Context: an optimization exercise on an open-source flow, tuned for small area. The choices shown serve that exercise and are no tape-out recipe.
RTL that was checked went through simulation tests only; none was proved equivalent to the original.
Some runs may be left out. An edit can pass the tests and still lose a function that they never use.
Only the layout flow was run in runs 6 to 9; the RTL was not checked for function there.

### flow/config.mk
export PLATFORM = sky130hd
export DESIGN_NAME = DP_project
export DESIGN_NICKNAME = DP_project
export VERILOG_FILES = /design/flow/design.v
export SDC_FILE = /design/flow/constraint.sdc
export NUM_CORES = 4
export LEC_CHECK = 0
export CAP_MARGIN = 20
export CORE_MARGIN = 2
export CORE_UTILIZATION = 40
export PLACE_DENSITY = 0.6
export SLEW_MARGIN = 20
### flow/run.sh
#!/bin/bash
# synth_recipe.tcl (not shown) runs the flow's synth.tcl, then flattens the netlist and writes it again
# the make line also repeats each setting of config.mk as NAME=value (left out here)
make -C /OpenROAD-flow-scripts/flow DESIGN_CONFIG=/design/flow/config.mk WORK_HOME=/design/flow/orfs CLKGATE_MAP_FILE= SYNTH_SCRIPT=/design/flow/synth_recipe.tcl finish
### flow/constraint.sdc
create_clock -name core_clock -period 15.0 [get_ports {in_clk}]
set_input_delay 3.0000 -clock core_clock [delete_from_list [all_inputs] [get_ports {in_clk}]]
set_output_delay 3.0000 -clock core_clock [all_outputs]
set_load 0.01 [all_outputs]
### flow/design.v
module DP_project(
    input [1:0] mode,
    input start, cancel, door_close, fill_water, drain_water, in_clk,
    output reg door_lock, fill_valve, drain_valve, motor_bled,
    output reg [3:0] mode_led,
    output reg [2:0] status,
    output reg [4:0] ps_led,
    output reg [6:0] lcd_out,
    output reg [7:0] lcd_an
    );
    localparam DIV = 9;
    reg [17:0] clk_counter, lcd_counter;
    reg motor, clk;
    reg wash_up, rinse_up, spin_up;
    reg wash_done, rinse_done, spin_done;
    reg [16:0]  washcount, rinsecount, spincount;
    reg [2:0] ps, ns;
    reg [1:0] mode_r;
    reg [1:0] step, step_n;
    reg [1:0] digit_display;
    reg [6:0] display1 [1:0];
    reg [3:0] lcd_bit [1:0];
    reg [4:0] display;
    reg door_lock_n, fill_valve_n, drain_valve_n, motor_n;
    reg wash_up_n, rinse_up_n, spin_up_n;
    reg [3:0] mode_led_n;
    reg [2:0] status_n;
    reg [4:0] ps_led_n;
    parameter idle = 3'b000,
              ready = 3'b001,
              wash = 3'b010,
              rinse = 3'b011,
              spin = 3'b100;
    wire tick = (clk_counter > DIV) && !clk;
    always @(*) motor_bled = motor;
    always@(posedge in_clk)
        begin
            if(cancel)
                begin
                clk <= 1'b0;
                clk_counter <= 0;
                end
            else if(clk_counter <= DIV)
                clk_counter <= clk_counter + 1'b1;
            else
                begin
                clk <= ~clk;
                clk_counter <= 1'b1;
                end
        end
    always@(posedge in_clk)
        begin
            if(cancel)
                begin
                ps <= idle;
                step <= 2'b00;
                mode_r <= 2'b00;
                door_lock <= 1'b0;
                fill_valve <= 1'b0;
                drain_valve <= 1'b0;
                motor <= 1'b0;
                wash_up <= 1'b0;
                rinse_up <= 1'b0;
                spin_up <= 1'b0;
                mode_led <= 4'b0000;
                status <= 3'b000;
                ps_led <= 5'b00000;
                end
            else if(tick)
                begin
                ps <= ns;
                step <= step_n;
                if(ps == idle)
                    mode_r <= mode;
                door_lock <= door_lock_n;
                fill_valve <= fill_valve_n;
                drain_valve <= drain_valve_n;
                motor <= motor_n;
                wash_up <= wash_up_n;
                rinse_up <= rinse_up_n;
                spin_up <= spin_up_n;
                mode_led <= mode_led_n;
                status <= status_n;
                ps_led <= ps_led_n;
                end
        end
    always@(*)
        begin
            ns = ps;
            step_n = step;
            door_lock_n = door_lock;
            fill_valve_n = fill_valve;
            drain_valve_n = drain_valve;
            motor_n = motor;
            wash_up_n = wash_up;
            rinse_up_n = rinse_up;
            spin_up_n = spin_up;
            mode_led_n = mode_led;
            status_n = status;
            ps_led_n = ps_led;
            case(ps)
                idle:
                    if(start && door_close)
                        begin
                        door_lock_n = 1'b1;
                        status_n = 3'b010;   
                        ns = ready;
                        end
                    else if(start && !door_close)
                        begin
                        status_n = 3'b001;   
                        ns = idle;
                        end
                    else
                        begin
                        status_n = 3'b100;   
                        case(mode)
                            2'b00 : mode_led_n = 4'b0001;
                            2'b01 : mode_led_n = 4'b0010;
                            2'b10 : mode_led_n = 4'b0100;
                            2'b11 : mode_led_n = 4'b1000;
                        endcase
                        ps_led_n = 5'b00001;
                        door_lock_n = 1'b0;
                        fill_valve_n = 1'b0;
                        drain_valve_n = 1'b0;
                        ns = idle;
                        step_n = 2'b00;
                        end
                 ready:
                    if(mode_r == 2'b00)
                        begin
                        ps_led_n = 5'b00010;
                        mode_led_n = 4'b0001;
                        step_n = 2'b00;
                        ns = wash;
                        end
                    else if(mode_r == 2'b01)
                        begin
                        ps_led_n = 5'b00010;
                        mode_led_n = 4'b0010;
                        step_n = 2'b00;
                        ns = wash;
                        end
                    else if(mode_r == 2'b10)
                        begin
                        ps_led_n = 5'b00010;
                        mode_led_n = 4'b0100;
                        step_n = 2'b00;
                        ns = rinse;
                        end
                    else
                        begin
                        ps_led_n = 5'b00010;
                        mode_led_n = 4'b1000;
                        step_n = 2'b00;
                        ns = spin;
                        end
                  wash:
                    begin
                        if(step_n == 2'b00)
                            begin
                            ps_led_n = 5'b00100;
                            fill_valve_n = 1'b1;
                            step_n = {1'b0, fill_water};
                            ns = wash;
                            end
                        else if(step_n == 2'b01)
                            begin
                            ps_led_n = 5'b00100;
                            fill_valve_n = 1'b0;
                            wash_up_n = 1'b1;
                            motor_n = 1'b1;
                            step_n = step_n + wash_done;
                            ns = wash;
                            end
                        else if(step_n == 2'b10)
                            begin
                            ps_led_n = 5'b00100;
                            motor_n = 1'b0;
                            wash_up_n = 1'b0;
                            drain_valve_n = 1'b1;
                            step_n = step_n + drain_water;
                            ns = wash;
                            end
                        else
                            begin
                            ps_led_n = 5'b00100;
                            drain_valve_n = 1'b0;
                            ns = rinse;
                            end
                    end
                  rinse:
                    begin
                        if(step_n == 2'b11 && !rinse_done)
                            step_n = 2'b00;
                        else if(step_n == 2'b00)
                            begin
                            ps_led_n = 5'b01000;
                            fill_valve_n = 1'b1;
                            step_n = {1'b0, fill_water};
                            ns = rinse;
                            end
                        else if(step_n == 2'b01)
                            begin
                            fill_valve_n = 1'b0;
                            rinse_up_n = 1'b1;
                            motor_n = 1'b1;
                            step_n = step_n + rinse_done;
                            ns = rinse;
                            end
                        else if(step_n == 2'b10)
                            begin
                            motor_n = 1'b0;
                            rinse_up_n = 1'b0;
                            drain_valve_n = 1'b1;
                            step_n = step_n + drain_water;
                            ns = rinse;
                            end
                        else
                            begin
                            drain_valve_n = 1'b0;
                            ns = spin;
                            end
                    end
                  spin:
                    if(!spin_done)
                        begin
                        ps_led_n = 5'b10000;
                        spin_up_n = 1'b1;
                        motor_n = 1'b1;
                        ns = spin;
                        end
                    else
                        begin
                        ps_led_n = 5'b10000;
                        spin_up_n = 1'b0;
                        motor_n = 1'b0;
                        door_lock_n = 1'b0;
                        ns = idle;
                        end
                  default:
                        ns = ps;
            endcase
        end
    always@(*)
        begin
            if(mode_r == 2'b00)
                wash_done = (washcount == 1500) ? 1'b1 : 1'b0;   
            else if(mode_r == 2'b01)
                wash_done = (washcount == 1250) ? 1'b1 : 1'b0;   
            else
                wash_done = 1'b0;
        end
    always@(*)
        begin
            if(mode_r == 2'b00)
                rinse_done = (rinsecount == 1500) ? 1'b1 : 1'b0;   
            else if(mode_r == 2'b01)
                rinse_done = (rinsecount == 1000) ? 1'b1 : 1'b0;   
            else if(mode_r == 2'b10)
                rinse_done = (rinsecount == 1500) ? 1'b1 : 1'b0;   
            else
                rinse_done = 1'b0;
        end
    always@(*)
        begin
            if(mode_r == 2'b00)
                spin_done = (spincount == 1000) ? 1'b1 : 1'b0;   
            else if(mode_r == 2'b01)
                spin_done = (spincount == 750) ? 1'b1 : 1'b0;   
            else
                spin_done = (spincount == 1000) ? 1'b1 : 1'b0;   
        end
    always@(posedge in_clk)
        begin
            if(cancel)
                begin
                washcount <= 0;
                rinsecount <= 0;
                spincount <= 0;
                display <= 0;
                end
            else if(tick)
                begin
                if(wash_done && ps == 3'b010)
                    washcount <= washcount;
                else if(wash_up)
                    washcount <= washcount + 1'b1;
                else
                    washcount <= 0;
                if(rinse_done && ps == 3'b011)
                    rinsecount <= rinsecount;
                else if(rinse_up)
                    rinsecount <= rinsecount + 1'b1;
                else
                    rinsecount <= 0;
                if(spin_done && ps == 3'b100)
                    spincount <= spincount;
                else if(spin_up)
                    spincount <= spincount + 1'b1;
                else
                    spincount <= 0;
                if(ps == 3'b000)
                    begin
                    case(mode)
                        2'b00 : display <= 16;
                        2'b01 : display <= 12;
                        2'b10 : display <= 10;
                        2'b11 : display <= 4;
                    endcase
                    end
                else if(wash_up)
                    begin
                    if((washcount % 250) == 0)
                        display <= display - 1'b1;
                    end
                else if(rinse_up)
                    begin
                    if((rinsecount % 250) == 0)
                        display <= display - 1'b1;
                    end
                else if(spin_up)
                    begin
                    if((spincount % 250) == 0)
                        display <= display - 1'b1;
                    end
                end
        end
    always@(posedge in_clk)
        begin
            if(cancel)
                begin
                lcd_counter <= 0;
                digit_display <= 0;
                lcd_bit[0] <= 4'b0000;
                lcd_bit[1] <= 4'b0000;
                display1[0] <= 7'b1111111;
                display1[1] <= 7'b1111111;
                lcd_an <= 8'b11111111;
                lcd_out <= 7'b1111111;
                end
            else
                begin
                if(lcd_counter <= DIV)
                    lcd_counter <= lcd_counter + 1'b1;
                else
                    begin
                    digit_display <= digit_display + 1'b1;
                    lcd_counter <= 1'b1;
                    end
                case(display)
                    0 : begin lcd_bit[0] <= 4'b0000; lcd_bit[1] <= 4'b0000; end
                    1 : begin lcd_bit[0] <= 4'b0001; lcd_bit[1] <= 4'b0000; end
                    2 : begin lcd_bit[0] <= 4'b0010; lcd_bit[1] <= 4'b0000; end
                    3 : begin lcd_bit[0] <= 4'b0011; lcd_bit[1] <= 4'b0000; end
                    4 : begin lcd_bit[0] <= 4'b0100; lcd_bit[1] <= 4'b0000; end
                    5 : begin lcd_bit[0] <= 4'b0101; lcd_bit[1] <= 4'b0000; end
                    6 : begin lcd_bit[0] <= 4'b0110; lcd_bit[1] <= 4'b0000; end
                    7 : begin lcd_bit[0] <= 4'b0111; lcd_bit[1] <= 4'b0000; end
                    8 : begin lcd_bit[0] <= 4'b1000; lcd_bit[1] <= 4'b0000; end
                    9 : begin lcd_bit[0] <= 4'b1001; lcd_bit[1] <= 4'b0000; end
                   10 : begin lcd_bit[0] <= 4'b0000; lcd_bit[1] <= 4'b0001; end
                   11 : begin lcd_bit[0] <= 4'b0001; lcd_bit[1] <= 4'b0001; end
                   12 : begin lcd_bit[0] <= 4'b0010; lcd_bit[1] <= 4'b0001; end
                   13 : begin lcd_bit[0] <= 4'b0011; lcd_bit[1] <= 4'b0001; end
                   14 : begin lcd_bit[0] <= 4'b0100; lcd_bit[1] <= 4'b0001; end
                   15 : begin lcd_bit[0] <= 4'b0101; lcd_bit[1] <= 4'b0001; end
                   16 : begin lcd_bit[0] <= 4'b0110; lcd_bit[1] <= 4'b0001; end
              default : begin lcd_bit[0] <= 4'b0000; lcd_bit[1] <= 4'b0000; end
                endcase
                if(digit_display[1] == 1'b0)
                    begin
                    case(lcd_bit[digit_display[0]])
                        0 : display1[digit_display[0]] <= 7'b1000000;
                        1 : display1[digit_display[0]] <= 7'b1111001;
                        2 : display1[digit_display[0]] <= 7'b0100100;
                        3 : display1[digit_display[0]] <= 7'b0110000;
                        4 : display1[digit_display[0]] <= 7'b0011001;
                        5 : display1[digit_display[0]] <= 7'b0010010;
                        6 : display1[digit_display[0]] <= 7'b0000010;
                        7 : display1[digit_display[0]] <= 7'b1111000;
                        8 : display1[digit_display[0]] <= 7'b0000000;
                        9 : display1[digit_display[0]] <= 7'b0010000;
                  default : display1[digit_display[0]] <= 7'b1111111;
                    endcase
                    end
                case(digit_display)
                    0 : begin
                        lcd_an <= 8'b11111110;
                        lcd_out <= display1[0];
                        end
                    1 : begin
                        lcd_an <= 8'b11111101;
                        lcd_out <= display1[1];
                        end
                    default : ;
                endcase
                end
        end
endmodule
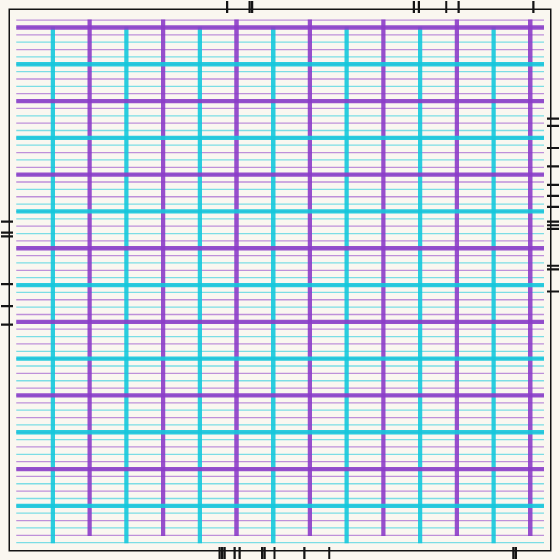
**Above:** run 1 (PDN straps and rails).
Pins as bars on the die edge.
| color | net |
|---|---|
| purple | VDD |
| cyan | VSS |
met1 rails: 72
met4 straps: 14
rows: 71
signal pins: 39
met5 straps: 14

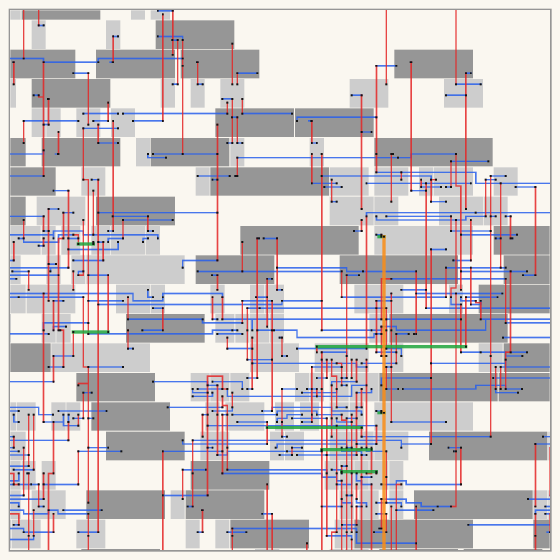
**Above:** run 1 (zoomed window).
Window x 125 to 175, y 125 to 175 um. Cells in gray, sequential cells in the stronger gray; small squares are vias.
| color | layer |
|---|---|
| blue | M1 |
| red | M2 |
| orange | M4 |
| green | M3 |
cells with their middle in the window: 135
most frequent: dfxtp_1 (22), nor2_1 (17), conb_1 (13)
netlist names of flops here include: lcd_counter (11), display1 (10), lcd_bit (4)
sequential cells in the window: 32

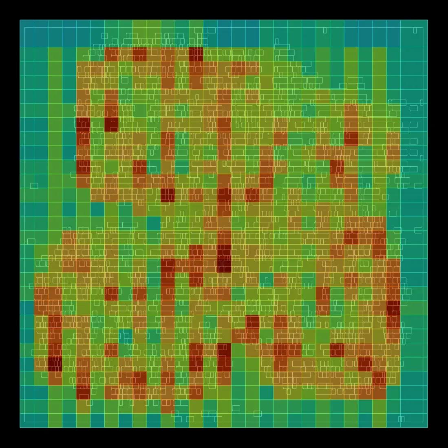
**Above:** run 1 (track usage over the die).
Global Route Usage Sum: 20.1%
final core utilization: 43.6%
WL/cell: 16.1 um
GR Util met1: 27.8%
global routing's busiest layer: met2

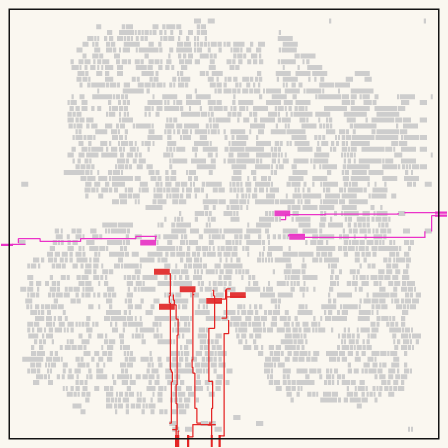
**Above:** run 1 (I/O nets highlighted).
| color | port | direction | end cells | wire |
|---|---|---|---|---|
| red | ps_led | output | 5 | 409 um |
| magenta | status | output | 3 | 229 um |

==> summary.txt, run 1 <==
| Result | Reported | Unit |
|:---|:---|:---|
| Placed Instances | 2,477 | - |
| Placement Cell Area | 15,800 | um^2 |
| Post-synth top flop | sky130_fd_sc_hd__dfxtp_1 | - |
| Number of buffers inserted during clock tree synthesis | 17 | - |
| Final Slew Violations | 0 | - |
| Crit path from | spincount[9]$_SDFFE_PP0P_ | - |
| Number of placed I/O pins | 39 | - |
| Met2 layer wire length in the routed design | 18,400 | um |
| Area of the placeable core | 37,700 | um^2 |
| Share of synthesized registers carrying an async set or reset | 0 | % |
| Clock input transition at the sequential cells of the worst setup and hold paths | 70 | ps |
| Hold path startpoint | display1[1][6]$_SDFFCE_PN1P_ | - |
| Number of clock sinks | 149 | - |
| Share of post-route cells with drive strength above 1 | 8.76 | % |
| Normalized max-slew margin | 30.4 | % |
| Setup repair after global routing missed its margin | no | - |
| Critical path capture point | display[1]$_SDFFE_PP0P_ | - |
| Number of iterations in the first detailed-routing pass | 5 | - |
| Final design area excluding fillers | 16,400 | um^2 |
| Die outline width | 200 | um |
| Clk_buf instances | 17 | - |
| Maximum fanout count along the critical path | 22 | - |
| Startpoint-to-endpoint class of the critical path | register to register | - |
| Synthesized flop and latch total | 149 | - |
| Largest stage delay, worst path | 820 | ps |
| Footprint of the multi-input gates | 11,400 | um^2 |
| Routed vias/inst | 6.05 | - |
| DRT Wirelength | 40,300 | um |
| Slew at the pin closest to its max-slew limit | 1020 | ps |
| DIE HEIGHT | 200 | um |
| Most common cell after layout, fill and taps aside | sky130_fd_sc_hd__nor2_1 | - |
| Maximum clock rate | 111 | MHz |
| Outcome | finished clean | - |
| H-Tree Level Count | 4 | - |
| Simple-gate share of the synthesized area | 27.3 | % |
| Sequential Area | 3120 | um^2 |
| Final RePlAce weighted congestion | 0.908 | - |
| Most common library cells after synthesis | sky130_fd_sc_hd__nor2_1, sky130_fd_sc_hd__nand2_1, sky130_fd_sc_hd__dfxtp_1 | - |
| Uppermost layer routed | met5 | - |
| Max-capacitance violation count | 0 | - |
| Crit path buffers/inverters | 0 | - |
| Share of synthesized area spent on multiplexers | 3.88 | % |
| Endpoint with the worst hold slack | lcd_out[6]$_SDFFE_PP1P_ | - |
| Final cell count without fillers | 2,510 | - |
| Pin count of the biggest net entering global routing | 46 | - |
| Sequential-to-total area share from yosys stat | 20.4 | % |
| Gate Count Post-Synth | 2,021 | - |
| Top-count cell post-synth | sky130_fd_sc_hd__nor2_1 | - |
| Buffer depth of the longest clock path | 2 | - |
| Levels on crit path | 26 | - |
| Worst hold-check slack | 462 | ps |
| Number of antenna-violating nets in the routed design | 0 | - |
| Worst R2R Path Depth | 26 | - |
| Number of global-route vias before repair | 13,600 | - |
| Congestion Overflow GR | 0 | - |
| Final worst slack | 5980 | ps |
| First DRT Iteration DRCs | 1,008 | - |
| Fin. Hold Viols | 0 | - |
| Critical path required time | 15,290 | ps |
| Top class by area | multi-input combinational cells | - |
| Hold-fix buffer count after cts | 0 | - |
| Nets | 2,027 | - |
| Type of the tightest min-delay check | register to register | - |
| Library cells used by synthesis | 136 | - |
| Fraction of area in non-clock buffers | 2.15 | % |
| Floorplan row count | 71 | - |
| Met2 usage | 32.0 | % |
| Synthesized area divided by synthesized cell count | 7.57 | um^2 |
| Routed length on met3 | 1920 | um |
| Regs by FF count | clk_counter (18), lcd_counter (18) | - |
| Commonest cells after routing, fill and taps aside | sky130_fd_sc_hd__nor2_1, sky130_fd_sc_hd__nand2_1, sky130_fd_sc_hd__dfxtp_1 | - |
| Share of the synthesized netlist area taken by xor and xnor gates | 5.34 | % |
| Post-CTS repair timing setup buffer count | 0 | - |
| Global-route wire length before repair | 67,200 | um |
| Post-cts gate resize count | 0 | - |
| Number of non-clock buffers in the layout | 37 | - |
| Final critical-path share of the clock period | 60.2 | % |
| Via count | 15,200 | - |
| Root buffer cell | sky130_fd_sc_hd__clkbuf_16 | - |
| Reg2Reg Setup Slack | 5980 | ps |
| Crit. End Element | register | - |
| DR DRC count | 0 | - |
| Post-synthesis instance area | 15,300 | um^2 |
| Multi-input gate share of total cell area | 69.8 | % |
| Worst path top cell family by delay | compound AO/OA/AOI/OAI gates | - |
| WP data arrival | 9320 | ps |
| Non-clock inverter instance count of the final layout | 67 | - |
| Area share of the leading cell type in the synthesized netlist | 17.7 | % |
| Placed wire-length estimate after detailed placement | 30,200 | um |
| Met1 layer wirelength in the final routing | 19,200 | um |
| Cell type contributing the most total cell area after synthesis | sky130_fd_sc_hd__dfxtp_1 | - |
| Sequential cell count | 149 | - |
| Top area cells in the synthesized netlist | sky130_fd_sc_hd__dfxtp_1, sky130_fd_sc_hd__nor2_1, sky130_fd_sc_hd__nand2_1, sky130_fd_sc_hd__a21oi_1, sky130_fd_sc_hd__xnor2_1 | - |
| Reg2Reg Launch Point | spincount[9]$_SDFFE_PP0P_ | - |
| Die outline area | 39,800 | um^2 |
| Number of well-tap cells placed | 511 | - |
| Placement Setup Slack | 6120 | ps |
| Initial Utilization | 40.6 | % |
| Initial antenna violation count | 2 | - |
| GR Layer Usage met3 | 2.97 | % |
| Antenna Cells | 1 | - |
| Clock latency (worst-skew pair) | 430 | ps |
| Share of the synthesized area in compound gates (AO/OA/AOI/OAI) | 33.9 | % |
| Multi-input gate count | 1,713 | - |
==> run 2: a larger rewrite; changed files in full <==
==> flow/design.v <==
module DP_project(
    input [1:0] mode,
    input start, cancel, door_close, fill_water, drain_water, in_clk,
    output door_lock, fill_valve, drain_valve, motor_bled,
    output [3:0] mode_led,
    output [2:0] status,
    output [4:0] ps_led,
    output [6:0] lcd_out,
    output [7:0] lcd_an
    );
    localparam IDLE = 3'd0, READY = 3'd1, WASH = 3'd2, RINSE = 3'd3, SPIN = 3'd4;
    reg [3:0] c;
    reg [1:0] dd;
    reg       fp;        
    wire c10  = (c == 4'd10);
    wire tick = c10 && !dd[0];
    always @(posedge in_clk) begin
        if (cancel) begin
            c  <= 4'd0;
            dd <= 2'd0;
        end else if (c10) begin
            c  <= 4'd1;
            dd <= dd + 1'b1;
        end else
            c  <= c + 1'b1;
    end
    reg [2:0]  ps;
    reg [1:0]  step;
    reg        e;        
    reg        z;        
    reg        rd;       
    reg        motor;
    reg [1:0]  ml;       
    reg [1:0]  mode_r;   
    reg [10:0] t;        
    reg [4:0]  d;        
    reg [10:0] target;
    always @(*) begin
        case (ps)
            WASH:    target = mode_r[0] ? 11'd1250 : 11'd1500;
            RINSE:   target = (mode_r == 2'd1) ? 11'd1000 : 11'd1500;
            default: target = (mode_r == 2'd1) ? 11'd750 : 11'd1000;
        endcase
    end
    wire done = (t == target);
    reg [4:0] dload;
    always @(*) begin
        case (mode)
            2'd0: dload = 5'd16;
            2'd1: dload = 5'd12;
            2'd2: dload = 5'd10;
            default: dload = 5'd4;
        endcase
    end
    wire t250 = (t == 11'd0) || (t == 11'd250) || (t == 11'd500) || (t == 11'd750) ||
                (t == 11'd1000) || (t == 11'd1250) || (t == 11'd1500);
    always @(posedge in_clk) begin
        if (cancel) begin
            ps <= IDLE;
            step <= 2'd0;
            e <= 1'b0;
            z <= 1'b1;
            rd <= 1'b0;
            motor <= 1'b0;
            ml <= 2'd0;
            mode_r <= 2'd0;
            t <= 11'd0;
            d <= 5'd0;
        end else if (tick) begin
            if (!motor)
                t <= 11'd0;
            else if (!done)
                t <= t + 1'b1;
            if (ps == IDLE)
                d <= dload;
            else if (motor && t250)
                d <= d - 1'b1;
            case (ps)
                IDLE: begin
                    mode_r <= mode;
                    if (start && door_close) begin
                        ps <= READY;
                        rd <= 1'b0;
                    end else if (start) begin
                        rd <= 1'b1;
                    end else begin
                        e <= 1'b1;
                        z <= 1'b0;
                        rd <= 1'b0;
                        ml <= mode;
                    end
                end
                READY: begin
                    e <= 1'b0;
                    z <= 1'b0;
                    ml <= mode_r;
                    step <= 2'd0;
                    ps <= (mode_r[1] == 1'b0) ? WASH : (mode_r[0] ? SPIN : RINSE);
                end
                WASH, RINSE: begin
                    case (step)
                        2'd0: begin
                            e <= 1'b1;
                            step <= {1'b0, fill_water};
                        end
                        2'd1: begin
                            motor <= 1'b1;
                            if (done) step <= 2'd2;
                        end
                        2'd2: begin
                            motor <= 1'b0;
                            if (drain_water) step <= 2'd3;
                        end
                        default: begin
                            if (!e)
                                step <= 2'd0;
                            else begin
                                e <= 1'b0;
                                ps <= (ps == WASH) ? RINSE : SPIN;
                            end
                        end
                    endcase
                end
                default: begin  
                    if (!done) begin
                        e <= 1'b1;
                        motor <= 1'b1;
                    end else begin
                        e <= 1'b0;
                        motor <= 1'b0;
                        ps <= IDLE;
                    end
                end
            endcase
        end
    end
    wire st_idle  = (ps == IDLE);
    wire st_ready = (ps == READY);
    wire st_wash  = (ps == WASH);
    wire st_rinse = (ps == RINSE);
    wire st_spin  = (ps == SPIN);
    wire st_wr    = st_wash || st_rinse;
    assign door_lock   = !st_idle;
    assign motor_bled  = motor;
    assign fill_valve  = st_wr && ((step == 2'd0 && e) || (step == 2'd1 && !motor));
    assign drain_valve = st_wr && ((step == 2'd2 && !motor) || (step == 2'd3 && e));
    assign mode_led    = z ? 4'b0000 : (4'b0001 << ml);
    assign status      = !st_idle ? 3'b010 :
                         rd ? 3'b001 : e ? 3'b100 : z ? 3'b000 : 3'b010;
    reg [4:0] psl;
    always @(*) begin
        if (st_idle || st_ready)
            psl = z ? 5'b00000 : e ? 5'b00001 : 5'b10000;
        else if (st_wash)
            psl = e ? 5'b00100 : 5'b00010;
        else if (st_rinse)
            psl = e ? 5'b01000 : (mode_r == 2'd2 ? 5'b00010 : 5'b00100);
        else
            psl = e ? 5'b10000 : (mode_r == 2'd3 ? 5'b00010 : 5'b01000);
    end
    assign ps_led = psl;
    wire       ten = (d >= 5'd10) && (d <= 5'd16);
    wire [3:0] unit = (d <= 5'd9) ? d[3:0] : ten ? (d[3:0] - 4'd10) : 4'd0;
    reg [3:0] ustore;    
    reg       tb;        
    reg       tstore;    
    always @(posedge in_clk) begin
        if (cancel) begin
            ustore <= 4'd0;
            tb <= 1'b0;
            tstore <= 1'b0;
            fp <= 1'b1;
        end else if (tick) begin
            if (!dd[1]) begin
                ustore <= unit;
                tb <= ten;
            end else begin
                tstore <= ten;
                fp <= 1'b0;
            end
        end
    end
    reg [3:0] dig;
    reg       blank;
    reg [1:0] an;
    always @(*) begin
        blank = 1'b0;
        dig = 4'd0;
        an = 2'b01;
        if (c == 4'd0) begin
            blank = 1'b1;
            an = 2'b11;
        end else case (dd)
            2'd0: begin
                an = 2'b10;
                if (c == 4'd1) begin
                    blank = fp;
                    dig = {3'b000, tstore};
                    an = fp ? 2'b10 : 2'b01;
                end else if (c == 4'd2)
                    dig = ustore;
                else
                    dig = unit;
            end
            2'd1: begin
                if (c == 4'd1) begin
                    dig = ustore;
                    an = 2'b10;
                end else if (c == 4'd2) begin
                    blank = fp;
                    dig = {3'b000, tstore};
                end else if (c == 4'd3)
                    dig = {3'b000, tb};
                else
                    dig = {3'b000, ten};
            end
            2'd2: dig = {3'b000, ten};
            default: dig = {3'b000, tstore};
        endcase
    end
    reg [6:0] seg;
    always @(*) begin
        case (dig)
            4'd0: seg = 7'b1000000;
            4'd1: seg = 7'b1111001;
            4'd2: seg = 7'b0100100;
            4'd3: seg = 7'b0110000;
            4'd4: seg = 7'b0011001;
            4'd5: seg = 7'b0010010;
            4'd6: seg = 7'b0000010;
            4'd7: seg = 7'b1111000;
            4'd8: seg = 7'b0000000;
            default: seg = 7'b0010000;
        endcase
    end
    assign lcd_out = blank ? 7'b1111111 : seg;
    assign lcd_an  = {6'b111111, an};
endmodule
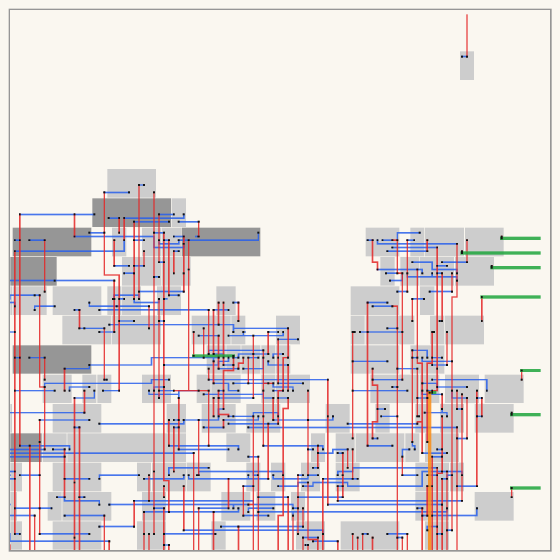
**Above:** run 2 (zoomed window).
Window x 49 to 99, y 49 to 99 um. Cells in gray, sequential cells in the stronger gray; small squares are vias.
| color | layer |
|---|---|
| orange | M4 |
| blue | M1 |
| green | M3 |
| red | M2 |
most frequent: ha_1 (13), inv_1 (12), nand2_1 (10)
netlist names of flops here include: c (4), fp (1)
sequential cells in the window: 5
cells with their middle in the window: 100

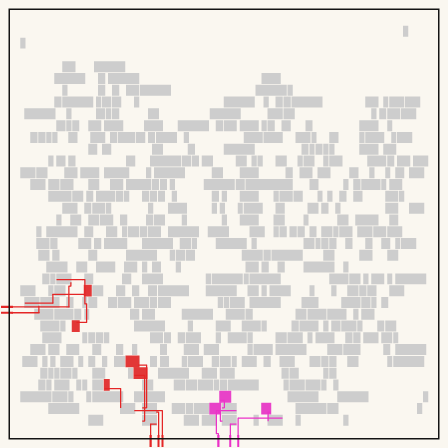
**Above:** run 2 (I/O nets highlighted).
| color | port | direction | end cells | wire |
|---|---|---|---|---|
| magenta | status | output | 3 | 38.2 um |
| red | ps_led | output | 5 | 119 um |

==> run 2 against run 1 <==
Compared with the run above:
- cell count down 77%
- non-clock buffer count down 2
- global-route usage down 1.2 points
- cell area down 76%
- count of clock-buffer cells in the layout down 10
==> summary.txt, run 2 <==
| Result | Reported | Unit | Change |
|:---|:---|:---|:---|
| Maximum fanout count along the critical path | 10 | - | -55% |
| Simple-gate share of the synthesized area | 26.8 | % | -0.44 points |
| Routed vias/inst | 5.77 | - | -4.6% |
| Library cells used by synthesis | 78 | - | -43% |
| Critical path required time | 12,000 | ps | -3290 ps |
| Number of synthesized flops with an enable pin | 0 | - |  |
| Global-route wire length before repair | 15,500 | um | -77% |
| Share of synthesized registers carrying an async set or reset | 0 | % | unchanged |
| Outcome | finished clean | - |  |
| Post-Route Skew | 10.3 | ps |  |
| Placement Cell Area | 3890 | um^2 | -75% |
| Max-capacitance violation count | 0 | - | unchanged |
| DR DRC count | 0 | - | unchanged |
| Setup repair after global routing missed its margin | no | - |  |
| Die outline area | 9750 | um^2 | -76% |
| Hold-fix buffer count after cts | 0 | - | unchanged |
| Fillers | 906 | - |  |
| Post-synth top flop | sky130_fd_sc_hd__dfxtp_1 | - |  |
| Non-clock inverter instance count of the final layout | 29 | - | -57% |
| GR Layer Usage met3 | 2.70 | % | -0.28 points |
| Via count | 3,375 | - | -78% |
| Top area cells in the synthesized netlist | sky130_fd_sc_hd__dfxtp_1, sky130_fd_sc_hd__ha_1, sky130_fd_sc_hd__a21oi_1, sky130_fd_sc_hd__nor2_1, sky130_fd_sc_hd__nand2_1 | - |  |
| WL/cell | 15.2 | um | -5.1% |
| Sum of negative setup slack | 0 | ps |  |
| First DRT Iteration DRCs | 134 | - | -87% |
| Number of buffers inserted during clock tree synthesis | 5 | - | -12 |
| Sequential Area | 841 | um^2 | -73% |
| Clock latency (worst-skew pair) | 300 | ps | -130 ps |
| Final cell count without fillers | 585 | - | -77% |
| Cell depth of the worst hold path | 2 | - |  |
| Number of well-tap cells placed | 108 | - | -79% |
| Clock tree from TritonCTS | done | - |  |
| Final Slew Violations | 0 | - | unchanged |
| Most common library cells after synthesis | sky130_fd_sc_hd__dfxtp_1, sky130_fd_sc_hd__nor2_1, sky130_fd_sc_hd__nand2_1 | - |  |
| Commonest cells after routing, fill and taps aside | sky130_fd_sc_hd__dfxtp_1, sky130_fd_sc_hd__nor2_1, sky130_fd_sc_hd__nand2_1 | - |  |
| Share of the synthesized area in compound gates (AO/OA/AOI/OAI) | 27.7 | % | -6.2 points |
| Final clock-cell share | 2.66 | % |  |
| Clk_buf instances | 7 | - | -10 |
| Nets | 514 | - | -75% |
| Number of flip-flops under the largest register name | 11 | - |  |
| Number of clock sinks | 42 | - | -72% |
| Final RePlAce weighted congestion | 0.852 | - | -6.2% |
| Seq area share | 21.0 | % |  |
| Cell repeated most along the worst path | sky130_fd_sc_hd__inv_1 | - |  |
| Sequential cell count | 42 | - | -72% |
| Startpoint-to-endpoint class of the critical path | register to output port | - |  |
| DIE HEIGHT | 98.8 | um | -51% |
| Reg2Reg Launch Point | c[0]$_SDFF_PP0_ | - |  |
| Area of the placeable core | 8720 | um^2 | -77% |
| Multi-input gate count | 363 | - | -79% |
| Share of post-route cells with drive strength above 1 | 5.24 | % | -3.5 points |
| Placement Setup Slack | 8900 | ps | +2780 ps |
| Critical path capture point | lcd_out[4] | - |  |
| Largest stage delay, worst path | 560 | ps | -260 ps |
| Hold path startpoint | t[10]$_SDFFE_PP0P_ | - |  |
| Number of global-route vias before repair | 3,237 | - | -76% |
| Critical R2R Capture | t[8]$_SDFFE_PP0P_ | - |  |
| Cells traversed along the worst timing path | inv_1, ha_1, a21bo_2, a31oi_2, a2111oi_0, o21ai_1, inv_1, ha_1, inv_1, nand2b_1, a41oi_1, clkdlybuf4s50_1 | - |  |
| Placed Instances | 577 | - | -77% |
| Root buffer cell | sky130_fd_sc_hd__clkbuf_8 | - |  |
| Register bank with the most flops | t | - |  |
| Sequential-to-total area share from yosys stat | 23.4 | % | +3.0 points |
| Placed wire-length estimate after detailed placement | 6640 | um | -78% |
| Cell type contributing the most total cell area after synthesis | sky130_fd_sc_hd__dfxtp_1 | - |  |
| Number of placed I/O pins | 39 | - | unchanged |
| Worst R2R Path Depth | 8 | - | -69% |
| Number of non-clock buffers in the layout | 35 | - | -5.4% |
| WP data arrival | 3410 | ps | -5910 ps |
| Final core utilization | 45.9 | % | +2.3 points |
| Top class by area | multi-input combinational cells | - |  |
| H-Tree Level Count | 2 | - | -2 |
| Global routing's busiest layer | met2 | - |  |
| Share of synthesized area spent on multiplexers | 2.54 | % | -1.3 points |
| Initial Utilization | 41.2 | % | +0.57 points |
| Synthesized flop and latch total | 42 | - | -72% |
| Slowest cell on the critical path | sky130_fd_sc_hd__clkdlybuf4s50_1 | - |  |
| Share of the synthesized netlist area taken by xor and xnor gates | 0.488 | % | -4.9 points |
| Slew at the pin closest to its max-slew limit | 565 | ps | -452 ps |
| Gate Count Post-Synth | 465 | - | -77% |
| Count of input and output buffers | 32 | - |  |
| Die outline width | 98.8 | um | -51% |
| Met1 layer wirelength in the final routing | 4170 | um | -78% |
| Ys Warns | 1 | - |  |
| Initial antenna violation count | 0 | - | -2 |
| Post-synthesis instance area | 3590 | um^2 | -77% |
| Number of antenna-violating nets in the routed design | 0 | - | unchanged |
| Clock input transition at the sequential cells of the worst setup and hold paths | 80 | ps | about the same |
| Post-cts gate resize count | 0 | - | unchanged |
| Worst hold-check slack | 490 | ps | +28.4 ps |
| Area growth from synthesis to final layout | 11.3 | % |  |
| Type of the tightest min-delay check | register to register | - |  |
| Routed length on met3 | 376 | um | -80% |
| Multi-input gate share of total cell area | 61.6 | % | -8.1 points |
| Post-layout min period | 6410 | ps |  |
| Regs by FF count | t (11), d (5) | - |  |
| Number of iterations in the first detailed-routing pass | 4 | - | -1 |
| Crit path from | d[1]$_SDFFE_PP0P_ | - |  |
| Uppermost layer routed | met4 | - |  |
| Normalized max-slew margin | 62.2 | % | +32 points |
| Floorplan row count | 34 | - | -52% |
| Maximum clock rate | 156 | MHz | +41% |
| Buffer depth of the longest clock path | 2 | - | unchanged |
| GR Util met1 | 24.7 | % | -3.1 points |
| Adder-Cell Fraction of Synth Area | 10.4 | % |  |
| Pin count of the biggest net entering global routing | 41 | - | -11% |
| Critical Path Source Type | register | - |  |
| Final critical-path share of the clock period | 42.8 | % | -17 points |
| Crit path buffers/inverters | 4 | - | +4 |
| Number of endpoints failing setup at the final stage | 0 | - |  |
| Reg2Reg Setup Slack | 12,410 | ps | +6430 ps |
| DRT Wirelength | 8920 | um | -78% |
| Post-CTS repair timing setup buffer count | 0 | - | unchanged |
| Fin. Hold Viols | 0 | - | unchanged |
| Worst path top cell family by delay | compound AO/OA/AOI/OAI gates | - |  |
| Congestion Overflow GR | 0 | - | unchanged |
| Met2 usage | 31.9 | % | -0.045 points |
| Met2 layer wire length in the routed design | 4220 | um | -77% |
| Most common cell after layout, fill and taps aside | sky130_fd_sc_hd__dfxtp_1 | - |  |
| Endpoint with the worst hold slack | t[10]$_SDFFE_PP0P_ | - |  |
| Final worst slack | 8590 | ps | +2610 ps |
| Area share of the leading cell type in the synthesized netlist | 23.4 | % | +5.7 points |
| Global Route Usage Sum | 18.8 | % | -1.2 points |
| Antenna Cells | 0 | - | -1 |
| Crit. End Element | output port | - |  |
| Combinational family with the most area after synthesis | compound AO/OA/AOI/OAI gates | - |  |
| Top-count cell post-synth | sky130_fd_sc_hd__dfxtp_1 | - |  |
| Synthesized area divided by synthesized cell count | 7.73 | um^2 | +2.0% |
| Levels on crit path | 12 | - | -54% |
| Final design area excluding fillers | 4000 | um^2 | -76% |
| Footprint of the multi-input gates | 2460 | um^2 | -78% |
| Fraction of area in non-clock buffers | 8.57 | % | +6.4 points |
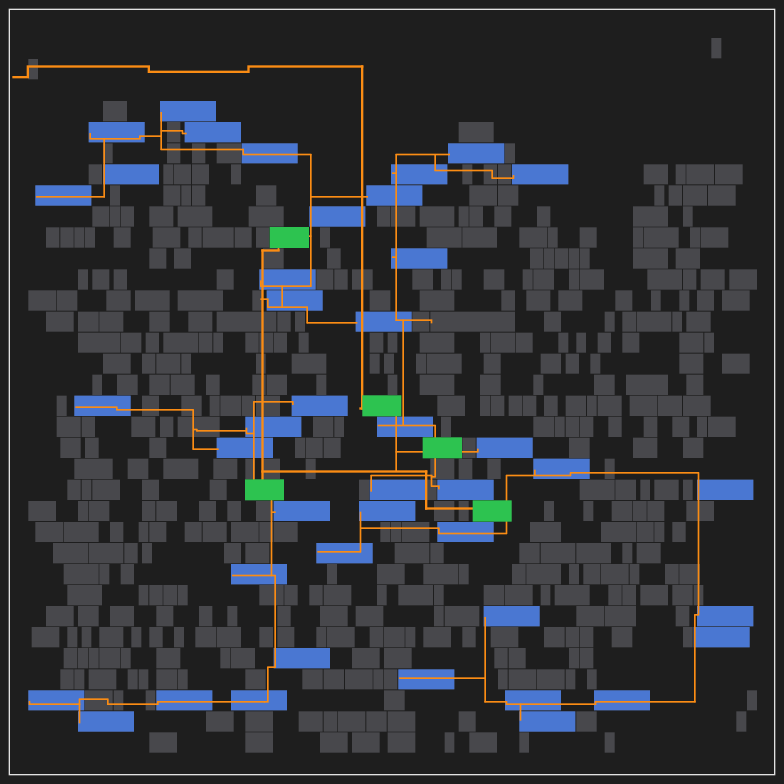
**Above:** run 2 (routed clock nets over the placement).
[orange] clock wires | length: 640 um
[blue] flip-flops | count: 42
[green] clock-net drivers | count: 5
routed clock nets: 6

## Run 3: files that changed since run 2, shown whole
removed: flow/run.sh
==> flow/design.v <==
module DP_project(
    input [1:0] mode,
    input start, cancel, door_close, fill_water, drain_water, in_clk,
    output door_lock, fill_valve, drain_valve, motor_bled,
    output [3:0] mode_led,
    output [2:0] status,
    output [4:0] ps_led,
    output [6:0] lcd_out,
    output [7:0] lcd_an
    );
    localparam IDLE = 3'd0, READY = 3'd1, WASH = 3'd2, RINSE = 3'd3, SPIN = 3'd4;
    reg [3:0] c;
    reg [1:0] dd;
    reg       fp;        
    wire c10  = (c == 4'd10);
    wire tick = c10 && !dd[0];
    always @(posedge in_clk) begin
        if (cancel) begin
            c  <= 4'd0;
            dd <= 2'd0;
        end else if (c10) begin
            c  <= 4'd1;
            dd <= dd + 1'b1;
        end else
            c  <= c + 1'b1;
    end
    reg [2:0]  ps;
    reg [1:0]  step;
    reg        e;        
    reg        motor;
    reg [1:0]  ml;       
    reg [7:0]  r;        
    reg [4:0]  d;
    wire st_idle  = (ps == IDLE);
    wire st_ready = (ps == READY);
    wire st_wash  = (ps == WASH);
    wire st_rinse = (ps == RINSE);
    wire st_spin  = (ps == SPIN);
    wire st_wr    = st_wash || st_rinse;
    reg [4:0] dend;
    always @(*) begin
        case (ps)
            WASH:    dend = ml[0] ? 5'd7 : 5'd16;
            RINSE:   dend = ml[1] ? 5'd4 : (ml[0] ? 5'd1 : 5'd2);
            default: dend = (ml == 2'd3) ? 5'd0 : (ml == 2'd2) ? 5'd30 : 5'd28;
        endcase
    end
    wire r0   = (r == 8'd0);
    wire done = r0 && (d == dend);
    reg [4:0] dload;
    always @(*) begin
        case (mode)
            2'd0: dload = 5'd22;
            2'd1: dload = 5'd18;
            2'd2: dload = 5'd16;
            default: dload = 5'd4;
        endcase
    end
    wire [4:0] ddec = (d == 5'd16) ? 5'd9 : d - 1'b1;
    wire [1:0] dmode = {~d[1], d[2] ^ d[1]};
    always @(posedge in_clk) begin
        if (cancel) begin
            ps <= IDLE;
            step <= 2'b10;
            e <= 1'b0;
            motor <= 1'b0;
            ml <= 2'd0;
            r <= 8'd0;
            d <= 5'd0;
        end else if (tick) begin
            if (!motor || done || r == 8'd249)
                r <= 8'd0;
            else
                r <= r + 1'b1;
            if (st_idle)
                d <= dload;
            else if (motor && r0)
                d <= ddec;
            case (ps)
                IDLE: begin
                    if (start && door_close) begin
                        ps <= READY;
                        step[0] <= 1'b0;
                    end else if (start) begin
                        step[0] <= 1'b1;
                    end else begin
                        e <= 1'b1;
                        step <= 2'b00;
                        ml <= mode;
                    end
                end
                READY: begin
                    e <= 1'b0;
                    step <= 2'b00;
                    ml <= dmode;
                    ps <= (dmode[1] == 1'b0) ? WASH : (dmode[0] ? SPIN : RINSE);
                end
                WASH, RINSE: begin
                    case (step)
                        2'd0: begin
                            e <= 1'b1;
                            step <= {1'b0, fill_water};
                        end
                        2'd1: begin
                            motor <= 1'b1;
                            if (done) step <= 2'd2;
                        end
                        2'd2: begin
                            motor <= 1'b0;
                            if (drain_water) step <= 2'd3;
                        end
                        default: begin
                            if (!e)
                                step <= 2'd0;
                            else begin
                                e <= 1'b0;
                                ps <= st_wash ? RINSE : SPIN;
                            end
                        end
                    endcase
                end
                default: begin  
                    if (!done) begin
                        e <= 1'b1;
                        motor <= 1'b1;
                    end else begin
                        e <= 1'b0;
                        motor <= 1'b0;
                        step <= 2'b00;
                        ps <= IDLE;
                    end
                end
            endcase
        end
    end
    wire z  = (st_idle || st_ready) && step[1];
    wire rd = st_idle && step[0];
    assign door_lock   = !st_idle;
    assign motor_bled  = motor;
    assign fill_valve  = st_wr && ((step == 2'd0 && e) || (step == 2'd1 && !motor));
    assign drain_valve = st_wr && ((step == 2'd2 && !motor) || (step == 2'd3 && e));
    assign mode_led    = z ? 4'b0000 : (4'b0001 << ml);
    assign status      = !st_idle ? 3'b010 :
                         rd ? 3'b001 : e ? 3'b100 : z ? 3'b000 : 3'b010;
    reg [4:0] psl;
    always @(*) begin
        if (st_idle || st_ready)
            psl = z ? 5'b00000 : e ? 5'b00001 : 5'b10000;
        else if (st_wash)
            psl = e ? 5'b00100 : 5'b00010;
        else if (st_rinse)
            psl = e ? 5'b01000 : (ml == 2'd2 ? 5'b00010 : 5'b00100);
        else
            psl = e ? 5'b10000 : (ml == 2'd3 ? 5'b00010 : 5'b01000);
    end
    assign ps_led = psl;
    wire       ten  = d[4] && !d[3];
    wire [3:0] unit = {d[3] && !d[4], d[2:0] & {3{!(d[4] && d[3])}}};
    reg [3:0] ustore;    
    reg       tb;        
    reg       tstore;    
    always @(posedge in_clk) begin
        if (cancel) begin
            ustore <= 4'd0;
            tb <= 1'b0;
            tstore <= 1'b0;
            fp <= 1'b1;
        end else if (tick) begin
            if (!dd[1]) begin
                ustore <= unit;
                tb <= ten;
            end else begin
                tstore <= ten;
                fp <= 1'b0;
            end
        end
    end
    reg [3:0] dig;
    reg       blank;
    reg [1:0] an;
    always @(*) begin
        blank = 1'b0;
        dig = 4'd0;
        an = 2'b01;
        if (c == 4'd0) begin
            blank = 1'b1;
            an = 2'b11;
        end else case (dd)
            2'd0: begin
                an = 2'b10;
                if (c == 4'd1) begin
                    blank = fp;
                    dig = {3'b000, tstore};
                    an = fp ? 2'b10 : 2'b01;
                end else if (c == 4'd2)
                    dig = ustore;
                else
                    dig = unit;
            end
            2'd1: begin
                if (c == 4'd1) begin
                    dig = ustore;
                    an = 2'b10;
                end else if (c == 4'd2) begin
                    blank = fp;
                    dig = {3'b000, tstore};
                end else if (c == 4'd3)
                    dig = {3'b000, tb};
                else
                    dig = {3'b000, ten};
            end
            2'd2: dig = {3'b000, ten};
            default: dig = {3'b000, tstore};
        endcase
    end
    reg [6:0] seg;
    always @(*) begin
        case (dig)
            4'd0: seg = 7'b1000000;
            4'd1: seg = 7'b1111001;
            4'd2: seg = 7'b0100100;
            4'd3: seg = 7'b0110000;
            4'd4: seg = 7'b0011001;
            4'd5: seg = 7'b0010010;
            4'd6: seg = 7'b0000010;
            4'd7: seg = 7'b1111000;
            4'd8: seg = 7'b0000000;
            default: seg = 7'b0010000;
        endcase
    end
    assign lcd_out = blank ? 7'b1111111 : seg;
    assign lcd_an  = {6'b111111, an};
endmodule
==> flow/flow/run.sh <==
#!/bin/bash
bash standard.sh > standard_sh.log 2>&1
==> flow/standard.sh <==
#!/bin/bash
# synth_recipe.tcl (not shown) runs the flow's synth.tcl, then flattens the netlist and writes it again
# the make line also repeats each setting of config.mk as NAME=value (left out here)
make -C /OpenROAD-flow-scripts/flow DESIGN_CONFIG=/design/flow/config.mk WORK_HOME=/design/flow/orfs CLKGATE_MAP_FILE= SYNTH_SCRIPT=/design/flow/synth_recipe.tcl "${@:-finish}"
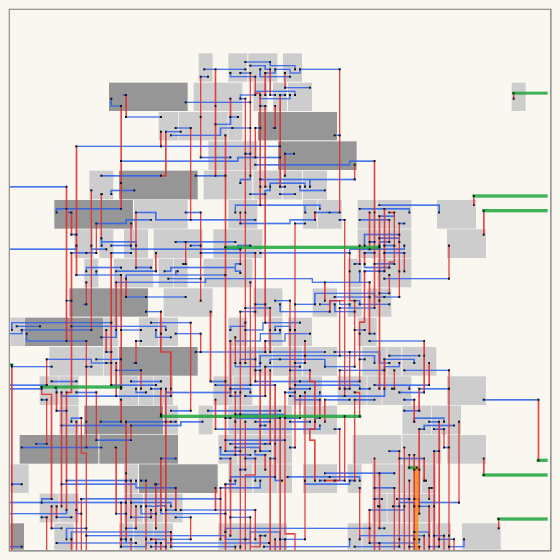
**Above:** run 3 (zoomed window).
Window x 41 to 91, y 41 to 91 um. Cells in gray, sequential cells in the stronger gray; small squares are vias.
| color | layer |
|---|---|
| blue | M1 |
| red | M2 |
| green | M3 |
| orange | M4 |
cells with their middle in the window: 128
most frequent: a21oi_1 (14), nand2_1 (12), dfxtp_1 (12)
sequential cells in the window: 12
netlist names of flops here include: c (4), ustore (3), dd (2)

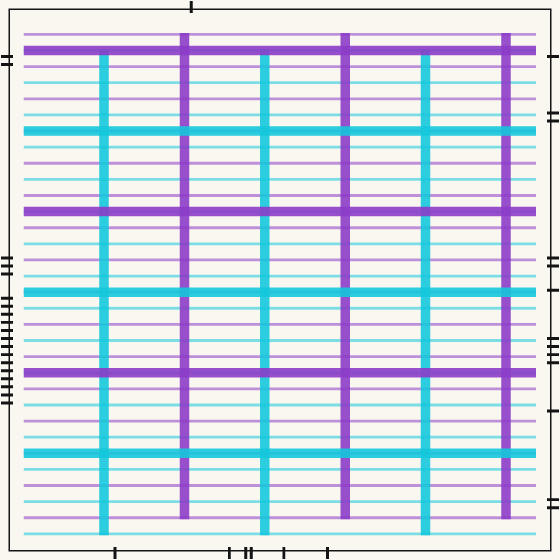
**Above:** run 3 (PDN straps and rails).
Pins as bars on the die edge.
| color | net |
|---|---|
| cyan | VSS |
| purple | VDD |
met1 rails: 32
met4 straps: 6
rows: 31
signal pins: 39
met5 straps: 6

==> run 3 against run 2 <==
Compared with the run above:
- still clean on timing, DRC and antenna
- critical path depth did not move
- wire length fell by 13%
- global-route usage is 0.11 points lower
- non-clock buffer count down 1
- synthesized cell count shrank 13%
- cell count decreased by 10%
- cell area shrank 13%
- critical path type unchanged
- critical endpoint unchanged
- highest routed layer unchanged
==> summary.txt, run 3 <==
| Result | Reported | Unit | Change |
|:---|:---|:---|:---|
| DRT Wirelength | 7720 | um | -13% |
| Routed vias/inst | 5.47 | - | -5.3% |
| Hold path startpoint | tb$_SDFFE_PP0P_ | - |  |
| Critical R2R Capture | ps[1]$_SDFFE_PP0P_ | - |  |
| Slew at the pin closest to its max-slew limit | 778 | ps | +212 ps |
| Placement Cell Area | 3380 | um^2 | -13% |
| Share of synthesized area spent on multiplexers | 1.98 | % | -0.57 points |
| Critical Path Source Type | register | - |  |
| Multi-input gate share of total cell area | 60.5 | % | -1.1 points |
| DIE HEIGHT | 91.2 | um | -7.7% |
| Met1 layer wirelength in the final routing | 3640 | um | -13% |
| Global Route Usage Sum | 18.7 | % | -0.11 points |
| Top-count cell post-synth | sky130_fd_sc_hd__nand2_1 | - |  |
| Cell type contributing the most total cell area after synthesis | sky130_fd_sc_hd__dfxtp_1 | - |  |
| Die outline area | 8310 | um^2 | -15% |
| Seq area share | 20.1 | % | -0.95 points |
| Startpoint-to-endpoint class of the critical path | register to output port | - |  |
| Combinational family with the most area after synthesis | compound AO/OA/AOI/OAI gates | - |  |
| Post-Route Skew | 4.22 | ps | -6.07 ps |
| Number of placed I/O pins | 39 | - | unchanged |
| Regs by FF count | r (8), d (5) | - |  |
| Final design area excluding fillers | 3490 | um^2 | -13% |
| WL/cell | 14.7 | um | -3.3% |
| Register bank with the most flops | r | - |  |
| Number of flip-flops under the largest register name | 8 | - | -3 |
| Share of the synthesized netlist area taken by xor and xnor gates | 2.02 | % | +1.5 points |
| Synthesized flop and latch total | 35 | - | -17% |
| Congestion Overflow GR | 0 | - | unchanged |
| Outcome | finished clean | - |  |
| Reg2Reg Launch Point | ps[1]$_SDFFE_PP0P_ | - |  |
| Most common cell after layout, fill and taps aside | sky130_fd_sc_hd__nand2_1 | - |  |
| Critical path capture point | lcd_out[4] | - |  |
| Area of the placeable core | 7290 | um^2 | -16% |
| GR Layer Usage met3 | 2.82 | % | +0.13 points |
| Footprint of the multi-input gates | 2110 | um^2 | -14% |
| Hold-fix buffer count after cts | 0 | - | unchanged |
| Buffer depth of the longest clock path | 2 | - | unchanged |
| Cell depth of the worst hold path | 2 | - | unchanged |
| Placement Setup Slack | 9140 | ps | +240 ps |
| Synthesized area divided by synthesized cell count | 7.48 | um^2 | -3.1% |
| Post-synthesis instance area | 3040 | um^2 | -15% |
| Share of post-route cells with drive strength above 1 | 5.65 | % | +0.41 points |
| Maximum fanout count along the critical path | 12 | - | +2 |
| Maximum clock rate | 161 | MHz | +3.4% |
| Commonest cells after routing, fill and taps aside | sky130_fd_sc_hd__nand2_1, sky130_fd_sc_hd__dfxtp_1, sky130_fd_sc_hd__nor2_1, sky130_fd_sc_hd__a21oi_1, sky130_fd_sc_hd__clkdlybuf4s50_1 | - |  |
| Final cell count without fillers | 524 | - | -10% |
| Largest stage delay, worst path | 550 | ps | about the same |
| Number of endpoints failing setup at the final stage | 0 | - | unchanged |
| Floorplan row count | 31 | - | -8.8% |
| Root buffer cell | sky130_fd_sc_hd__clkbuf_8 | - |  |
| Final clock-cell share | 3.23 | % | +0.57 points |
| Levels on crit path | 12 | - | unchanged |
| Area share of the leading cell type in the synthesized netlist | 23.1 | % | -0.34 points |
| Cells traversed along the worst timing path | inv_1, ha_1, nand3b_1, a21oi_1, a32oi_1, nor2_1, inv_1, ha_1, o22ai_1, a21oi_1, o21ai_0, clkdlybuf4s50_1 | - |  |
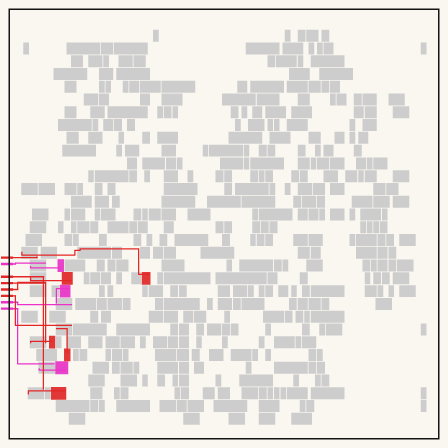
**Above:** run 3 (I/O nets highlighted).
| color | port | direction | end cells | wire |
|---|---|---|---|---|
| red | ps_led | output | 5 | 149 um |
| magenta | status | output | 3 | 59.6 um |

==> inputs of run 4 (changes only) <==
==> flow/run.sh (new file) <==
#!/bin/bash
# synth_recipe.tcl (not shown) runs the flow's synth.tcl, then flattens the netlist and writes it again
# the make line also repeats each setting of config.mk as NAME=value (left out here)
make -C /OpenROAD-flow-scripts/flow DESIGN_CONFIG=/design/flow/config.mk WORK_HOME=/design/flow/orfs CLKGATE_MAP_FILE= SYNTH_SCRIPT=/design/flow/synth_recipe.tcl finish
--- a/flow/config.mk
+++ b/flow/config.mk
@@ -7,2 +7,3 @@
 export LEC_CHECK = 0
+export ABC_AREA = 1
 export CAP_MARGIN = 20
removed: flow/flow/run.sh
removed: flow/standard.sh
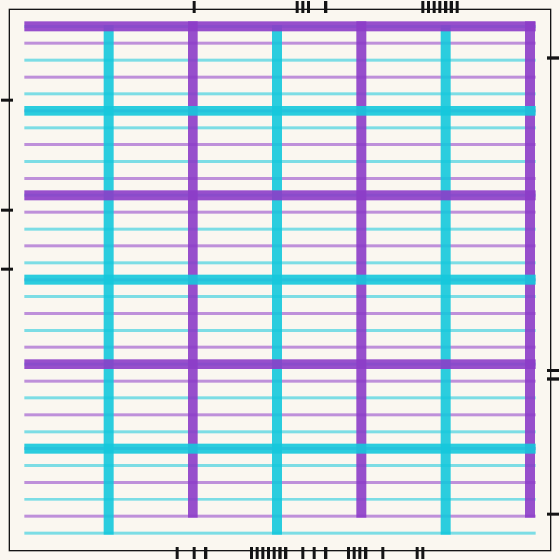
**Above:** run 4 (PDN straps and rails).
Pins as bars on the die edge.
| color | net |
|---|---|
| cyan | VSS |
| purple | VDD |
rows: 30
signal pins: 39
met5 straps: 6
met1 rails: 31

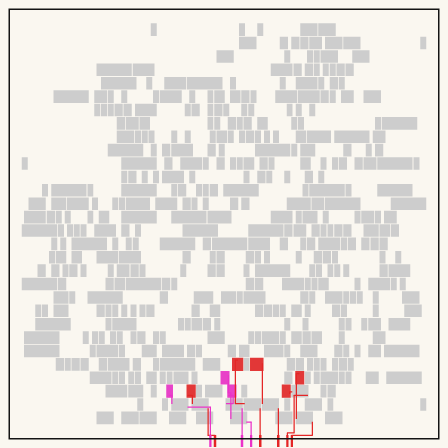
**Above:** run 4 (I/O nets highlighted).
| color | port | direction | end cells | wire |
|---|---|---|---|---|
| red | ps_led | output | 5 | 70.1 um |
| magenta | status | output | 3 | 35.4 um |

==> run 4 against run 3 <==
Compared with the run above:
- flip-flop and latch count stayed put
- still clean on timing, DRC and antenna
- critical path type unchanged
- hold slack lost 23 ps
- sequential share of layout area rose by 1.8 points
- critical path depth up 2
- via count fell by 6.3%
- first-iteration DRC count fell by 15%
==> summary.txt, run 4 <==
| Result | Reported | Unit | Change |
|:---|:---|:---|:---|
| Outcome | finished clean | - |  |
| Post-Route Skew | 5.18 | ps | +0.954 ps |
| Reg2Reg Setup Slack | 12,930 | ps |  |
| Final cell count without fillers | 534 | - | +1.9% |
| Placement Setup Slack | 9490 | ps | +352 ps |
| Antenna Cells | 0 | - |  |
| Gate Count Post-Synth | 420 | - |  |
| Global routing's busiest layer | met2 | - |  |
| Synthesized area divided by synthesized cell count | 6.55 | um^2 | -12% |
| Levels on crit path | 14 | - | +2 |
| Sequential-to-total area share from yosys stat | 25.5 | % |  |
| Clock latency (worst-skew pair) | 290 | ps |  |
| Post-layout min period | 5820 | ps |  |
| Area growth from synthesis to final layout | 16.6 | % |  |
| Top area cells in the synthesized netlist | sky130_fd_sc_hd__dfxtp_1, sky130_fd_sc_hd__ha_1, sky130_fd_sc_hd__nand2_1, sky130_fd_sc_hd__inv_1, sky130_fd_sc_hd__nor2_1 | - |  |
| Global Route Usage Sum | 18.3 | % | -0.40 points |
| Placed wire-length estimate after detailed placement | 5090 | um |  |
| First DRT Iteration DRCs | 129 | - |  |
| Endpoint with the worst hold slack | tb$_SDFFE_PP0P_ | - |  |
| Cells traversed along the worst timing path | inv_1, ha_1, nand2_1, inv_1, nand2_1, nor2_1, nor4_1, nand3_1, nand2_1, inv_1, ha_1, o21ai_0, o21ai_0, clkdlybuf4s50_1 | - |  |
| Fin. Hold Viols | 0 | - |  |
| Fraction of area in non-clock buffers | 9.98 | % |  |
| Top-count cell post-synth | sky130_fd_sc_hd__nand2_1 | - |  |
| Reg2Reg Launch Point | ps[2]$_SDFFE_PP0P_ | - |  |
| Number of antenna-violating nets in the routed design | 0 | - |  |
| Die outline width | 87.0 | um |  |
| Routed vias/inst | 5.03 | - | -8.0% |
| Number of placed I/O pins | 39 | - | unchanged |
| Critical Path Source Type | register | - |  |
| Sum of negative setup slack | 0 | ps |  |
| Final worst slack | 9180 | ps |  |
| Largest stage delay, worst path | 510 | ps | -40 ps |
| Number of global-route vias before repair | 2,506 | - |  |
| Critical R2R Capture | ml[1]$_SDFFE_PP0P_ | - |  |
| Number of iterations in the first detailed-routing pass | 4 | - |  |
| Sequential Area | 701 | um^2 |  |
| Root buffer cell | sky130_fd_sc_hd__clkbuf_8 | - |  |
| Non-clock inverter instance count of the final layout | 72 | - |  |
| Number of flip-flops under the largest register name | 8 | - | unchanged |
| WP data arrival | 2820 | ps |  |
| Final RePlAce weighted congestion | 0.874 | - |  |
| Crit path from | dd[0]$_SDFFE_PP0N_ | - |  |
| Number of buffers inserted during clock tree synthesis | 5 | - |  |
| Global-route wire length before repair | 11,300 | um |  |
| Slew at the pin closest to its max-slew limit | 789 | ps | +11.4 ps |
| DR DRC count | 0 | - |  |
| Congestion Overflow GR | 0 | - | unchanged |
| Max-capacitance violation count | 0 | - |  |
| WL/cell | 12.3 | um | -16% |
| Placed Instances | 526 | - |  |
| Cell type contributing the most total cell area after synthesis | sky130_fd_sc_hd__dfxtp_1 | - |  |
| Most common library cells after synthesis | sky130_fd_sc_hd__nand2_1, sky130_fd_sc_hd__inv_1, sky130_fd_sc_hd__nor2_1 | - |  |
| Combinational family with the most area after synthesis | simple AND/OR/NAND/NOR gates | - |  |
| Post-CTS repair timing setup buffer count | 0 | - |  |
| Final design area excluding fillers | 3210 | um^2 | -8.0% |
| Floorplan row count | 30 | - | -3.2% |
| Synthesized flop and latch total | 35 | - | unchanged |
| Hold-fix buffer count after cts | 0 | - | unchanged |
| Multi-input gate share of total cell area | 53.9 | % | -6.6 points |
| Share of the synthesized netlist area taken by xor and xnor gates | 1.59 | % | -0.43 points |
| Sequential cell count | 35 | - |  |
| Commonest cells after routing, fill and taps aside | sky130_fd_sc_hd__nand2_1, sky130_fd_sc_hd__inv_1, sky130_fd_sc_hd__nor2_1 | - |  |
| Via count | 2,685 | - |  |
| Ys Warns | 1 | - |  |
| Share of synthesized area spent on multiplexers | 0 | % | -2.0 points |
| GR Util met1 | 25.3 | % |  |
| Area of the placeable core | 6720 | um^2 | -7.9% |
| Number of non-clock buffers in the layout | 32 | - |  |
| DIE HEIGHT | 87.0 | um | -4.6% |
| Final core utilization | 47.8 | % |  |
| Adder-Cell Fraction of Synth Area | 12.7 | % |  |
| Setup repair after global routing missed its margin | no | - |  |
| Clock tree from TritonCTS | done | - |  |
| Nets | 489 | - |  |
| Seq area share | 21.8 | % | +1.8 points |
| Final critical-path share of the clock period | 38.8 | % |  |
| Routed length on met3 | 160 | um |  |
| Area share of the leading cell type in the synthesized netlist | 25.5 | % | +2.4 points |
| DRT Wirelength | 6590 | um | -15% |
| Met2 layer wire length in the routed design | 2940 | um |  |
| Number of synthesized flops with an enable pin | 0 | - |  |
| Share of post-route cells with drive strength above 1 | 5.95 | % | +0.30 points |
| Number of endpoints failing setup at the final stage | 0 | - | unchanged |
| Met2 usage | 29.5 | % |  |
| Simple-gate share of the synthesized area | 28.6 | % |  |
| Hold path startpoint | tb$_SDFFE_PP0P_ | - |  |
| Clk_buf instances | 6 | - |  |
| Worst path top cell family by delay | buffers and inverters | - |  |
| Normalized max-slew margin | 47.2 | % |  |
| Critical path capture point | lcd_out[6] | - |  |
| Worst R2R Path Depth | 9 | - |  |
| Initial antenna violation count | 0 | - |  |
| Maximum fanout count along the critical path | 5 | - | -7 |
| Worst hold-check slack | 464 | ps |  |
| Startpoint-to-endpoint class of the critical path | register to output port | - |  |
| Regs by FF count | r (8), d (5) | - |  |
| Crit path buffers/inverters | 4 | - |  |
| Footprint of the multi-input gates | 1730 | um^2 | -18% |
| Die outline area | 7560 | um^2 | -9.0% |
| Top class by area | multi-input combinational cells | - |  |
| Count of input and output buffers | 32 | - |  |
| Post-cts gate resize count | 0 | - |  |
| Fillers | 700 | - |  |
| Number of clock sinks | 35 | - |  |
| Post-synthesis instance area | 2750 | um^2 | -9.4% |
| Buffer depth of the longest clock path | 2 | - | unchanged |
| GR Layer Usage met3 | 2.84 | % | +0.022 points |
| H-Tree Level Count | 2 | - |  |
| Register bank with the most flops | r | - |  |
| Critical path required time | 12,000 | ps |  |
| Library cells used by synthesis | 39 | - |  |
| Pin count of the biggest net entering global routing | 18 | - |  |
| Type of the tightest min-delay check | register to register | - |  |
| Final clock-cell share | 2.65 | % | -0.58 points |
| Share of the synthesized area in compound gates (AO/OA/AOI/OAI) | 19.2 | % |  |
| Multi-input gate count | 307 | - |  |
| Number of well-tap cells placed | 80 | - |  |
| Cell depth of the worst hold path | 2 | - | unchanged |
| Post-synth top flop | sky130_fd_sc_hd__dfxtp_1 | - |  |
| Share of synthesized registers carrying an async set or reset | 0 | % |  |
| Maximum clock rate | 172 | MHz | +6.6% |
| Clock input transition at the sequential cells of the worst setup and hold paths | 70 | ps |  |
| Uppermost layer routed | met4 | - |  |
| Most common cell after layout, fill and taps aside | sky130_fd_sc_hd__nand2_1 | - |  |
| Final Slew Violations | 0 | - |  |
| Initial Utilization | 41.0 | % |  |
| Slowest cell on the critical path | sky130_fd_sc_hd__clkdlybuf4s50_1 | - |  |
| Placement Cell Area | 3130 | um^2 | -7.5% |
| Met1 layer wirelength in the final routing | 3420 | um | -6.1% |
| Crit. End Element | output port | - |  |
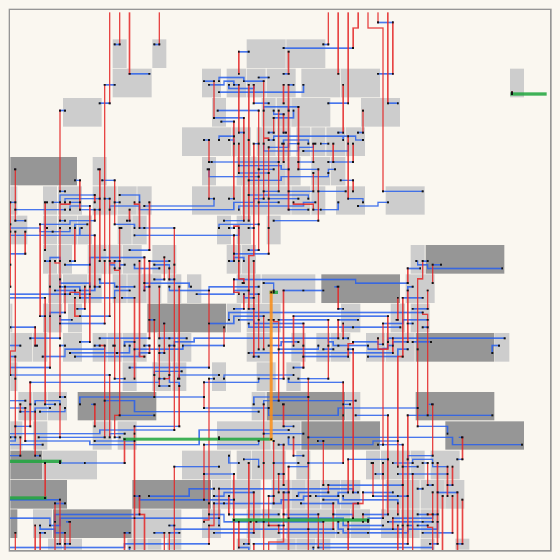
**Above:** run 4 (zoomed window).
Window x 37 to 87, y 37 to 87 um. Cells in gray, sequential cells in the stronger gray; small squares are vias.
| color | layer |
|---|---|
| orange | M4 |
| red | M2 |
| blue | M1 |
| green | M3 |
sequential cells in the window: 13
netlist names of flops here include: d (5), ustore (4), ps (2)
most frequent: inv_1 (27), o21ai_0 (23), nand2_1 (20)
cells with their middle in the window: 155

==> inputs of run 5 (changes only) <==
==> flow/flow/run.sh (new file) <==
#!/bin/bash
set -euo pipefail
here=$(pwd)
export MY_ABC_SCRIPT=$here/flow/area.abc
bash standard.sh ADDER_MAP_FILE= SYNTH_SCRIPT=$here/flow/my_synth.tcl synth > synth.log 2>&1
bash standard.sh ADDER_MAP_FILE= SYNTH_SCRIPT=$here/flow/my_synth.tcl finish > finish.log 2>&1
==> flow/flow/area.abc (new file) <==
strash
&get -n
&deepsyn -T 30
&put
strash
dch -f
map -a
topo
==> flow/flow/my_synth.tcl (new file) <==
# The standard flow's synthesis (synth_recipe.tcl) with one change: the final abc
# mapping runs an area-oriented script (flow/area.abc) in place of the
# platform's.
proc synth {args} { yosys synth -nofsm -noshare {*}$args }
proc abc {args} {
  set i [lsearch -exact $args -script]
  if {$i >= 0} {
    set args [lreplace $args [expr {$i+1}] [expr {$i+1}] $::env(MY_ABC_SCRIPT)]
  }
  yosys abc {*}$args
}
source $::env(SCRIPTS_DIR)/synth.tcl
# left out here: clear keep_hierarchy, flatten, clean up, hide names made inside functions, write 1_2_yosys.v
==> flow/standard.sh (new file) <==
#!/bin/bash
# synth_recipe.tcl (not shown) runs the flow's synth.tcl, then flattens the netlist and writes it again
# the make line also repeats each setting of config.mk as NAME=value (left out here)
make -C /OpenROAD-flow-scripts/flow DESIGN_CONFIG=/design/flow/config.mk WORK_HOME=/design/flow/orfs CLKGATE_MAP_FILE= SYNTH_SCRIPT=/design/flow/synth_recipe.tcl "${@:-finish}"
removed: flow/run.sh
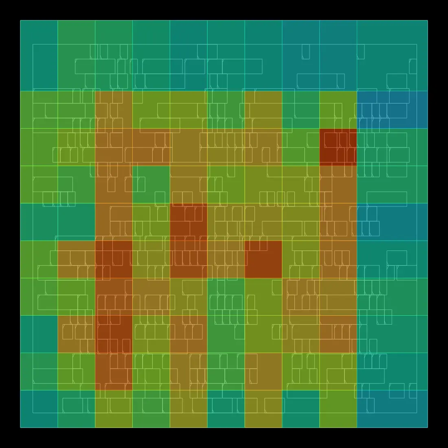
**Above:** run 5 (track usage over the die).
final core utilization: 51.6%
met2 usage: 34.5%
GR Layer Usage met3: 3.61%

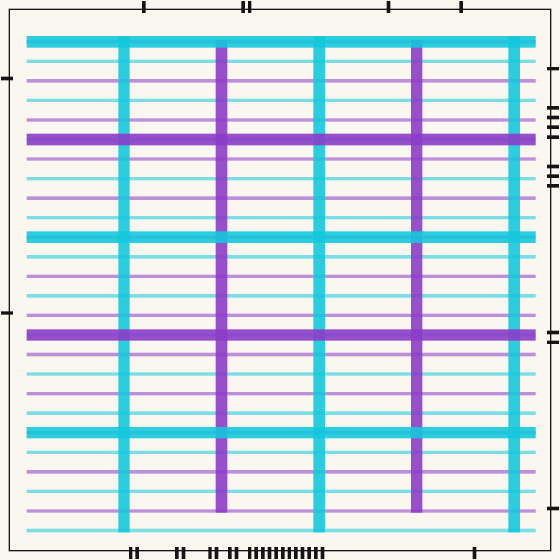
**Above:** run 5 (PDN straps and rails).
Pins as bars on the die edge.
| color | net |
|---|---|
| cyan | VSS |
| purple | VDD |
rows: 25
signal pins: 39
met4 straps: 5
met1 rails: 26
met5 straps: 5

==> run 5 against run 4 <==
Compared with the run above:
- critical endpoint is now lcd_out[2]
- flip-flop and latch count did not move
- first-iteration DRC count down 33%
- die area shrank 25%
- core utilization rose by 3.8 points
- sequential share of layout area grew 6.4 points
- hold slack lost 2.0 ps
- clock skew hardly changed
- synthesized cell count decreased by 22%
==> summary.txt, run 5 <==
| Result | Reported | Unit | Change |
|:---|:---|:---|:---|
| Cells traversed along the worst timing path | nand2_1, clkinv_1, nor2_1, clkinv_1, nor3_1, clkinv_1, o22ai_1, clkinv_1, nand2_1, a21oi_1, nor2_1, clkinv_1, o21ai_0, clkdlybuf4s50_1 | - |  |
| Type of the tightest min-delay check | register to register | - |  |
| Initial Utilization | 42.0 | % | +1.1 points |
| Post-Route Skew | 4.89 | ps | -0.288 ps |
| Final worst slack | 8950 | ps | -236 ps |
| Met2 layer wire length in the routed design | 2570 | um | -13% |
| Post-layout min period | 6050 | ps | +236 ps |
| H-Tree Level Count | 2 | - | unchanged |
| Number of clock sinks | 35 | - | unchanged |
| Post-CTS repair timing setup buffer count | 0 | - | unchanged |
| Largest stage delay, worst path | 550 | ps | +40 ps |
| Synthesized flop and latch total | 35 | - | unchanged |
| Maximum fanout count along the critical path | 5 | - | unchanged |
| Outcome | finished clean | - |  |
| Fraction of area in non-clock buffers | 12.9 | % | +2.9 points |
| Routed length on met3 | 159 | um | -0.63% |
| Worst R2R Path Depth | 15 | - | +6 |
| Post-cts gate resize count | 0 | - | unchanged |
| WP data arrival | 3050 | ps | +230 ps |
| Most common library cells after synthesis | sky130_fd_sc_hd__nor2_1, sky130_fd_sc_hd__clkinv_1, sky130_fd_sc_hd__nand2_1 | - |  |
| Clk_buf instances | 5 | - | -1 |
| Share of synthesized registers carrying an async set or reset | 0 | % | unchanged |
| Critical Path Source Type | register | - |  |
| Congestion Overflow GR | 0 | - | unchanged |
| Reg2Reg Launch Point | c[1]$_SDFF_PP0_ | - |  |
| Number of global-route vias before repair | 1,936 | - | -23% |
| Final Slew Violations | 0 | - | unchanged |
| Number of iterations in the first detailed-routing pass | 4 | - | unchanged |
| Initial antenna violation count | 0 | - | unchanged |
| Maximum clock rate | 165 | MHz | -3.9% |
| Max-capacitance violation count | 0 | - | unchanged |
| Startpoint-to-endpoint class of the critical path | register to output port | - |  |
| Area of the placeable core | 4820 | um^2 | -28% |
| Cell type contributing the most total cell area after synthesis | sky130_fd_sc_hd__dfxtp_1 | - |  |
| GR Util met1 | 26.8 | % | +1.5 points |
| Fin. Hold Viols | 0 | - | unchanged |
| Worst path top cell family by delay | buffers and inverters | - |  |
| Register bank with the most flops | r | - |  |
| Endpoint with the worst hold slack | c[0]$_SDFF_PP0_ | - |  |
| Uppermost layer routed | met4 | - |  |
| Number of flip-flops under the largest register name | 8 | - | unchanged |
| Footprint of the multi-input gates | 1090 | um^2 | -37% |
| Hold path startpoint | c[0]$_SDFF_PP0_ | - |  |
| Synthesized area divided by synthesized cell count | 6.17 | um^2 | -5.8% |
| Number of placed I/O pins | 39 | - | unchanged |
| DIE HEIGHT | 75.1 | um | -14% |
| Critical path required time | 12,000 | ps | about the same |
| Placement Cell Area | 2400 | um^2 | -23% |
| Multi-input gate share of total cell area | 44.0 | % | -9.9 points |
| Global Route Usage Sum | 20.4 | % | +2.1 points |
| DRT Wirelength | 5290 | um | -20% |
| Floorplan row count | 25 | - | -17% |
| Top-count cell post-synth | sky130_fd_sc_hd__nor2_1 | - |  |
| First DRT Iteration DRCs | 87 | - | -33% |
| Number of non-clock buffers in the layout | 32 | - | unchanged |
| Clock tree from TritonCTS | done | - |  |
| Final critical-path share of the clock period | 40.4 | % | +1.6 points |
| Critical R2R Capture | r[7]$_SDFFE_PP0P_ | - |  |
| Final RePlAce weighted congestion | 0.863 | - | -1.2% |
| Reg2Reg Setup Slack | 12,090 | ps | -840 ps |
| Commonest cells after routing, fill and taps aside | sky130_fd_sc_hd__nor2_1, sky130_fd_sc_hd__clkinv_1, sky130_fd_sc_hd__nand2_1 | - |  |
| Critical path capture point | lcd_out[2] | - |  |
| Area share of the leading cell type in the synthesized netlist | 34.6 | % | +9.2 points |
| Placed Instances | 426 | - | -19% |
| Share of the synthesized netlist area taken by xor and xnor gates | 0.433 | % | -1.2 points |
| Final design area excluding fillers | 2490 | um^2 | -23% |
| Count of input and output buffers | 32 | - | unchanged |
| Global-route wire length before repair | 8830 | um | -22% |
| Root buffer cell | sky130_fd_sc_hd__clkbuf_8 | - |  |
| Seq area share | 28.2 | % | +6.4 points |
| Buffer depth of the longest clock path | 2 | - | unchanged |
| Post-synthesis instance area | 2020 | um^2 | -26% |
| Share of the synthesized area in compound gates (AO/OA/AOI/OAI) | 22.2 | % | +3.1 points |
| Die outline width | 75.1 | um | -14% |
| Crit path from | c[1]$_SDFF_PP0_ | - |  |
| Number of antenna-violating nets in the routed design | 0 | - | unchanged |
| Sum of negative setup slack | 0 | ps | unchanged |
| Worst hold-check slack | 462 | ps | -2.02 ps |
| Combinational family with the most area after synthesis | simple AND/OR/NAND/NOR gates | - |  |
| Gate Count Post-Synth | 328 | - | -22% |
| Post-synth top flop | sky130_fd_sc_hd__dfxtp_1 | - |  |
| Area growth from synthesis to final layout | 22.8 | % |  |
| Share of synthesized area spent on multiplexers | 0 | % | unchanged |
| Top area cells in the synthesized netlist | sky130_fd_sc_hd__dfxtp_1, sky130_fd_sc_hd__nor2_1, sky130_fd_sc_hd__clkinv_1, sky130_fd_sc_hd__nand2_1, sky130_fd_sc_hd__o21ai_0 | - |  |
| Most common cell after layout, fill and taps aside | sky130_fd_sc_hd__nor2_1 | - |  |
| Multi-input gate count | 238 | - | -22% |
| Adder-Cell Fraction of Synth Area | 0 | % | -13 points |
| Ys Warns | 1 | - | unchanged |
| Fillers | 520 | - | -26% |
| Non-clock inverter instance count of the final layout | 54 | - | -25% |
| DR DRC count | 0 | - | unchanged |
| Number of well-tap cells placed | 67 | - | -16% |
| Antenna Cells | 0 | - | unchanged |
| Via count | 2,165 | - | -19% |
| Simple-gate share of the synthesized area | 30.3 | % | +1.7 points |
| Placement Setup Slack | 9250 | ps | -242 ps |
| Met1 layer wirelength in the final routing | 2520 | um | -26% |
| Global routing's busiest layer | met2 | - |  |
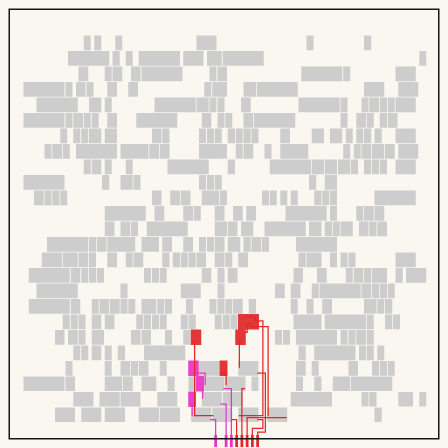
**Above:** run 5 (I/O nets highlighted).
| color | port | direction | end cells | wire |
|---|---|---|---|---|
| red | ps_led | output | 5 | 113 um |
| magenta | status | output | 3 | 28.1 um |

==> inputs of run 6 (changes only) <==
--- a/flow/design.v
+++ b/flow/design.v
@@ -11,16 +11,16 @@
     localparam IDLE = 3'd0, READY = 3'd1, WASH = 3'd2, RINSE = 3'd3, SPIN = 3'd4;
-    reg [3:0] c;
-    reg [1:0] dd;
+    reg [3:0] k;
+    reg [1:0] s;
     reg       fp;        
-    wire c10  = (c == 4'd10);
-    wire tick = c10 && !dd[0];
+    wire k9   = k[3] && k[0];
+    wire tick = k[3] && !k[0] && !s[0];
     always @(posedge in_clk) begin
         if (cancel) begin
-            c  <= 4'd0;
-            dd <= 2'd0;
-        end else if (c10) begin
-            c  <= 4'd1;
-            dd <= dd + 1'b1;
+            k <= 4'd8;
+            s <= 2'd3;
+        end else if (k9) begin
+            k <= 4'd0;
+            s <= s + 1'b1;
         end else
-            c  <= c + 1'b1;
+            k <= k + 1'b1;
     end
@@ -70,6 +70,6 @@
         end else if (tick) begin
-            if (!motor || done || r == 8'd249)
+            if (!motor || done || r == 8'd236)
                 r <= 8'd0;
             else
-                r <= r + 1'b1;
+                r <= {r[6:0], ~(r[7] ^ r[5] ^ r[4] ^ r[3])};
             if (st_idle)
@@ -158,17 +158,22 @@
     wire [3:0] unit = {d[3] && !d[4], d[2:0] & {3{!(d[4] && d[3])}}};
-    reg [3:0] ustore;    
+    reg [3:0] ur;        
     reg       tb;        
-    reg       tstore;    
+    reg       tr;        
+    wire s0 = (s == 2'd0);
+    wire at00 = s0 && (k == 4'd0);
+    wire at08 = tick && !s[1];
+    wire at11 = (s == 2'd1) && (k == 4'd1);
     always @(posedge in_clk) begin
         if (cancel) begin
-            ustore <= 4'd0;
+            ur <= 4'd0;
             tb <= 1'b0;
-            tstore <= 1'b0;
+            tr <= 1'b0;
             fp <= 1'b1;
-        end else if (tick) begin
-            if (!dd[1]) begin
-                ustore <= unit;
+        end else begin
+            if (at00)
+                ur <= unit;
+            if (at08)
                 tb <= ten;
-            end else begin
-                tstore <= ten;
+            if (at11) begin
+                tr <= ten;
                 fp <= 1'b0;
@@ -177,40 +182,5 @@
     end
-    reg [3:0] dig;
-    reg       blank;
-    reg [1:0] an;
-    always @(*) begin
-        blank = 1'b0;
-        dig = 4'd0;
-        an = 2'b01;
-        if (c == 4'd0) begin
-            blank = 1'b1;
-            an = 2'b11;
-        end else case (dd)
-            2'd0: begin
-                an = 2'b10;
-                if (c == 4'd1) begin
-                    blank = fp;
-                    dig = {3'b000, tstore};
-                    an = fp ? 2'b10 : 2'b01;
-                end else if (c == 4'd2)
-                    dig = ustore;
-                else
-                    dig = unit;
-            end
-            2'd1: begin
-                if (c == 4'd1) begin
-                    dig = ustore;
-                    an = 2'b10;
-                end else if (c == 4'd2) begin
-                    blank = fp;
-                    dig = {3'b000, tstore};
-                end else if (c == 4'd3)
-                    dig = {3'b000, tb};
-                else
-                    dig = {3'b000, ten};
-            end
-            2'd2: dig = {3'b000, ten};
-            default: dig = {3'b000, tstore};
-        endcase
-    end
+    wire       blank = fp && ((s == 2'd3) || ((s == 2'd1) && (k == 4'd0)));
+    wire [3:0] dig = s0 ? ur : {3'b000, at11 ? tb : tr};
+    wire [1:0] an = {s0 || (fp && s == 2'd3), !(s0 || (fp && s == 2'd3 && k[0]))};
     reg [6:0] seg;
==> flow/flow/run.sh (replaced) <==
#!/bin/bash
set -euo pipefail
here=$(pwd)
export MY_ABC_SCRIPT=$here/flow/area.abc
args=(ADDER_MAP_FILE= SYNTH_SCRIPT=$here/flow/my_synth.tcl "BUFFER_PORTS_ARGS=-buffer_cell sky130_fd_sc_hd__buf_1")
bash standard.sh "${args[@]}" synth > synth.log 2>&1
bash standard.sh "${args[@]}" finish > finish.log 2>&1
==> flow/flow/area.abc (replaced) <==
strash
&get -n
&deepsyn -T 30
&put
strash
dch -f
amap
topo
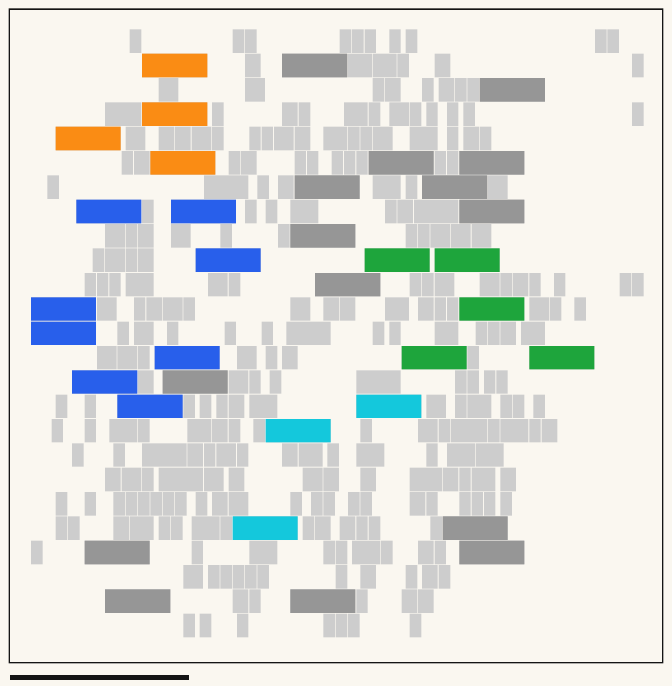
**Above:** run 6 (where the registers sit).
The bar under the picture is 20 um long.
| color | signal | placed flops |
|---|---|---|
| orange | k | 4 |
| cyan | ps | 3 |
| green | d | 5 |
| blue | r | 8 |
not colored: 15

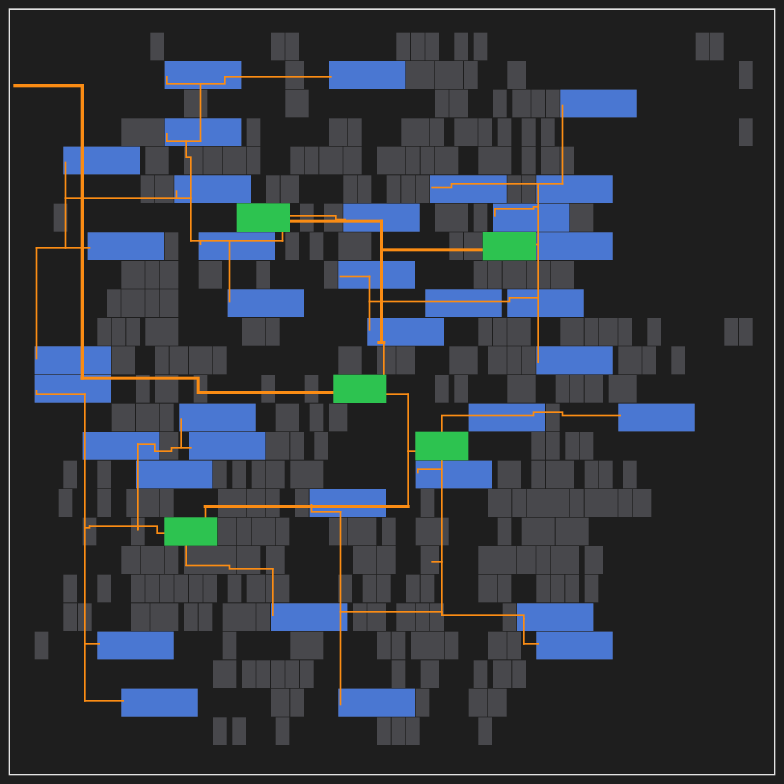
**Above:** run 6 (routed clock nets over the placement).
[blue] flip-flops | count: 35
[orange] clock wires | length: 478 um
[green] clock-net drivers | count: 5
routed clock nets: 6

==> run 6 against run 5 <==
Compared with the run above:
- still clean on timing, DRC and antenna
- synthesized cell count decreased by 16%
- wire length fell by 12%
- count of clock-buffer cells in the layout rose by 1
- via count decreased by 7.7%
- non-clock buffer count unchanged
- cell area shrank 14%
- first-iteration DRC count is 56% higher
- critical path type unchanged
- critical endpoint is now drain_valve
==> summary.txt, run 6 <==
| Result | Reported | Unit | Change |
|:---|:---|:---|:---|
| Final critical-path share of the clock period | 35.7 | % | -4.7 points |
| Top area cells in the synthesized netlist | sky130_fd_sc_hd__dfxtp_1, sky130_fd_sc_hd__nor2_1, sky130_fd_sc_hd__clkinv_1, sky130_fd_sc_hd__o22ai_1, sky130_fd_sc_hd__nand2_1 | - |  |
| Non-clock inverter instance count of the final layout | 49 | - | -9.3% |
| Clock tree from TritonCTS | done | - |  |
| Area of the placeable core | 4660 | um^2 | -3.2% |
| Share of post-route cells with drive strength above 1 | 2.24 | % |  |
| Fillers | 468 | - | -10% |
| Post-synth top flop | sky130_fd_sc_hd__dfxtp_1 | - |  |
| Area growth from synthesis to final layout | 13.1 | % |  |
| GR Util met1 | 25.3 | % | -1.5 points |
| Global Route Usage Sum | 19.1 | % | -1.3 points |
| Most common library cells after synthesis | sky130_fd_sc_hd__nor2_1, sky130_fd_sc_hd__clkinv_1, sky130_fd_sc_hd__dfxtp_1 | - |  |
| Simple-gate share of the synthesized area | 24.4 | % | -5.9 points |
| Critical R2R Capture | d[2]$_SDFFE_PP0P_ | - |  |
| Post-layout min period | 5350 | ps | -704 ps |
| Worst hold-check slack | 478 | ps | +16.7 ps |
| Placed wire-length estimate after detailed placement | 3670 | um |  |
| DR DRC count | 0 | - | unchanged |
| Adder-Cell Fraction of Synth Area | 0 | % | unchanged |
| Reg2Reg Setup Slack | 12,060 | ps | -30 ps |
| Footprint of the multi-input gates | 985 | um^2 | -10% |
| Reg2Reg Launch Point | k[3]$_SDFF_PP1_ | - |  |
| Worst R2R Path Depth | 9 | - | -6 |
| Uppermost layer routed | met4 | - |  |
| Cell repeated most along the worst path | sky130_fd_sc_hd__clkinv_1 | - |  |
| Share of synthesized registers carrying an async set or reset | 0 | % | unchanged |
| Multi-input gate count | 190 | - | -20% |
| Critical Path Source Type | register | - |  |
| Placed Instances | 360 | - | -15% |
| Regs by FF count | r (8), d (5) | - |  |
| Share of synthesized area spent on multiplexers | 0 | % | unchanged |
| Congestion Overflow GR | 0 | - | unchanged |
| Fraction of area in non-clock buffers | 5.60 | % | -7.3 points |
| Largest stage delay, worst path | 530 | ps | -20 ps |
| Final Slew Violations | 0 | - | unchanged |
| Met1 layer wirelength in the final routing | 2260 | um | -10% |
| Die outline width | 72.8 | um | -3.1% |
| Post-CTS repair timing setup buffer count | 0 | - | unchanged |
| Type of the tightest min-delay check | register to register | - |  |
| Placement Setup Slack | 9980 | ps | +730 ps |
| Number of clock sinks | 35 | - | unchanged |
| Register bank with the most flops | r | - |  |
| Ys Warns | 1 | - | unchanged |
| GR Layer Usage met3 | 5.11 | % | +1.5 points |
| WP data arrival | 2350 | ps | -700 ps |
| Post-synthesis instance area | 1900 | um^2 | -6.4% |
| Met2 usage | 29.7 | % | -4.8 points |
| Synthesized flop and latch total | 35 | - | unchanged |
| Maximum fanout count along the critical path | 6 | - | +1 |
| DRT Wirelength | 4680 | um | -12% |
| Final design area excluding fillers | 2140 | um^2 | -14% |
| Final RePlAce weighted congestion | 0.853 | - | -1.2% |
| Crit. End Element | output port | - |  |
| Nets | 321 | - |  |
| Fin. Hold Viols | 0 | - | unchanged |
| Maximum clock rate | 187 | MHz | +13% |
| Slowest cell on the critical path | sky130_fd_sc_hd__nor3_1 | - |  |
| Initial Utilization | 40.7 | % | -1.4 points |
| Root buffer cell | sky130_fd_sc_hd__clkbuf_8 | - |  |
| Area share of the leading cell type in the synthesized netlist | 37.0 | % | +2.4 points |
| First DRT Iteration DRCs | 136 | - | +56% |
| Top-count cell post-synth | sky130_fd_sc_hd__nor2_1 | - |  |
| H-Tree Level Count | 2 | - | unchanged |
| Via count | 1,998 | - | -7.7% |
| Synthesized area divided by synthesized cell count | 6.89 | um^2 | +12% |
| Placement Cell Area | 2060 | um^2 | -14% |
| Floorplan row count | 25 | - | unchanged |
| Startpoint-to-endpoint class of the critical path | register to output port | - |  |
| Global routing's busiest layer | met2 | - |  |
| Final worst slack | 9650 | ps | +704 ps |
| Gate Count Post-Synth | 275 | - | -16% |
| Share of the synthesized netlist area taken by xor and xnor gates | 0 | % | -0.43 points |
| Hold path startpoint | r[1]$_SDFFE_PP0P_ | - |  |
| Commonest cells after routing, fill and taps aside | sky130_fd_sc_hd__nor2_1, sky130_fd_sc_hd__clkinv_1, sky130_fd_sc_hd__dfxtp_1 | - |  |
| Post-cts gate resize count | 0 | - | unchanged |
| Final cell count without fillers | 367 | - |  |
| Met2 layer wire length in the routed design | 2110 | um | -18% |
| Critical path required time | 12,000 | ps | about the same |
| Clock input transition at the sequential cells of the worst setup and hold paths | 70 | ps |  |
| Count of input and output buffers | 32 | - | unchanged |
| Number of flip-flops under the largest register name | 8 | - | unchanged |
| Seq area share | 32.7 | % | +4.5 points |
| Final core utilization | 46.0 | % | -5.6 points |
| Crit path buffers/inverters | 4 | - |  |
| Clk_buf instances | 6 | - | +1 |
| Number of well-tap cells placed | 54 | - | -19% |
| Number of placed I/O pins | 39 | - | unchanged |
| Critical path capture point | drain_valve | - |  |
| Number of iterations in the first detailed-routing pass | 4 | - | unchanged |
| Multi-input gate share of total cell area | 45.9 | % | +1.9 points |
| Cell type contributing the most total cell area after synthesis | sky130_fd_sc_hd__dfxtp_1 | - |  |
| DIE HEIGHT | 72.8 | um | -3.1% |
| Most common cell after layout, fill and taps aside | sky130_fd_sc_hd__nor2_1 | - |  |
| Outcome | finished clean | - |  |
| Antenna Cells | 0 | - | unchanged |
| Number of antenna-violating nets in the routed design | 0 | - | unchanged |
| Number of non-clock buffers in the layout | 32 | - | unchanged |
| Post-Route Skew | 5.40 | ps | +0.507 ps |
| Worst path top cell family by delay | simple AND/OR/NAND/NOR gates | - |  |
| Share of the synthesized area in compound gates (AO/OA/AOI/OAI) | 26.3 | % | +4.1 points |
| Routed length on met3 | 254 | um | +60% |
| Max-capacitance violation count | 0 | - | unchanged |
| Cells traversed along the worst timing path | clkinv_1, nor2_1, clkinv_1, nor3_1, clkinv_1, o22ai_1, buf_1 | - |  |
| Endpoint with the worst hold slack | r[1]$_SDFFE_PP0P_ | - |  |
| Sum of negative setup slack | 0 | ps | unchanged |
| Number of global-route vias before repair | 1,831 | - | -5.4% |
| Buffer depth of the longest clock path | 2 | - | unchanged |
| Die outline area | 5310 | um^2 |  |
| Pin count of the biggest net entering global routing | 13 | - |  |
| Combinational family with the most area after synthesis | compound AO/OA/AOI/OAI gates | - |  |
| Global-route wire length before repair | 8020 | um | -9.1% |
| Initial antenna violation count | 0 | - | unchanged |
| Crit path from | ps[1]$_SDFFE_PP0P_ | - |  |
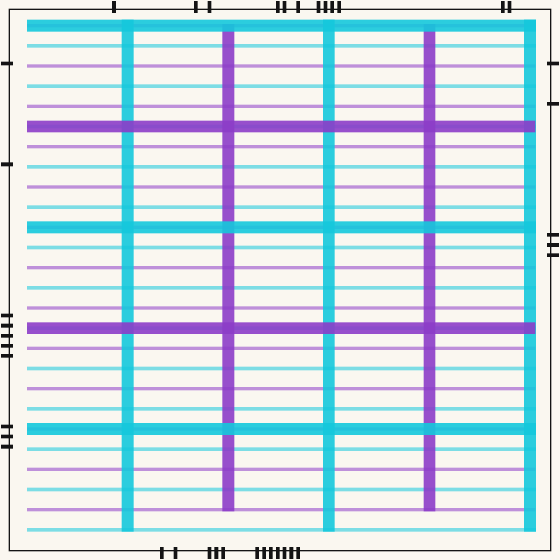
**Above:** run 6 (PDN straps and rails).
Pins as bars on the die edge.
| color | net |
|---|---|
| purple | VDD |
| cyan | VSS |
rows: 25
met4 straps: 5

==> inputs of run 7 (changes only) <==
--- a/flow/config.mk
+++ b/flow/config.mk
@@ -11,2 +11,3 @@
 export CORE_UTILIZATION = 40
+export CTS_BUF_LIST = sky130_fd_sc_hd__clkbuf_4
 export PLACE_DENSITY = 0.6
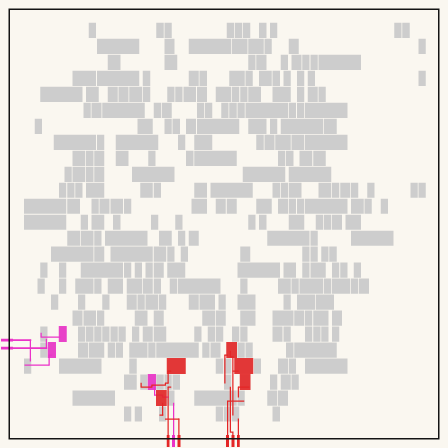
**Above:** run 7 (I/O nets highlighted).
| color | port | direction | end cells | wire |
|---|---|---|---|---|
| magenta | status | output | 3 | 33.6 um |
| red | ps_led | output | 5 | 66.3 um |

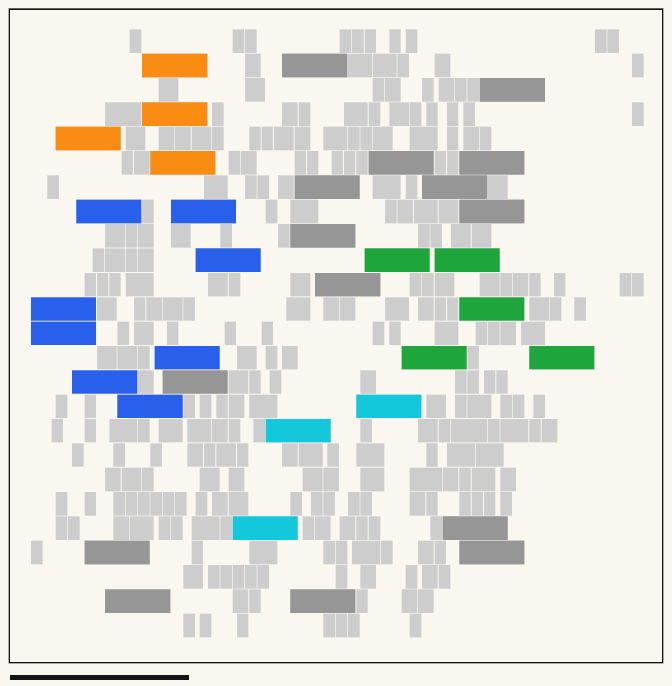
**Above:** run 7 (where the registers sit).
The bar under the picture is 20 um long.
| color | signal | placed flops |
|---|---|---|
| blue | r | 8 |
| cyan | ps | 3 |
| orange | k | 4 |
| green | d | 5 |

==> run 7 against run 6 <==
Compared with the run above:
- critical path type unchanged
- register-to-register slack hardly changed
- largest cell class unchanged
- count of clock-buffer cells in the layout is 1 lower
- critical endpoint unchanged
- still clean on timing, DRC and antenna
- wire length is 0.62% lower
- cell area is 1.9% lower
==> summary.txt, run 7 <==
| Result | Reported | Unit | Change |
|:---|:---|:---|:---|
| Die outline width | 72.8 | um | unchanged |
| Number of antenna-violating nets in the routed design | 0 | - | unchanged |
| Placed Instances | 360 | - | unchanged |
| DIE HEIGHT | 72.8 | um | unchanged |
| Initial antenna violation count | 0 | - | unchanged |
| Top-count cell post-synth | sky130_fd_sc_hd__nor2_1 | - |  |
| Number of placed I/O pins | 39 | - | unchanged |
| Final core utilization | 45.1 | % | -0.89 points |
| Cells traversed along the worst timing path | clkinv_1, nor2_1, clkinv_1, nor3_1, clkinv_1, o22ai_1, buf_1 | - |  |
| Sum of negative setup slack | 0 | ps | unchanged |
| Placement Setup Slack | 9980 | ps | unchanged |
| Most common cell after layout, fill and taps aside | sky130_fd_sc_hd__nor2_1 | - |  |
| Seq area share | 33.3 | % | +0.64 points |
| Type of the tightest min-delay check | register to register | - |  |
| Met2 layer wire length in the routed design | 2100 | um | -0.43% |
| Number of flip-flops under the largest register name | 8 | - | unchanged |
| Post-synthesis instance area | 1900 | um^2 | unchanged |
| Initial Utilization | 40.7 | % | unchanged |
| Crit path buffers/inverters | 4 | - | unchanged |
| Crit path from | ps[1]$_SDFFE_PP0P_ | - |  |
| Area of the placeable core | 4660 | um^2 | unchanged |
| Number of non-clock buffers in the layout | 32 | - | unchanged |
| Gate Count Post-Synth | 275 | - | unchanged |
| Maximum clock rate | 184 | MHz | -1.4% |
| Cell repeated most along the worst path | sky130_fd_sc_hd__clkinv_1 | - |  |
| Area share of the leading cell type in the synthesized netlist | 37.0 | % | unchanged |
| Clk_buf instances | 5 | - | -1 |
| Root buffer cell | sky130_fd_sc_hd__clkbuf_4 | - |  |
| Worst R2R Path Depth | 9 | - | unchanged |
| Most common library cells after synthesis | sky130_fd_sc_hd__nor2_1, sky130_fd_sc_hd__clkinv_1, sky130_fd_sc_hd__dfxtp_1 | - |  |
| Clock tree from TritonCTS | done | - |  |
| Number of well-tap cells placed | 54 | - | unchanged |
| Cell type contributing the most total cell area after synthesis | sky130_fd_sc_hd__dfxtp_1 | - |  |
| Worst hold-check slack | 484 | ps | +5.36 ps |
| Slowest cell on the critical path | sky130_fd_sc_hd__nor3_1 | - |  |
| Critical path required time | 12,000 | ps | about the same |
| Count of input and output buffers | 32 | - | unchanged |
| Number of global-route vias before repair | 1,831 | - | unchanged |
| Placed wire-length estimate after detailed placement | 3670 | um | unchanged |
| Congestion Overflow GR | 0 | - | unchanged |
| Maximum fanout count along the critical path | 6 | - | unchanged |
| WP data arrival | 2420 | ps | +70 ps |
| Fin. Hold Viols | 0 | - | unchanged |
| Buffer depth of the longest clock path | 2 | - | unchanged |
| Non-clock inverter instance count of the final layout | 49 | - | unchanged |
| Post-Route Skew | 6.13 | ps | +0.728 ps |
| Post-cts gate resize count | 0 | - | unchanged |
| Met2 usage | 29.8 | % | +0.10 points |
| Global Route Usage Sum | 19.2 | % | +0.087 points |
| Pin count of the biggest net entering global routing | 13 | - | unchanged |
| Die outline area | 5310 | um^2 | unchanged |
| Critical Path Source Type | register | - |  |
| Routed length on met3 | 275 | um | +8.3% |
| Share of the synthesized netlist area taken by xor and xnor gates | 0 | % | unchanged |
| Final critical-path share of the clock period | 36.1 | % | +0.49 points |
| Critical path capture point | drain_valve | - |  |
| H-Tree Level Count | 2 | - | unchanged |
| Final Slew Violations | 0 | - | unchanged |
| Final cell count without fillers | 367 | - | unchanged |
| Share of synthesized registers carrying an async set or reset | 0 | % | unchanged |
| Synthesized area divided by synthesized cell count | 6.89 | um^2 | unchanged |
| Adder-Cell Fraction of Synth Area | 0 | % | unchanged |
| Final RePlAce weighted congestion | 0.853 | - | unchanged |
| Fillers | 476 | - | +1.7% |
| GR Util met1 | 25.2 | % | -0.086 points |
| Largest stage delay, worst path | 540 | ps | about the same |
| Placement Cell Area | 2060 | um^2 | unchanged |
| Share of the synthesized area in compound gates (AO/OA/AOI/OAI) | 26.3 | % | unchanged |
| Max-capacitance violation count | 0 | - | unchanged |
| Number of iterations in the first detailed-routing pass | 4 | - | unchanged |
| Clock input transition at the sequential cells of the worst setup and hold paths | 110 | ps | +40 ps |
| Fraction of area in non-clock buffers | 5.71 | % | +0.11 points |
| Final design area excluding fillers | 2100 | um^2 | -1.9% |
| Via count | 1,989 | - | -0.45% |
| Synthesized flop and latch total | 35 | - | unchanged |
| Nets | 321 | - | unchanged |
| Floorplan row count | 25 | - | unchanged |
| Uppermost layer routed | met4 | - |  |
| Regs by FF count | r (8), d (5) | - |  |
| Post-CTS repair timing setup buffer count | 0 | - | unchanged |
| Endpoint with the worst hold slack | r[1]$_SDFFE_PP0P_ | - |  |
| Crit. End Element | output port | - |  |
| Share of post-route cells with drive strength above 1 | 1.92 | % | -0.32 points |
| Multi-input gate count | 190 | - | unchanged |
| Ys Warns | 1 | - | unchanged |
| First DRT Iteration DRCs | 113 | - | -17% |
| Reg2Reg Launch Point | k[3]$_SDFF_PP1_ | - |  |
| Top area cells in the synthesized netlist | sky130_fd_sc_hd__dfxtp_1, sky130_fd_sc_hd__nor2_1, sky130_fd_sc_hd__clkinv_1, sky130_fd_sc_hd__o22ai_1, sky130_fd_sc_hd__nand2_1 | - |  |
| Outcome | finished clean | - |  |
| Antenna Cells | 0 | - | unchanged |
| Multi-input gate share of total cell area | 46.8 | % | +0.90 points |
| Sequential Area | 701 | um^2 |  |
| Register bank with the most flops | r | - |  |
| Final worst slack | 9580 | ps | -73.4 ps |
| Hold path startpoint | r[1]$_SDFFE_PP0P_ | - |  |
| Startpoint-to-endpoint class of the critical path | register to output port | - |  |
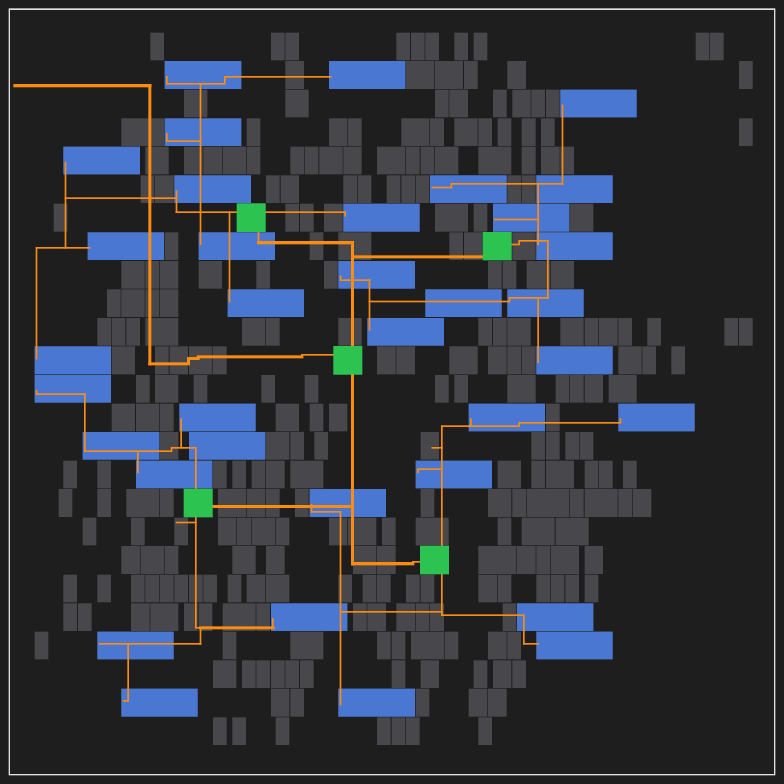
**Above:** run 7 (routed clock nets over the placement).
[blue] flip-flops | count: 35
[green] clock-net drivers | count: 5
[orange] clock wires | length: 462 um
routed clock nets: 6

==> inputs of run 8 (changes only) <==
--- a/flow/config.mk
+++ b/flow/config.mk
@@ -11,3 +11,5 @@
 export CORE_UTILIZATION = 40
-export CTS_BUF_LIST = sky130_fd_sc_hd__clkbuf_4
+export CTS_BUF_LIST = sky130_fd_sc_hd__clkbuf_16
+export CTS_CLUSTER_DIAMETER = 200
+export CTS_CLUSTER_SIZE = 50
 export PLACE_DENSITY = 0.6
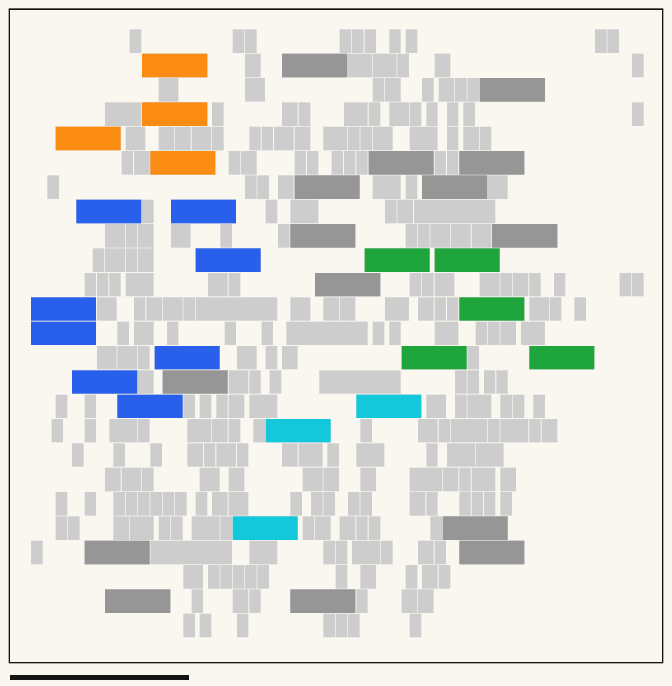
**Above:** run 8 (where the registers sit).
The bar under the picture is 20 um long.
| color | signal | placed flops |
|---|---|---|
| green | d | 5 |
| blue | r | 8 |
| cyan | ps | 3 |
| orange | k | 4 |

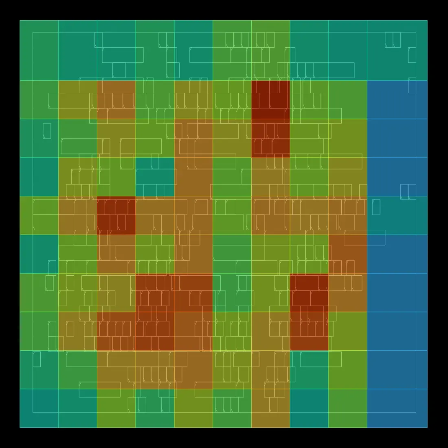
**Above:** run 8 (track usage over the die).
WL/cell: 12.8 um
GR Layer Usage met3: 4.14%
Global Route Usage Sum: 19.4%

==> run 8 against run 7 <==
Compared with the run above:
- clock skew about the same
- hold slack got worse by 6.3 ps
- via count up 0.50%
- worst setup slack better by 13 ps
- largest cell class unchanged
- core utilization rose by 1.9 points
- highest routed layer unchanged
- still clean
- non-clock buffer count did not move
- cell count did not move
- critical path type unchanged
==> summary.txt, run 8 <==
| Result | Reported | Unit | Change |
|:---|:---|:---|:---|
| Largest stage delay, worst path | 580 | ps | +40 ps |
| Number of antenna-violating nets in the routed design | 0 | - | unchanged |
| Area share of the leading cell type in the synthesized netlist | 37.0 | % | unchanged |
| Non-clock inverter instance count of the final layout | 49 | - | unchanged |
| Fraction of area in non-clock buffers | 5.48 | % | -0.23 points |
| Crit path buffers/inverters | 4 | - | unchanged |
| Maximum clock rate | 185 | MHz | +0.23% |
| Hold path startpoint | r[1]$_SDFFE_PP0P_ | - |  |
| Slowest cell on the critical path | sky130_fd_sc_hd__nor3_1 | - |  |
| Initial antenna violation count | 0 | - | unchanged |
| Nets | 321 | - | unchanged |
| Startpoint-to-endpoint class of the critical path | register to output port | - |  |
| Synthesized area divided by synthesized cell count | 6.89 | um^2 | unchanged |
| Placement Setup Slack | 9980 | ps | unchanged |
| Endpoint with the worst hold slack | r[1]$_SDFFE_PP0P_ | - |  |
| Type of the tightest min-delay check | register to register | - |  |
| Cells traversed along the worst timing path | clkinv_1, nor2_1, clkinv_1, nor3_1, clkinv_1, o22ai_1, buf_1 | - |  |
| Top area cells in the synthesized netlist | sky130_fd_sc_hd__dfxtp_1, sky130_fd_sc_hd__nor2_1, sky130_fd_sc_hd__clkinv_1, sky130_fd_sc_hd__o22ai_1, sky130_fd_sc_hd__nand2_1 | - |  |
| GR Util met1 | 25.8 | % | +0.60 points |
| Crit. End Element | output port | - |  |
| Final cell count without fillers | 367 | - | unchanged |
| Final design area excluding fillers | 2190 | um^2 | +4.2% |
| Number of non-clock buffers in the layout | 32 | - | unchanged |
| Multi-input gate count | 190 | - | unchanged |
| Share of the synthesized netlist area taken by xor and xnor gates | 0 | % | unchanged |
| Count of input and output buffers | 32 | - | unchanged |
| Number of well-tap cells placed | 54 | - | unchanged |
| Final Slew Violations | 0 | - | unchanged |
| Maximum fanout count along the critical path | 6 | - | unchanged |
| Buffer depth of the longest clock path | 2 | - | unchanged |
| Worst R2R Path Depth | 9 | - | unchanged |
| Via count | 1,999 | - | +0.50% |
| Final worst slack | 9590 | ps | +12.7 ps |
| Outcome | finished clean | - |  |
| Reg2Reg Launch Point | k[3]$_SDFF_PP1_ | - |  |
| Cell type contributing the most total cell area after synthesis | sky130_fd_sc_hd__dfxtp_1 | - |  |
| Post-CTS repair timing setup buffer count | 0 | - | unchanged |
| Crit path from | ps[1]$_SDFFE_PP0P_ | - |  |
| Post-synthesis instance area | 1900 | um^2 | unchanged |
| Post-Route Skew | 5.72 | ps | -0.404 ps |
| Area of the placeable core | 4660 | um^2 | unchanged |
| Floorplan row count | 25 | - | unchanged |
| Die outline area | 5310 | um^2 | unchanged |
| First DRT Iteration DRCs | 131 | - | +16% |
| Share of synthesized registers carrying an async set or reset | 0 | % | unchanged |
| Placed Instances | 360 | - | unchanged |
| WP data arrival | 2410 | ps | about the same |
| Sum of negative setup slack | 0 | ps | unchanged |
| Uppermost layer routed | met4 | - |  |
| Fillers | 467 | - | -1.9% |
| Number of placed I/O pins | 39 | - | unchanged |
| Routed length on met3 | 233 | um | -15% |
| Met2 usage | 30.0 | % | +0.20 points |
| Register bank with the most flops | r | - |  |
| Seq area share | 32.0 | % | -1.3 points |
| Max-capacitance violation count | 0 | - | unchanged |
| Multi-input gate share of total cell area | 44.9 | % | -1.9 points |
| Fin. Hold Viols | 0 | - | unchanged |
| Die outline width | 72.8 | um | unchanged |
| Clk_buf instances | 5 | - | unchanged |
| Number of global-route vias before repair | 1,832 | - | +0.055% |
| Clock tree from TritonCTS | done | - |  |
| Share of the synthesized area in compound gates (AO/OA/AOI/OAI) | 26.3 | % | unchanged |
| Share of post-route cells with drive strength above 1 | 1.92 | % | unchanged |
| Critical path capture point | drain_valve | - |  |
| Pin count of the biggest net entering global routing | 13 | - | unchanged |
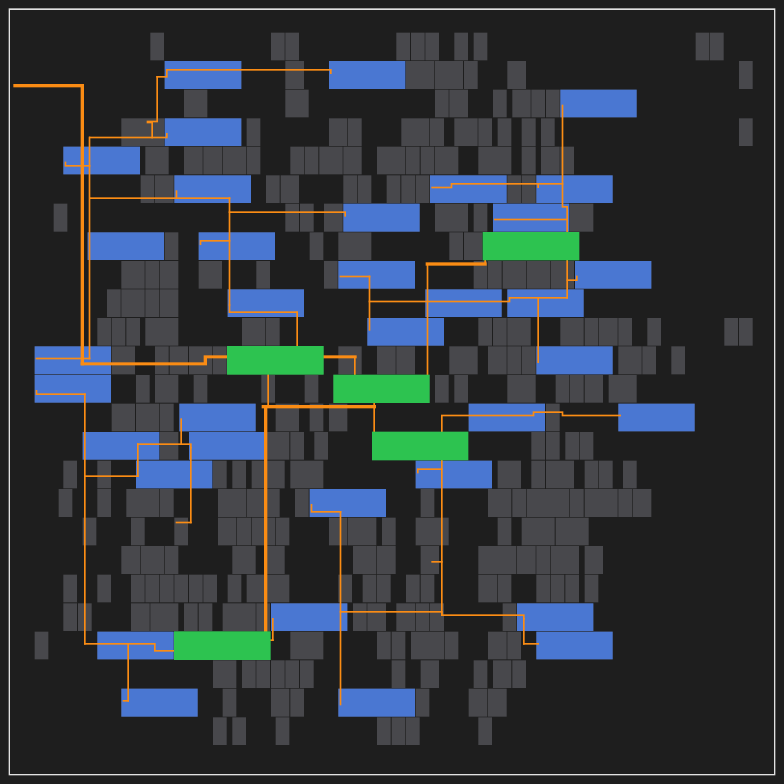
**Above:** run 8 (routed clock nets over the placement).
[blue] flip-flops | count: 35
[green] clock-net drivers | count: 5
[orange] clock wires | length: 488 um
routed clock nets: 6

==> inputs of run 9 (changes only) <==
==> flow/flow/run.sh (replaced) <==
#!/bin/bash
set -euo pipefail
here=$(pwd)
export MY_ABC_SCRIPT=$here/flow/area.abc
args=(ADDER_MAP_FILE= SYNTH_SCRIPT=$here/flow/my_synth.tcl "BUFFER_PORTS_ARGS=-buffer_cell sky130_fd_sc_hd__buf_1" "CTS_ARGS=-sink_clustering_enable -repair_clock_nets -buf_list sky130_fd_sc_hd__clkbuf_4 -dont_use_dummy_load")
bash standard.sh "${args[@]}" synth > synth.log 2>&1
bash standard.sh "${args[@]}" finish > finish.log 2>&1
--- a/flow/config.mk
+++ b/flow/config.mk
@@ -11,5 +11,2 @@
 export CORE_UTILIZATION = 40
-export CTS_BUF_LIST = sky130_fd_sc_hd__clkbuf_16
-export CTS_CLUSTER_DIAMETER = 200
-export CTS_CLUSTER_SIZE = 50
 export PLACE_DENSITY = 0.6
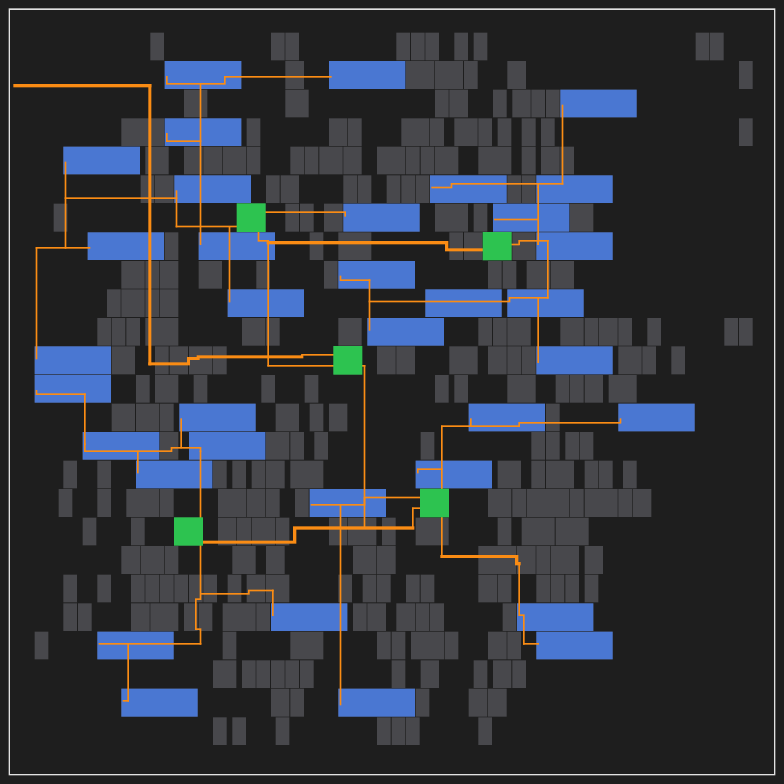
**Above:** run 9 (routed clock nets over the placement).
[blue] flip-flops | count: 35
[green] clock-net drivers | count: 5
[orange] clock wires | length: 473 um
routed clock nets: 6

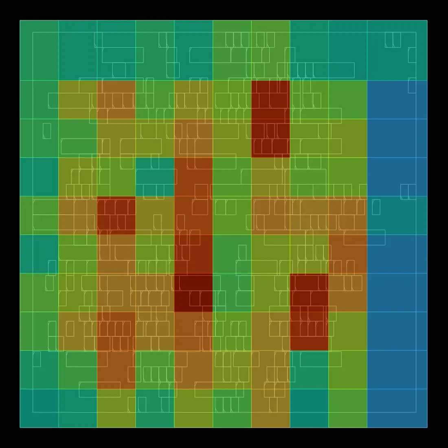
**Above:** run 9 (track usage over the die).
GR Layer Usage met3: 5.25%
met2 usage: 30.0%

==> run 9 against run 8 <==
Compared with the run above:
- still clean
- fmax shrank 0.22%
- clock skew up 9.0 ps
- critical path depth stayed put
- cell count decreased by 0.54%
- via count decreased by 0.70%
- first-iteration DRC count up 3.8%
==> summary.txt, run 9 <==
| Result | Reported | Unit | Change |
|:---|:---|:---|:---|
| Post-synthesis instance area | 1900 | um^2 | unchanged |
| Cell repeated most along the worst path | sky130_fd_sc_hd__clkinv_1 | - |  |
| Share of the synthesized netlist area taken by xor and xnor gates | 0 | % | unchanged |
| Placed wire-length estimate after detailed placement | 3670 | um |  |
| Multi-input gate share of total cell area | 47.0 | % | +2.1 points |
| Largest stage delay, worst path | 540 | ps | -40 ps |
| Nets | 321 | - | unchanged |
| Non-clock inverter instance count of the final layout | 49 | - | unchanged |
| Maximum fanout count along the critical path | 6 | - | unchanged |
| Max-capacitance violation count | 0 | - | unchanged |
| Setup repair after global routing missed its margin | no | - |  |
| Crit path buffers/inverters | 4 | - | unchanged |
| Global routing's busiest layer | met2 | - |  |
| Critical R2R Capture | d[1]$_SDFFE_PP0P_ | - |  |
| Normalized max-slew margin | 43.6 | % |  |
| Global Route Usage Sum | 19.1 | % | -0.23 points |
| H-Tree Level Count | 2 | - |  |
| Final Slew Violations | 0 | - | unchanged |
| DIE HEIGHT | 72.8 | um |  |
| Root buffer cell | sky130_fd_sc_hd__clkbuf_4 | - |  |
| Post-synth top flop | sky130_fd_sc_hd__dfxtp_1 | - |  |
| DRT Wirelength | 4710 | um |  |
| First DRT Iteration DRCs | 136 | - | +3.8% |
| Number of iterations in the first detailed-routing pass | 4 | - |  |
| Number of synthesized flops with an enable pin | 0 | - |  |
| Regs by FF count | r (8), d (5) | - |  |
| Final core utilization | 44.9 | % |  |
| Post-CTS repair timing setup buffer count | 0 | - | unchanged |
| Commonest cells after routing, fill and taps aside | sky130_fd_sc_hd__nor2_1, sky130_fd_sc_hd__clkinv_1, sky130_fd_sc_hd__dfxtp_1 | - |  |
| Area growth from synthesis to final layout | 10.5 | % |  |
| Outcome | finished clean | - |  |
| Routed length on met3 | 250 | um | +7.3% |
| Maximum clock rate | 184 | MHz | -0.22% |
| Share of synthesized area spent on multiplexers | 0 | % |  |
| Die outline area | 5310 | um^2 | unchanged |
| DR DRC count | 0 | - |  |
| Worst hold-check slack | 484 | ps |  |
| Footprint of the multi-input gates | 985 | um^2 |  |
| GR Util met1 | 25.0 | % | -0.77 points |
| Number of endpoints failing setup at the final stage | 0 | - |  |
| Uppermost layer routed | met4 | - |  |
| Synthesized area divided by synthesized cell count | 6.89 | um^2 | unchanged |
| Final cell count without fillers | 365 | - | -0.54% |
| Count of input and output buffers | 32 | - | unchanged |
| WP data arrival | 2420 | ps | about the same |
| Initial Utilization | 40.7 | % |  |
| Number of buffers inserted during clock tree synthesis | 5 | - |  |
| Share of post-route cells with drive strength above 1 | 1.61 | % | -0.31 points |
| Area share of the leading cell type in the synthesized netlist | 37.0 | % | unchanged |
| Fin. Hold Viols | 0 | - | unchanged |
| Startpoint-to-endpoint class of the critical path | register to output port | - |  |
| Pin count of the biggest net entering global routing | 13 | - | unchanged |
| Hold path startpoint | r[1]$_SDFFE_PP0P_ | - |  |
| Final critical-path share of the clock period | 36.1 | % |  |
| Clock tree from TritonCTS | done | - |  |
| Post-Route Skew | 14.8 | ps | +9.03 ps |
| Library cells used by synthesis | 32 | - |  |
| Reg2Reg Setup Slack | 12,020 | ps |  |
| Top area cells in the synthesized netlist | sky130_fd_sc_hd__dfxtp_1, sky130_fd_sc_hd__nor2_1, sky130_fd_sc_hd__clkinv_1, sky130_fd_sc_hd__o22ai_1, sky130_fd_sc_hd__nand2_1 | - |  |
| Gate Count Post-Synth | 275 | - |  |
| Critical path capture point | drain_valve | - |  |
| Crit. End Element | output port | - |  |
| Global-route wire length before repair | 8020 | um |  |
| Clk_buf instances | 5 | - | unchanged |
| Endpoint with the worst hold slack | r[1]$_SDFFE_PP0P_ | - |  |
| Sum of negative setup slack | 0 | ps | unchanged |
| Worst R2R Path Depth | 9 | - | unchanged |
| Final RePlAce weighted congestion | 0.853 | - |  |
| Fraction of area in non-clock buffers | 5.73 | % | +0.25 points |
| Number of global-route vias before repair | 1,829 | - | -0.16% |
| Simple-gate share of the synthesized area | 24.4 | % |  |
| Buffer depth of the longest clock path | 2 | - | unchanged |
| Seq area share | 33.5 | % | +1.5 points |
| Register bank with the most flops | r | - |  |
| Share of synthesized registers carrying an async set or reset | 0 | % | unchanged |
| Slowest cell on the critical path | sky130_fd_sc_hd__nor3_1 | - |  |
| Cell type contributing the most total cell area after synthesis | sky130_fd_sc_hd__dfxtp_1 | - |  |
| Clock latency (worst-skew pair) | 340 | ps |  |
| Crit path from | ps[1]$_SDFFE_PP0P_ | - |  |
| Placed Instances | 360 | - | unchanged |
| Post-layout min period | 5420 | ps |  |
| Placement Setup Slack | 9980 | ps | unchanged |
| Sequential cell count | 35 | - |  |
| Reg2Reg Launch Point | k[3]$_SDFF_PP1_ | - |  |
| Clock input transition at the sequential cells of the worst setup and hold paths | 110 | ps |  |
| Initial antenna violation count | 0 | - | unchanged |
| Number of well-tap cells placed | 54 | - | unchanged |
| Number of clock sinks | 35 | - |  |
| Type of the tightest min-delay check | register to register | - |  |
| Number of non-clock buffers in the layout | 32 | - | unchanged |
| Critical path required time | 12,000 | ps |  |
| Top class by area | multi-input combinational cells | - |  |
| Via count | 1,985 | - | -0.70% |
| Synthesized flop and latch total | 35 | - |  |
| Final design area excluding fillers | 2090 | um^2 | -4.4% |
| Cells traversed along the worst timing path | clkinv_1, nor2_1, clkinv_1, nor3_1, clkinv_1, o22ai_1, buf_1 | - |  |
| Adder-Cell Fraction of Synth Area | 0 | % |  |
| Multi-input gate count | 190 | - | unchanged |
| Die outline width | 72.8 | um | unchanged |
| Number of placed I/O pins | 39 | - | unchanged |
| Share of the synthesized area in compound gates (AO/OA/AOI/OAI) | 26.3 | % | unchanged |
| Floorplan row count | 25 | - | unchanged |
| Number of antenna-violating nets in the routed design | 0 | - | unchanged |
| WL/cell | 12.9 | um | +0.85% |
| Area of the placeable core | 4660 | um^2 | unchanged |
| Met2 layer wire length in the routed design | 2170 | um |  |
| Final clock-cell share | 1.79 | % |  |
| Placement Cell Area | 2060 | um^2 |  |
| Final worst slack | 9580 | ps | -12.0 ps |
| Most common cell after layout, fill and taps aside | sky130_fd_sc_hd__nor2_1 | - |  |
| Fillers | 478 | - | +2.4% |
| Cell depth of the worst hold path | 2 | - |  |
| Top-count cell post-synth | sky130_fd_sc_hd__nor2_1 | - |  |
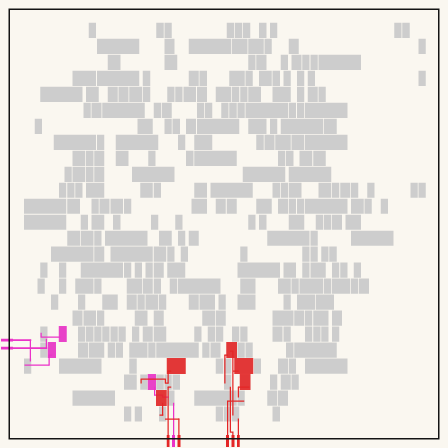
**Above:** run 9 (I/O nets highlighted).
| color | port | direction | end cells | wire |
|---|---|---|---|---|
| magenta | status | output | 3 | 33.6 um |
| red | ps_led | output | 5 | 66.3 um |

==> afterwards: timing with drivers on the ports <==
The results above use ideal ports. As a check the final layouts listed here were re-extracted and re-timed, cells and wires unchanged. Step 1 (the two cells are an assumption about what drives the block):
set clk [get_ports {in_clk}]
set_driving_cell -lib_cell sky130_fd_sc_hd__clkbuf_16 $clk
set_driving_cell -lib_cell sky130_fd_sc_hd__buf_2 [delete_from_list [all_inputs] $clk]
Step 2 moves the port delays by t, midway between the first and last clock arrival at a register: inputs arrive t later, outputs are due t later. That takes back most of the time a late clock gives input paths. Slacks: ideal / step 1 / step 2; pairs: ideal / step 1.
| run | shift t [ns] | slack for setup (ns) | clock arrival spread, ns | worst data-port slew with drivers (ns) |
|---|---|---|---|---|
| run 1 | 0.468 | 5.975 / 5.975 / 5.975 | 0.016 / 0.016 | 0.07 |
| run 2 | 0.323 | 8.586 / 8.555 / 8.878 | 0.010 / 0.010 | 0.04 |
| run 3 | 0.311 | 8.796 / 8.767 / 9.078 | 0.005 / 0.006 | 0.03 |
| run 4 | 0.318 | 9.183 / 9.154 / 9.471 | 0.006 / 0.005 | 0.04 |
| run 5 | 0.309 | 8.947 / 8.923 / 9.232 | 0.005 / 0.005 | 0.04 |
| run 6 | 0.307 | 9.652 / 9.625 / 9.932 | 0.006 / 0.006 | 0.03 |
| run 7 | 0.357 | 9.578 / 9.553 / 9.910 | 0.006 / 0.006 | 0.03 |
| run 8 | 0.305 | 9.591 / 9.559 / 9.864 | 0.006 / 0.006 | 0.03 |
| run 9 | 0.354 | 9.579 / 9.554 / 9.909 | 0.015 / 0.015 | 0.03 |
After both steps setup and hold are still met in every run listed.
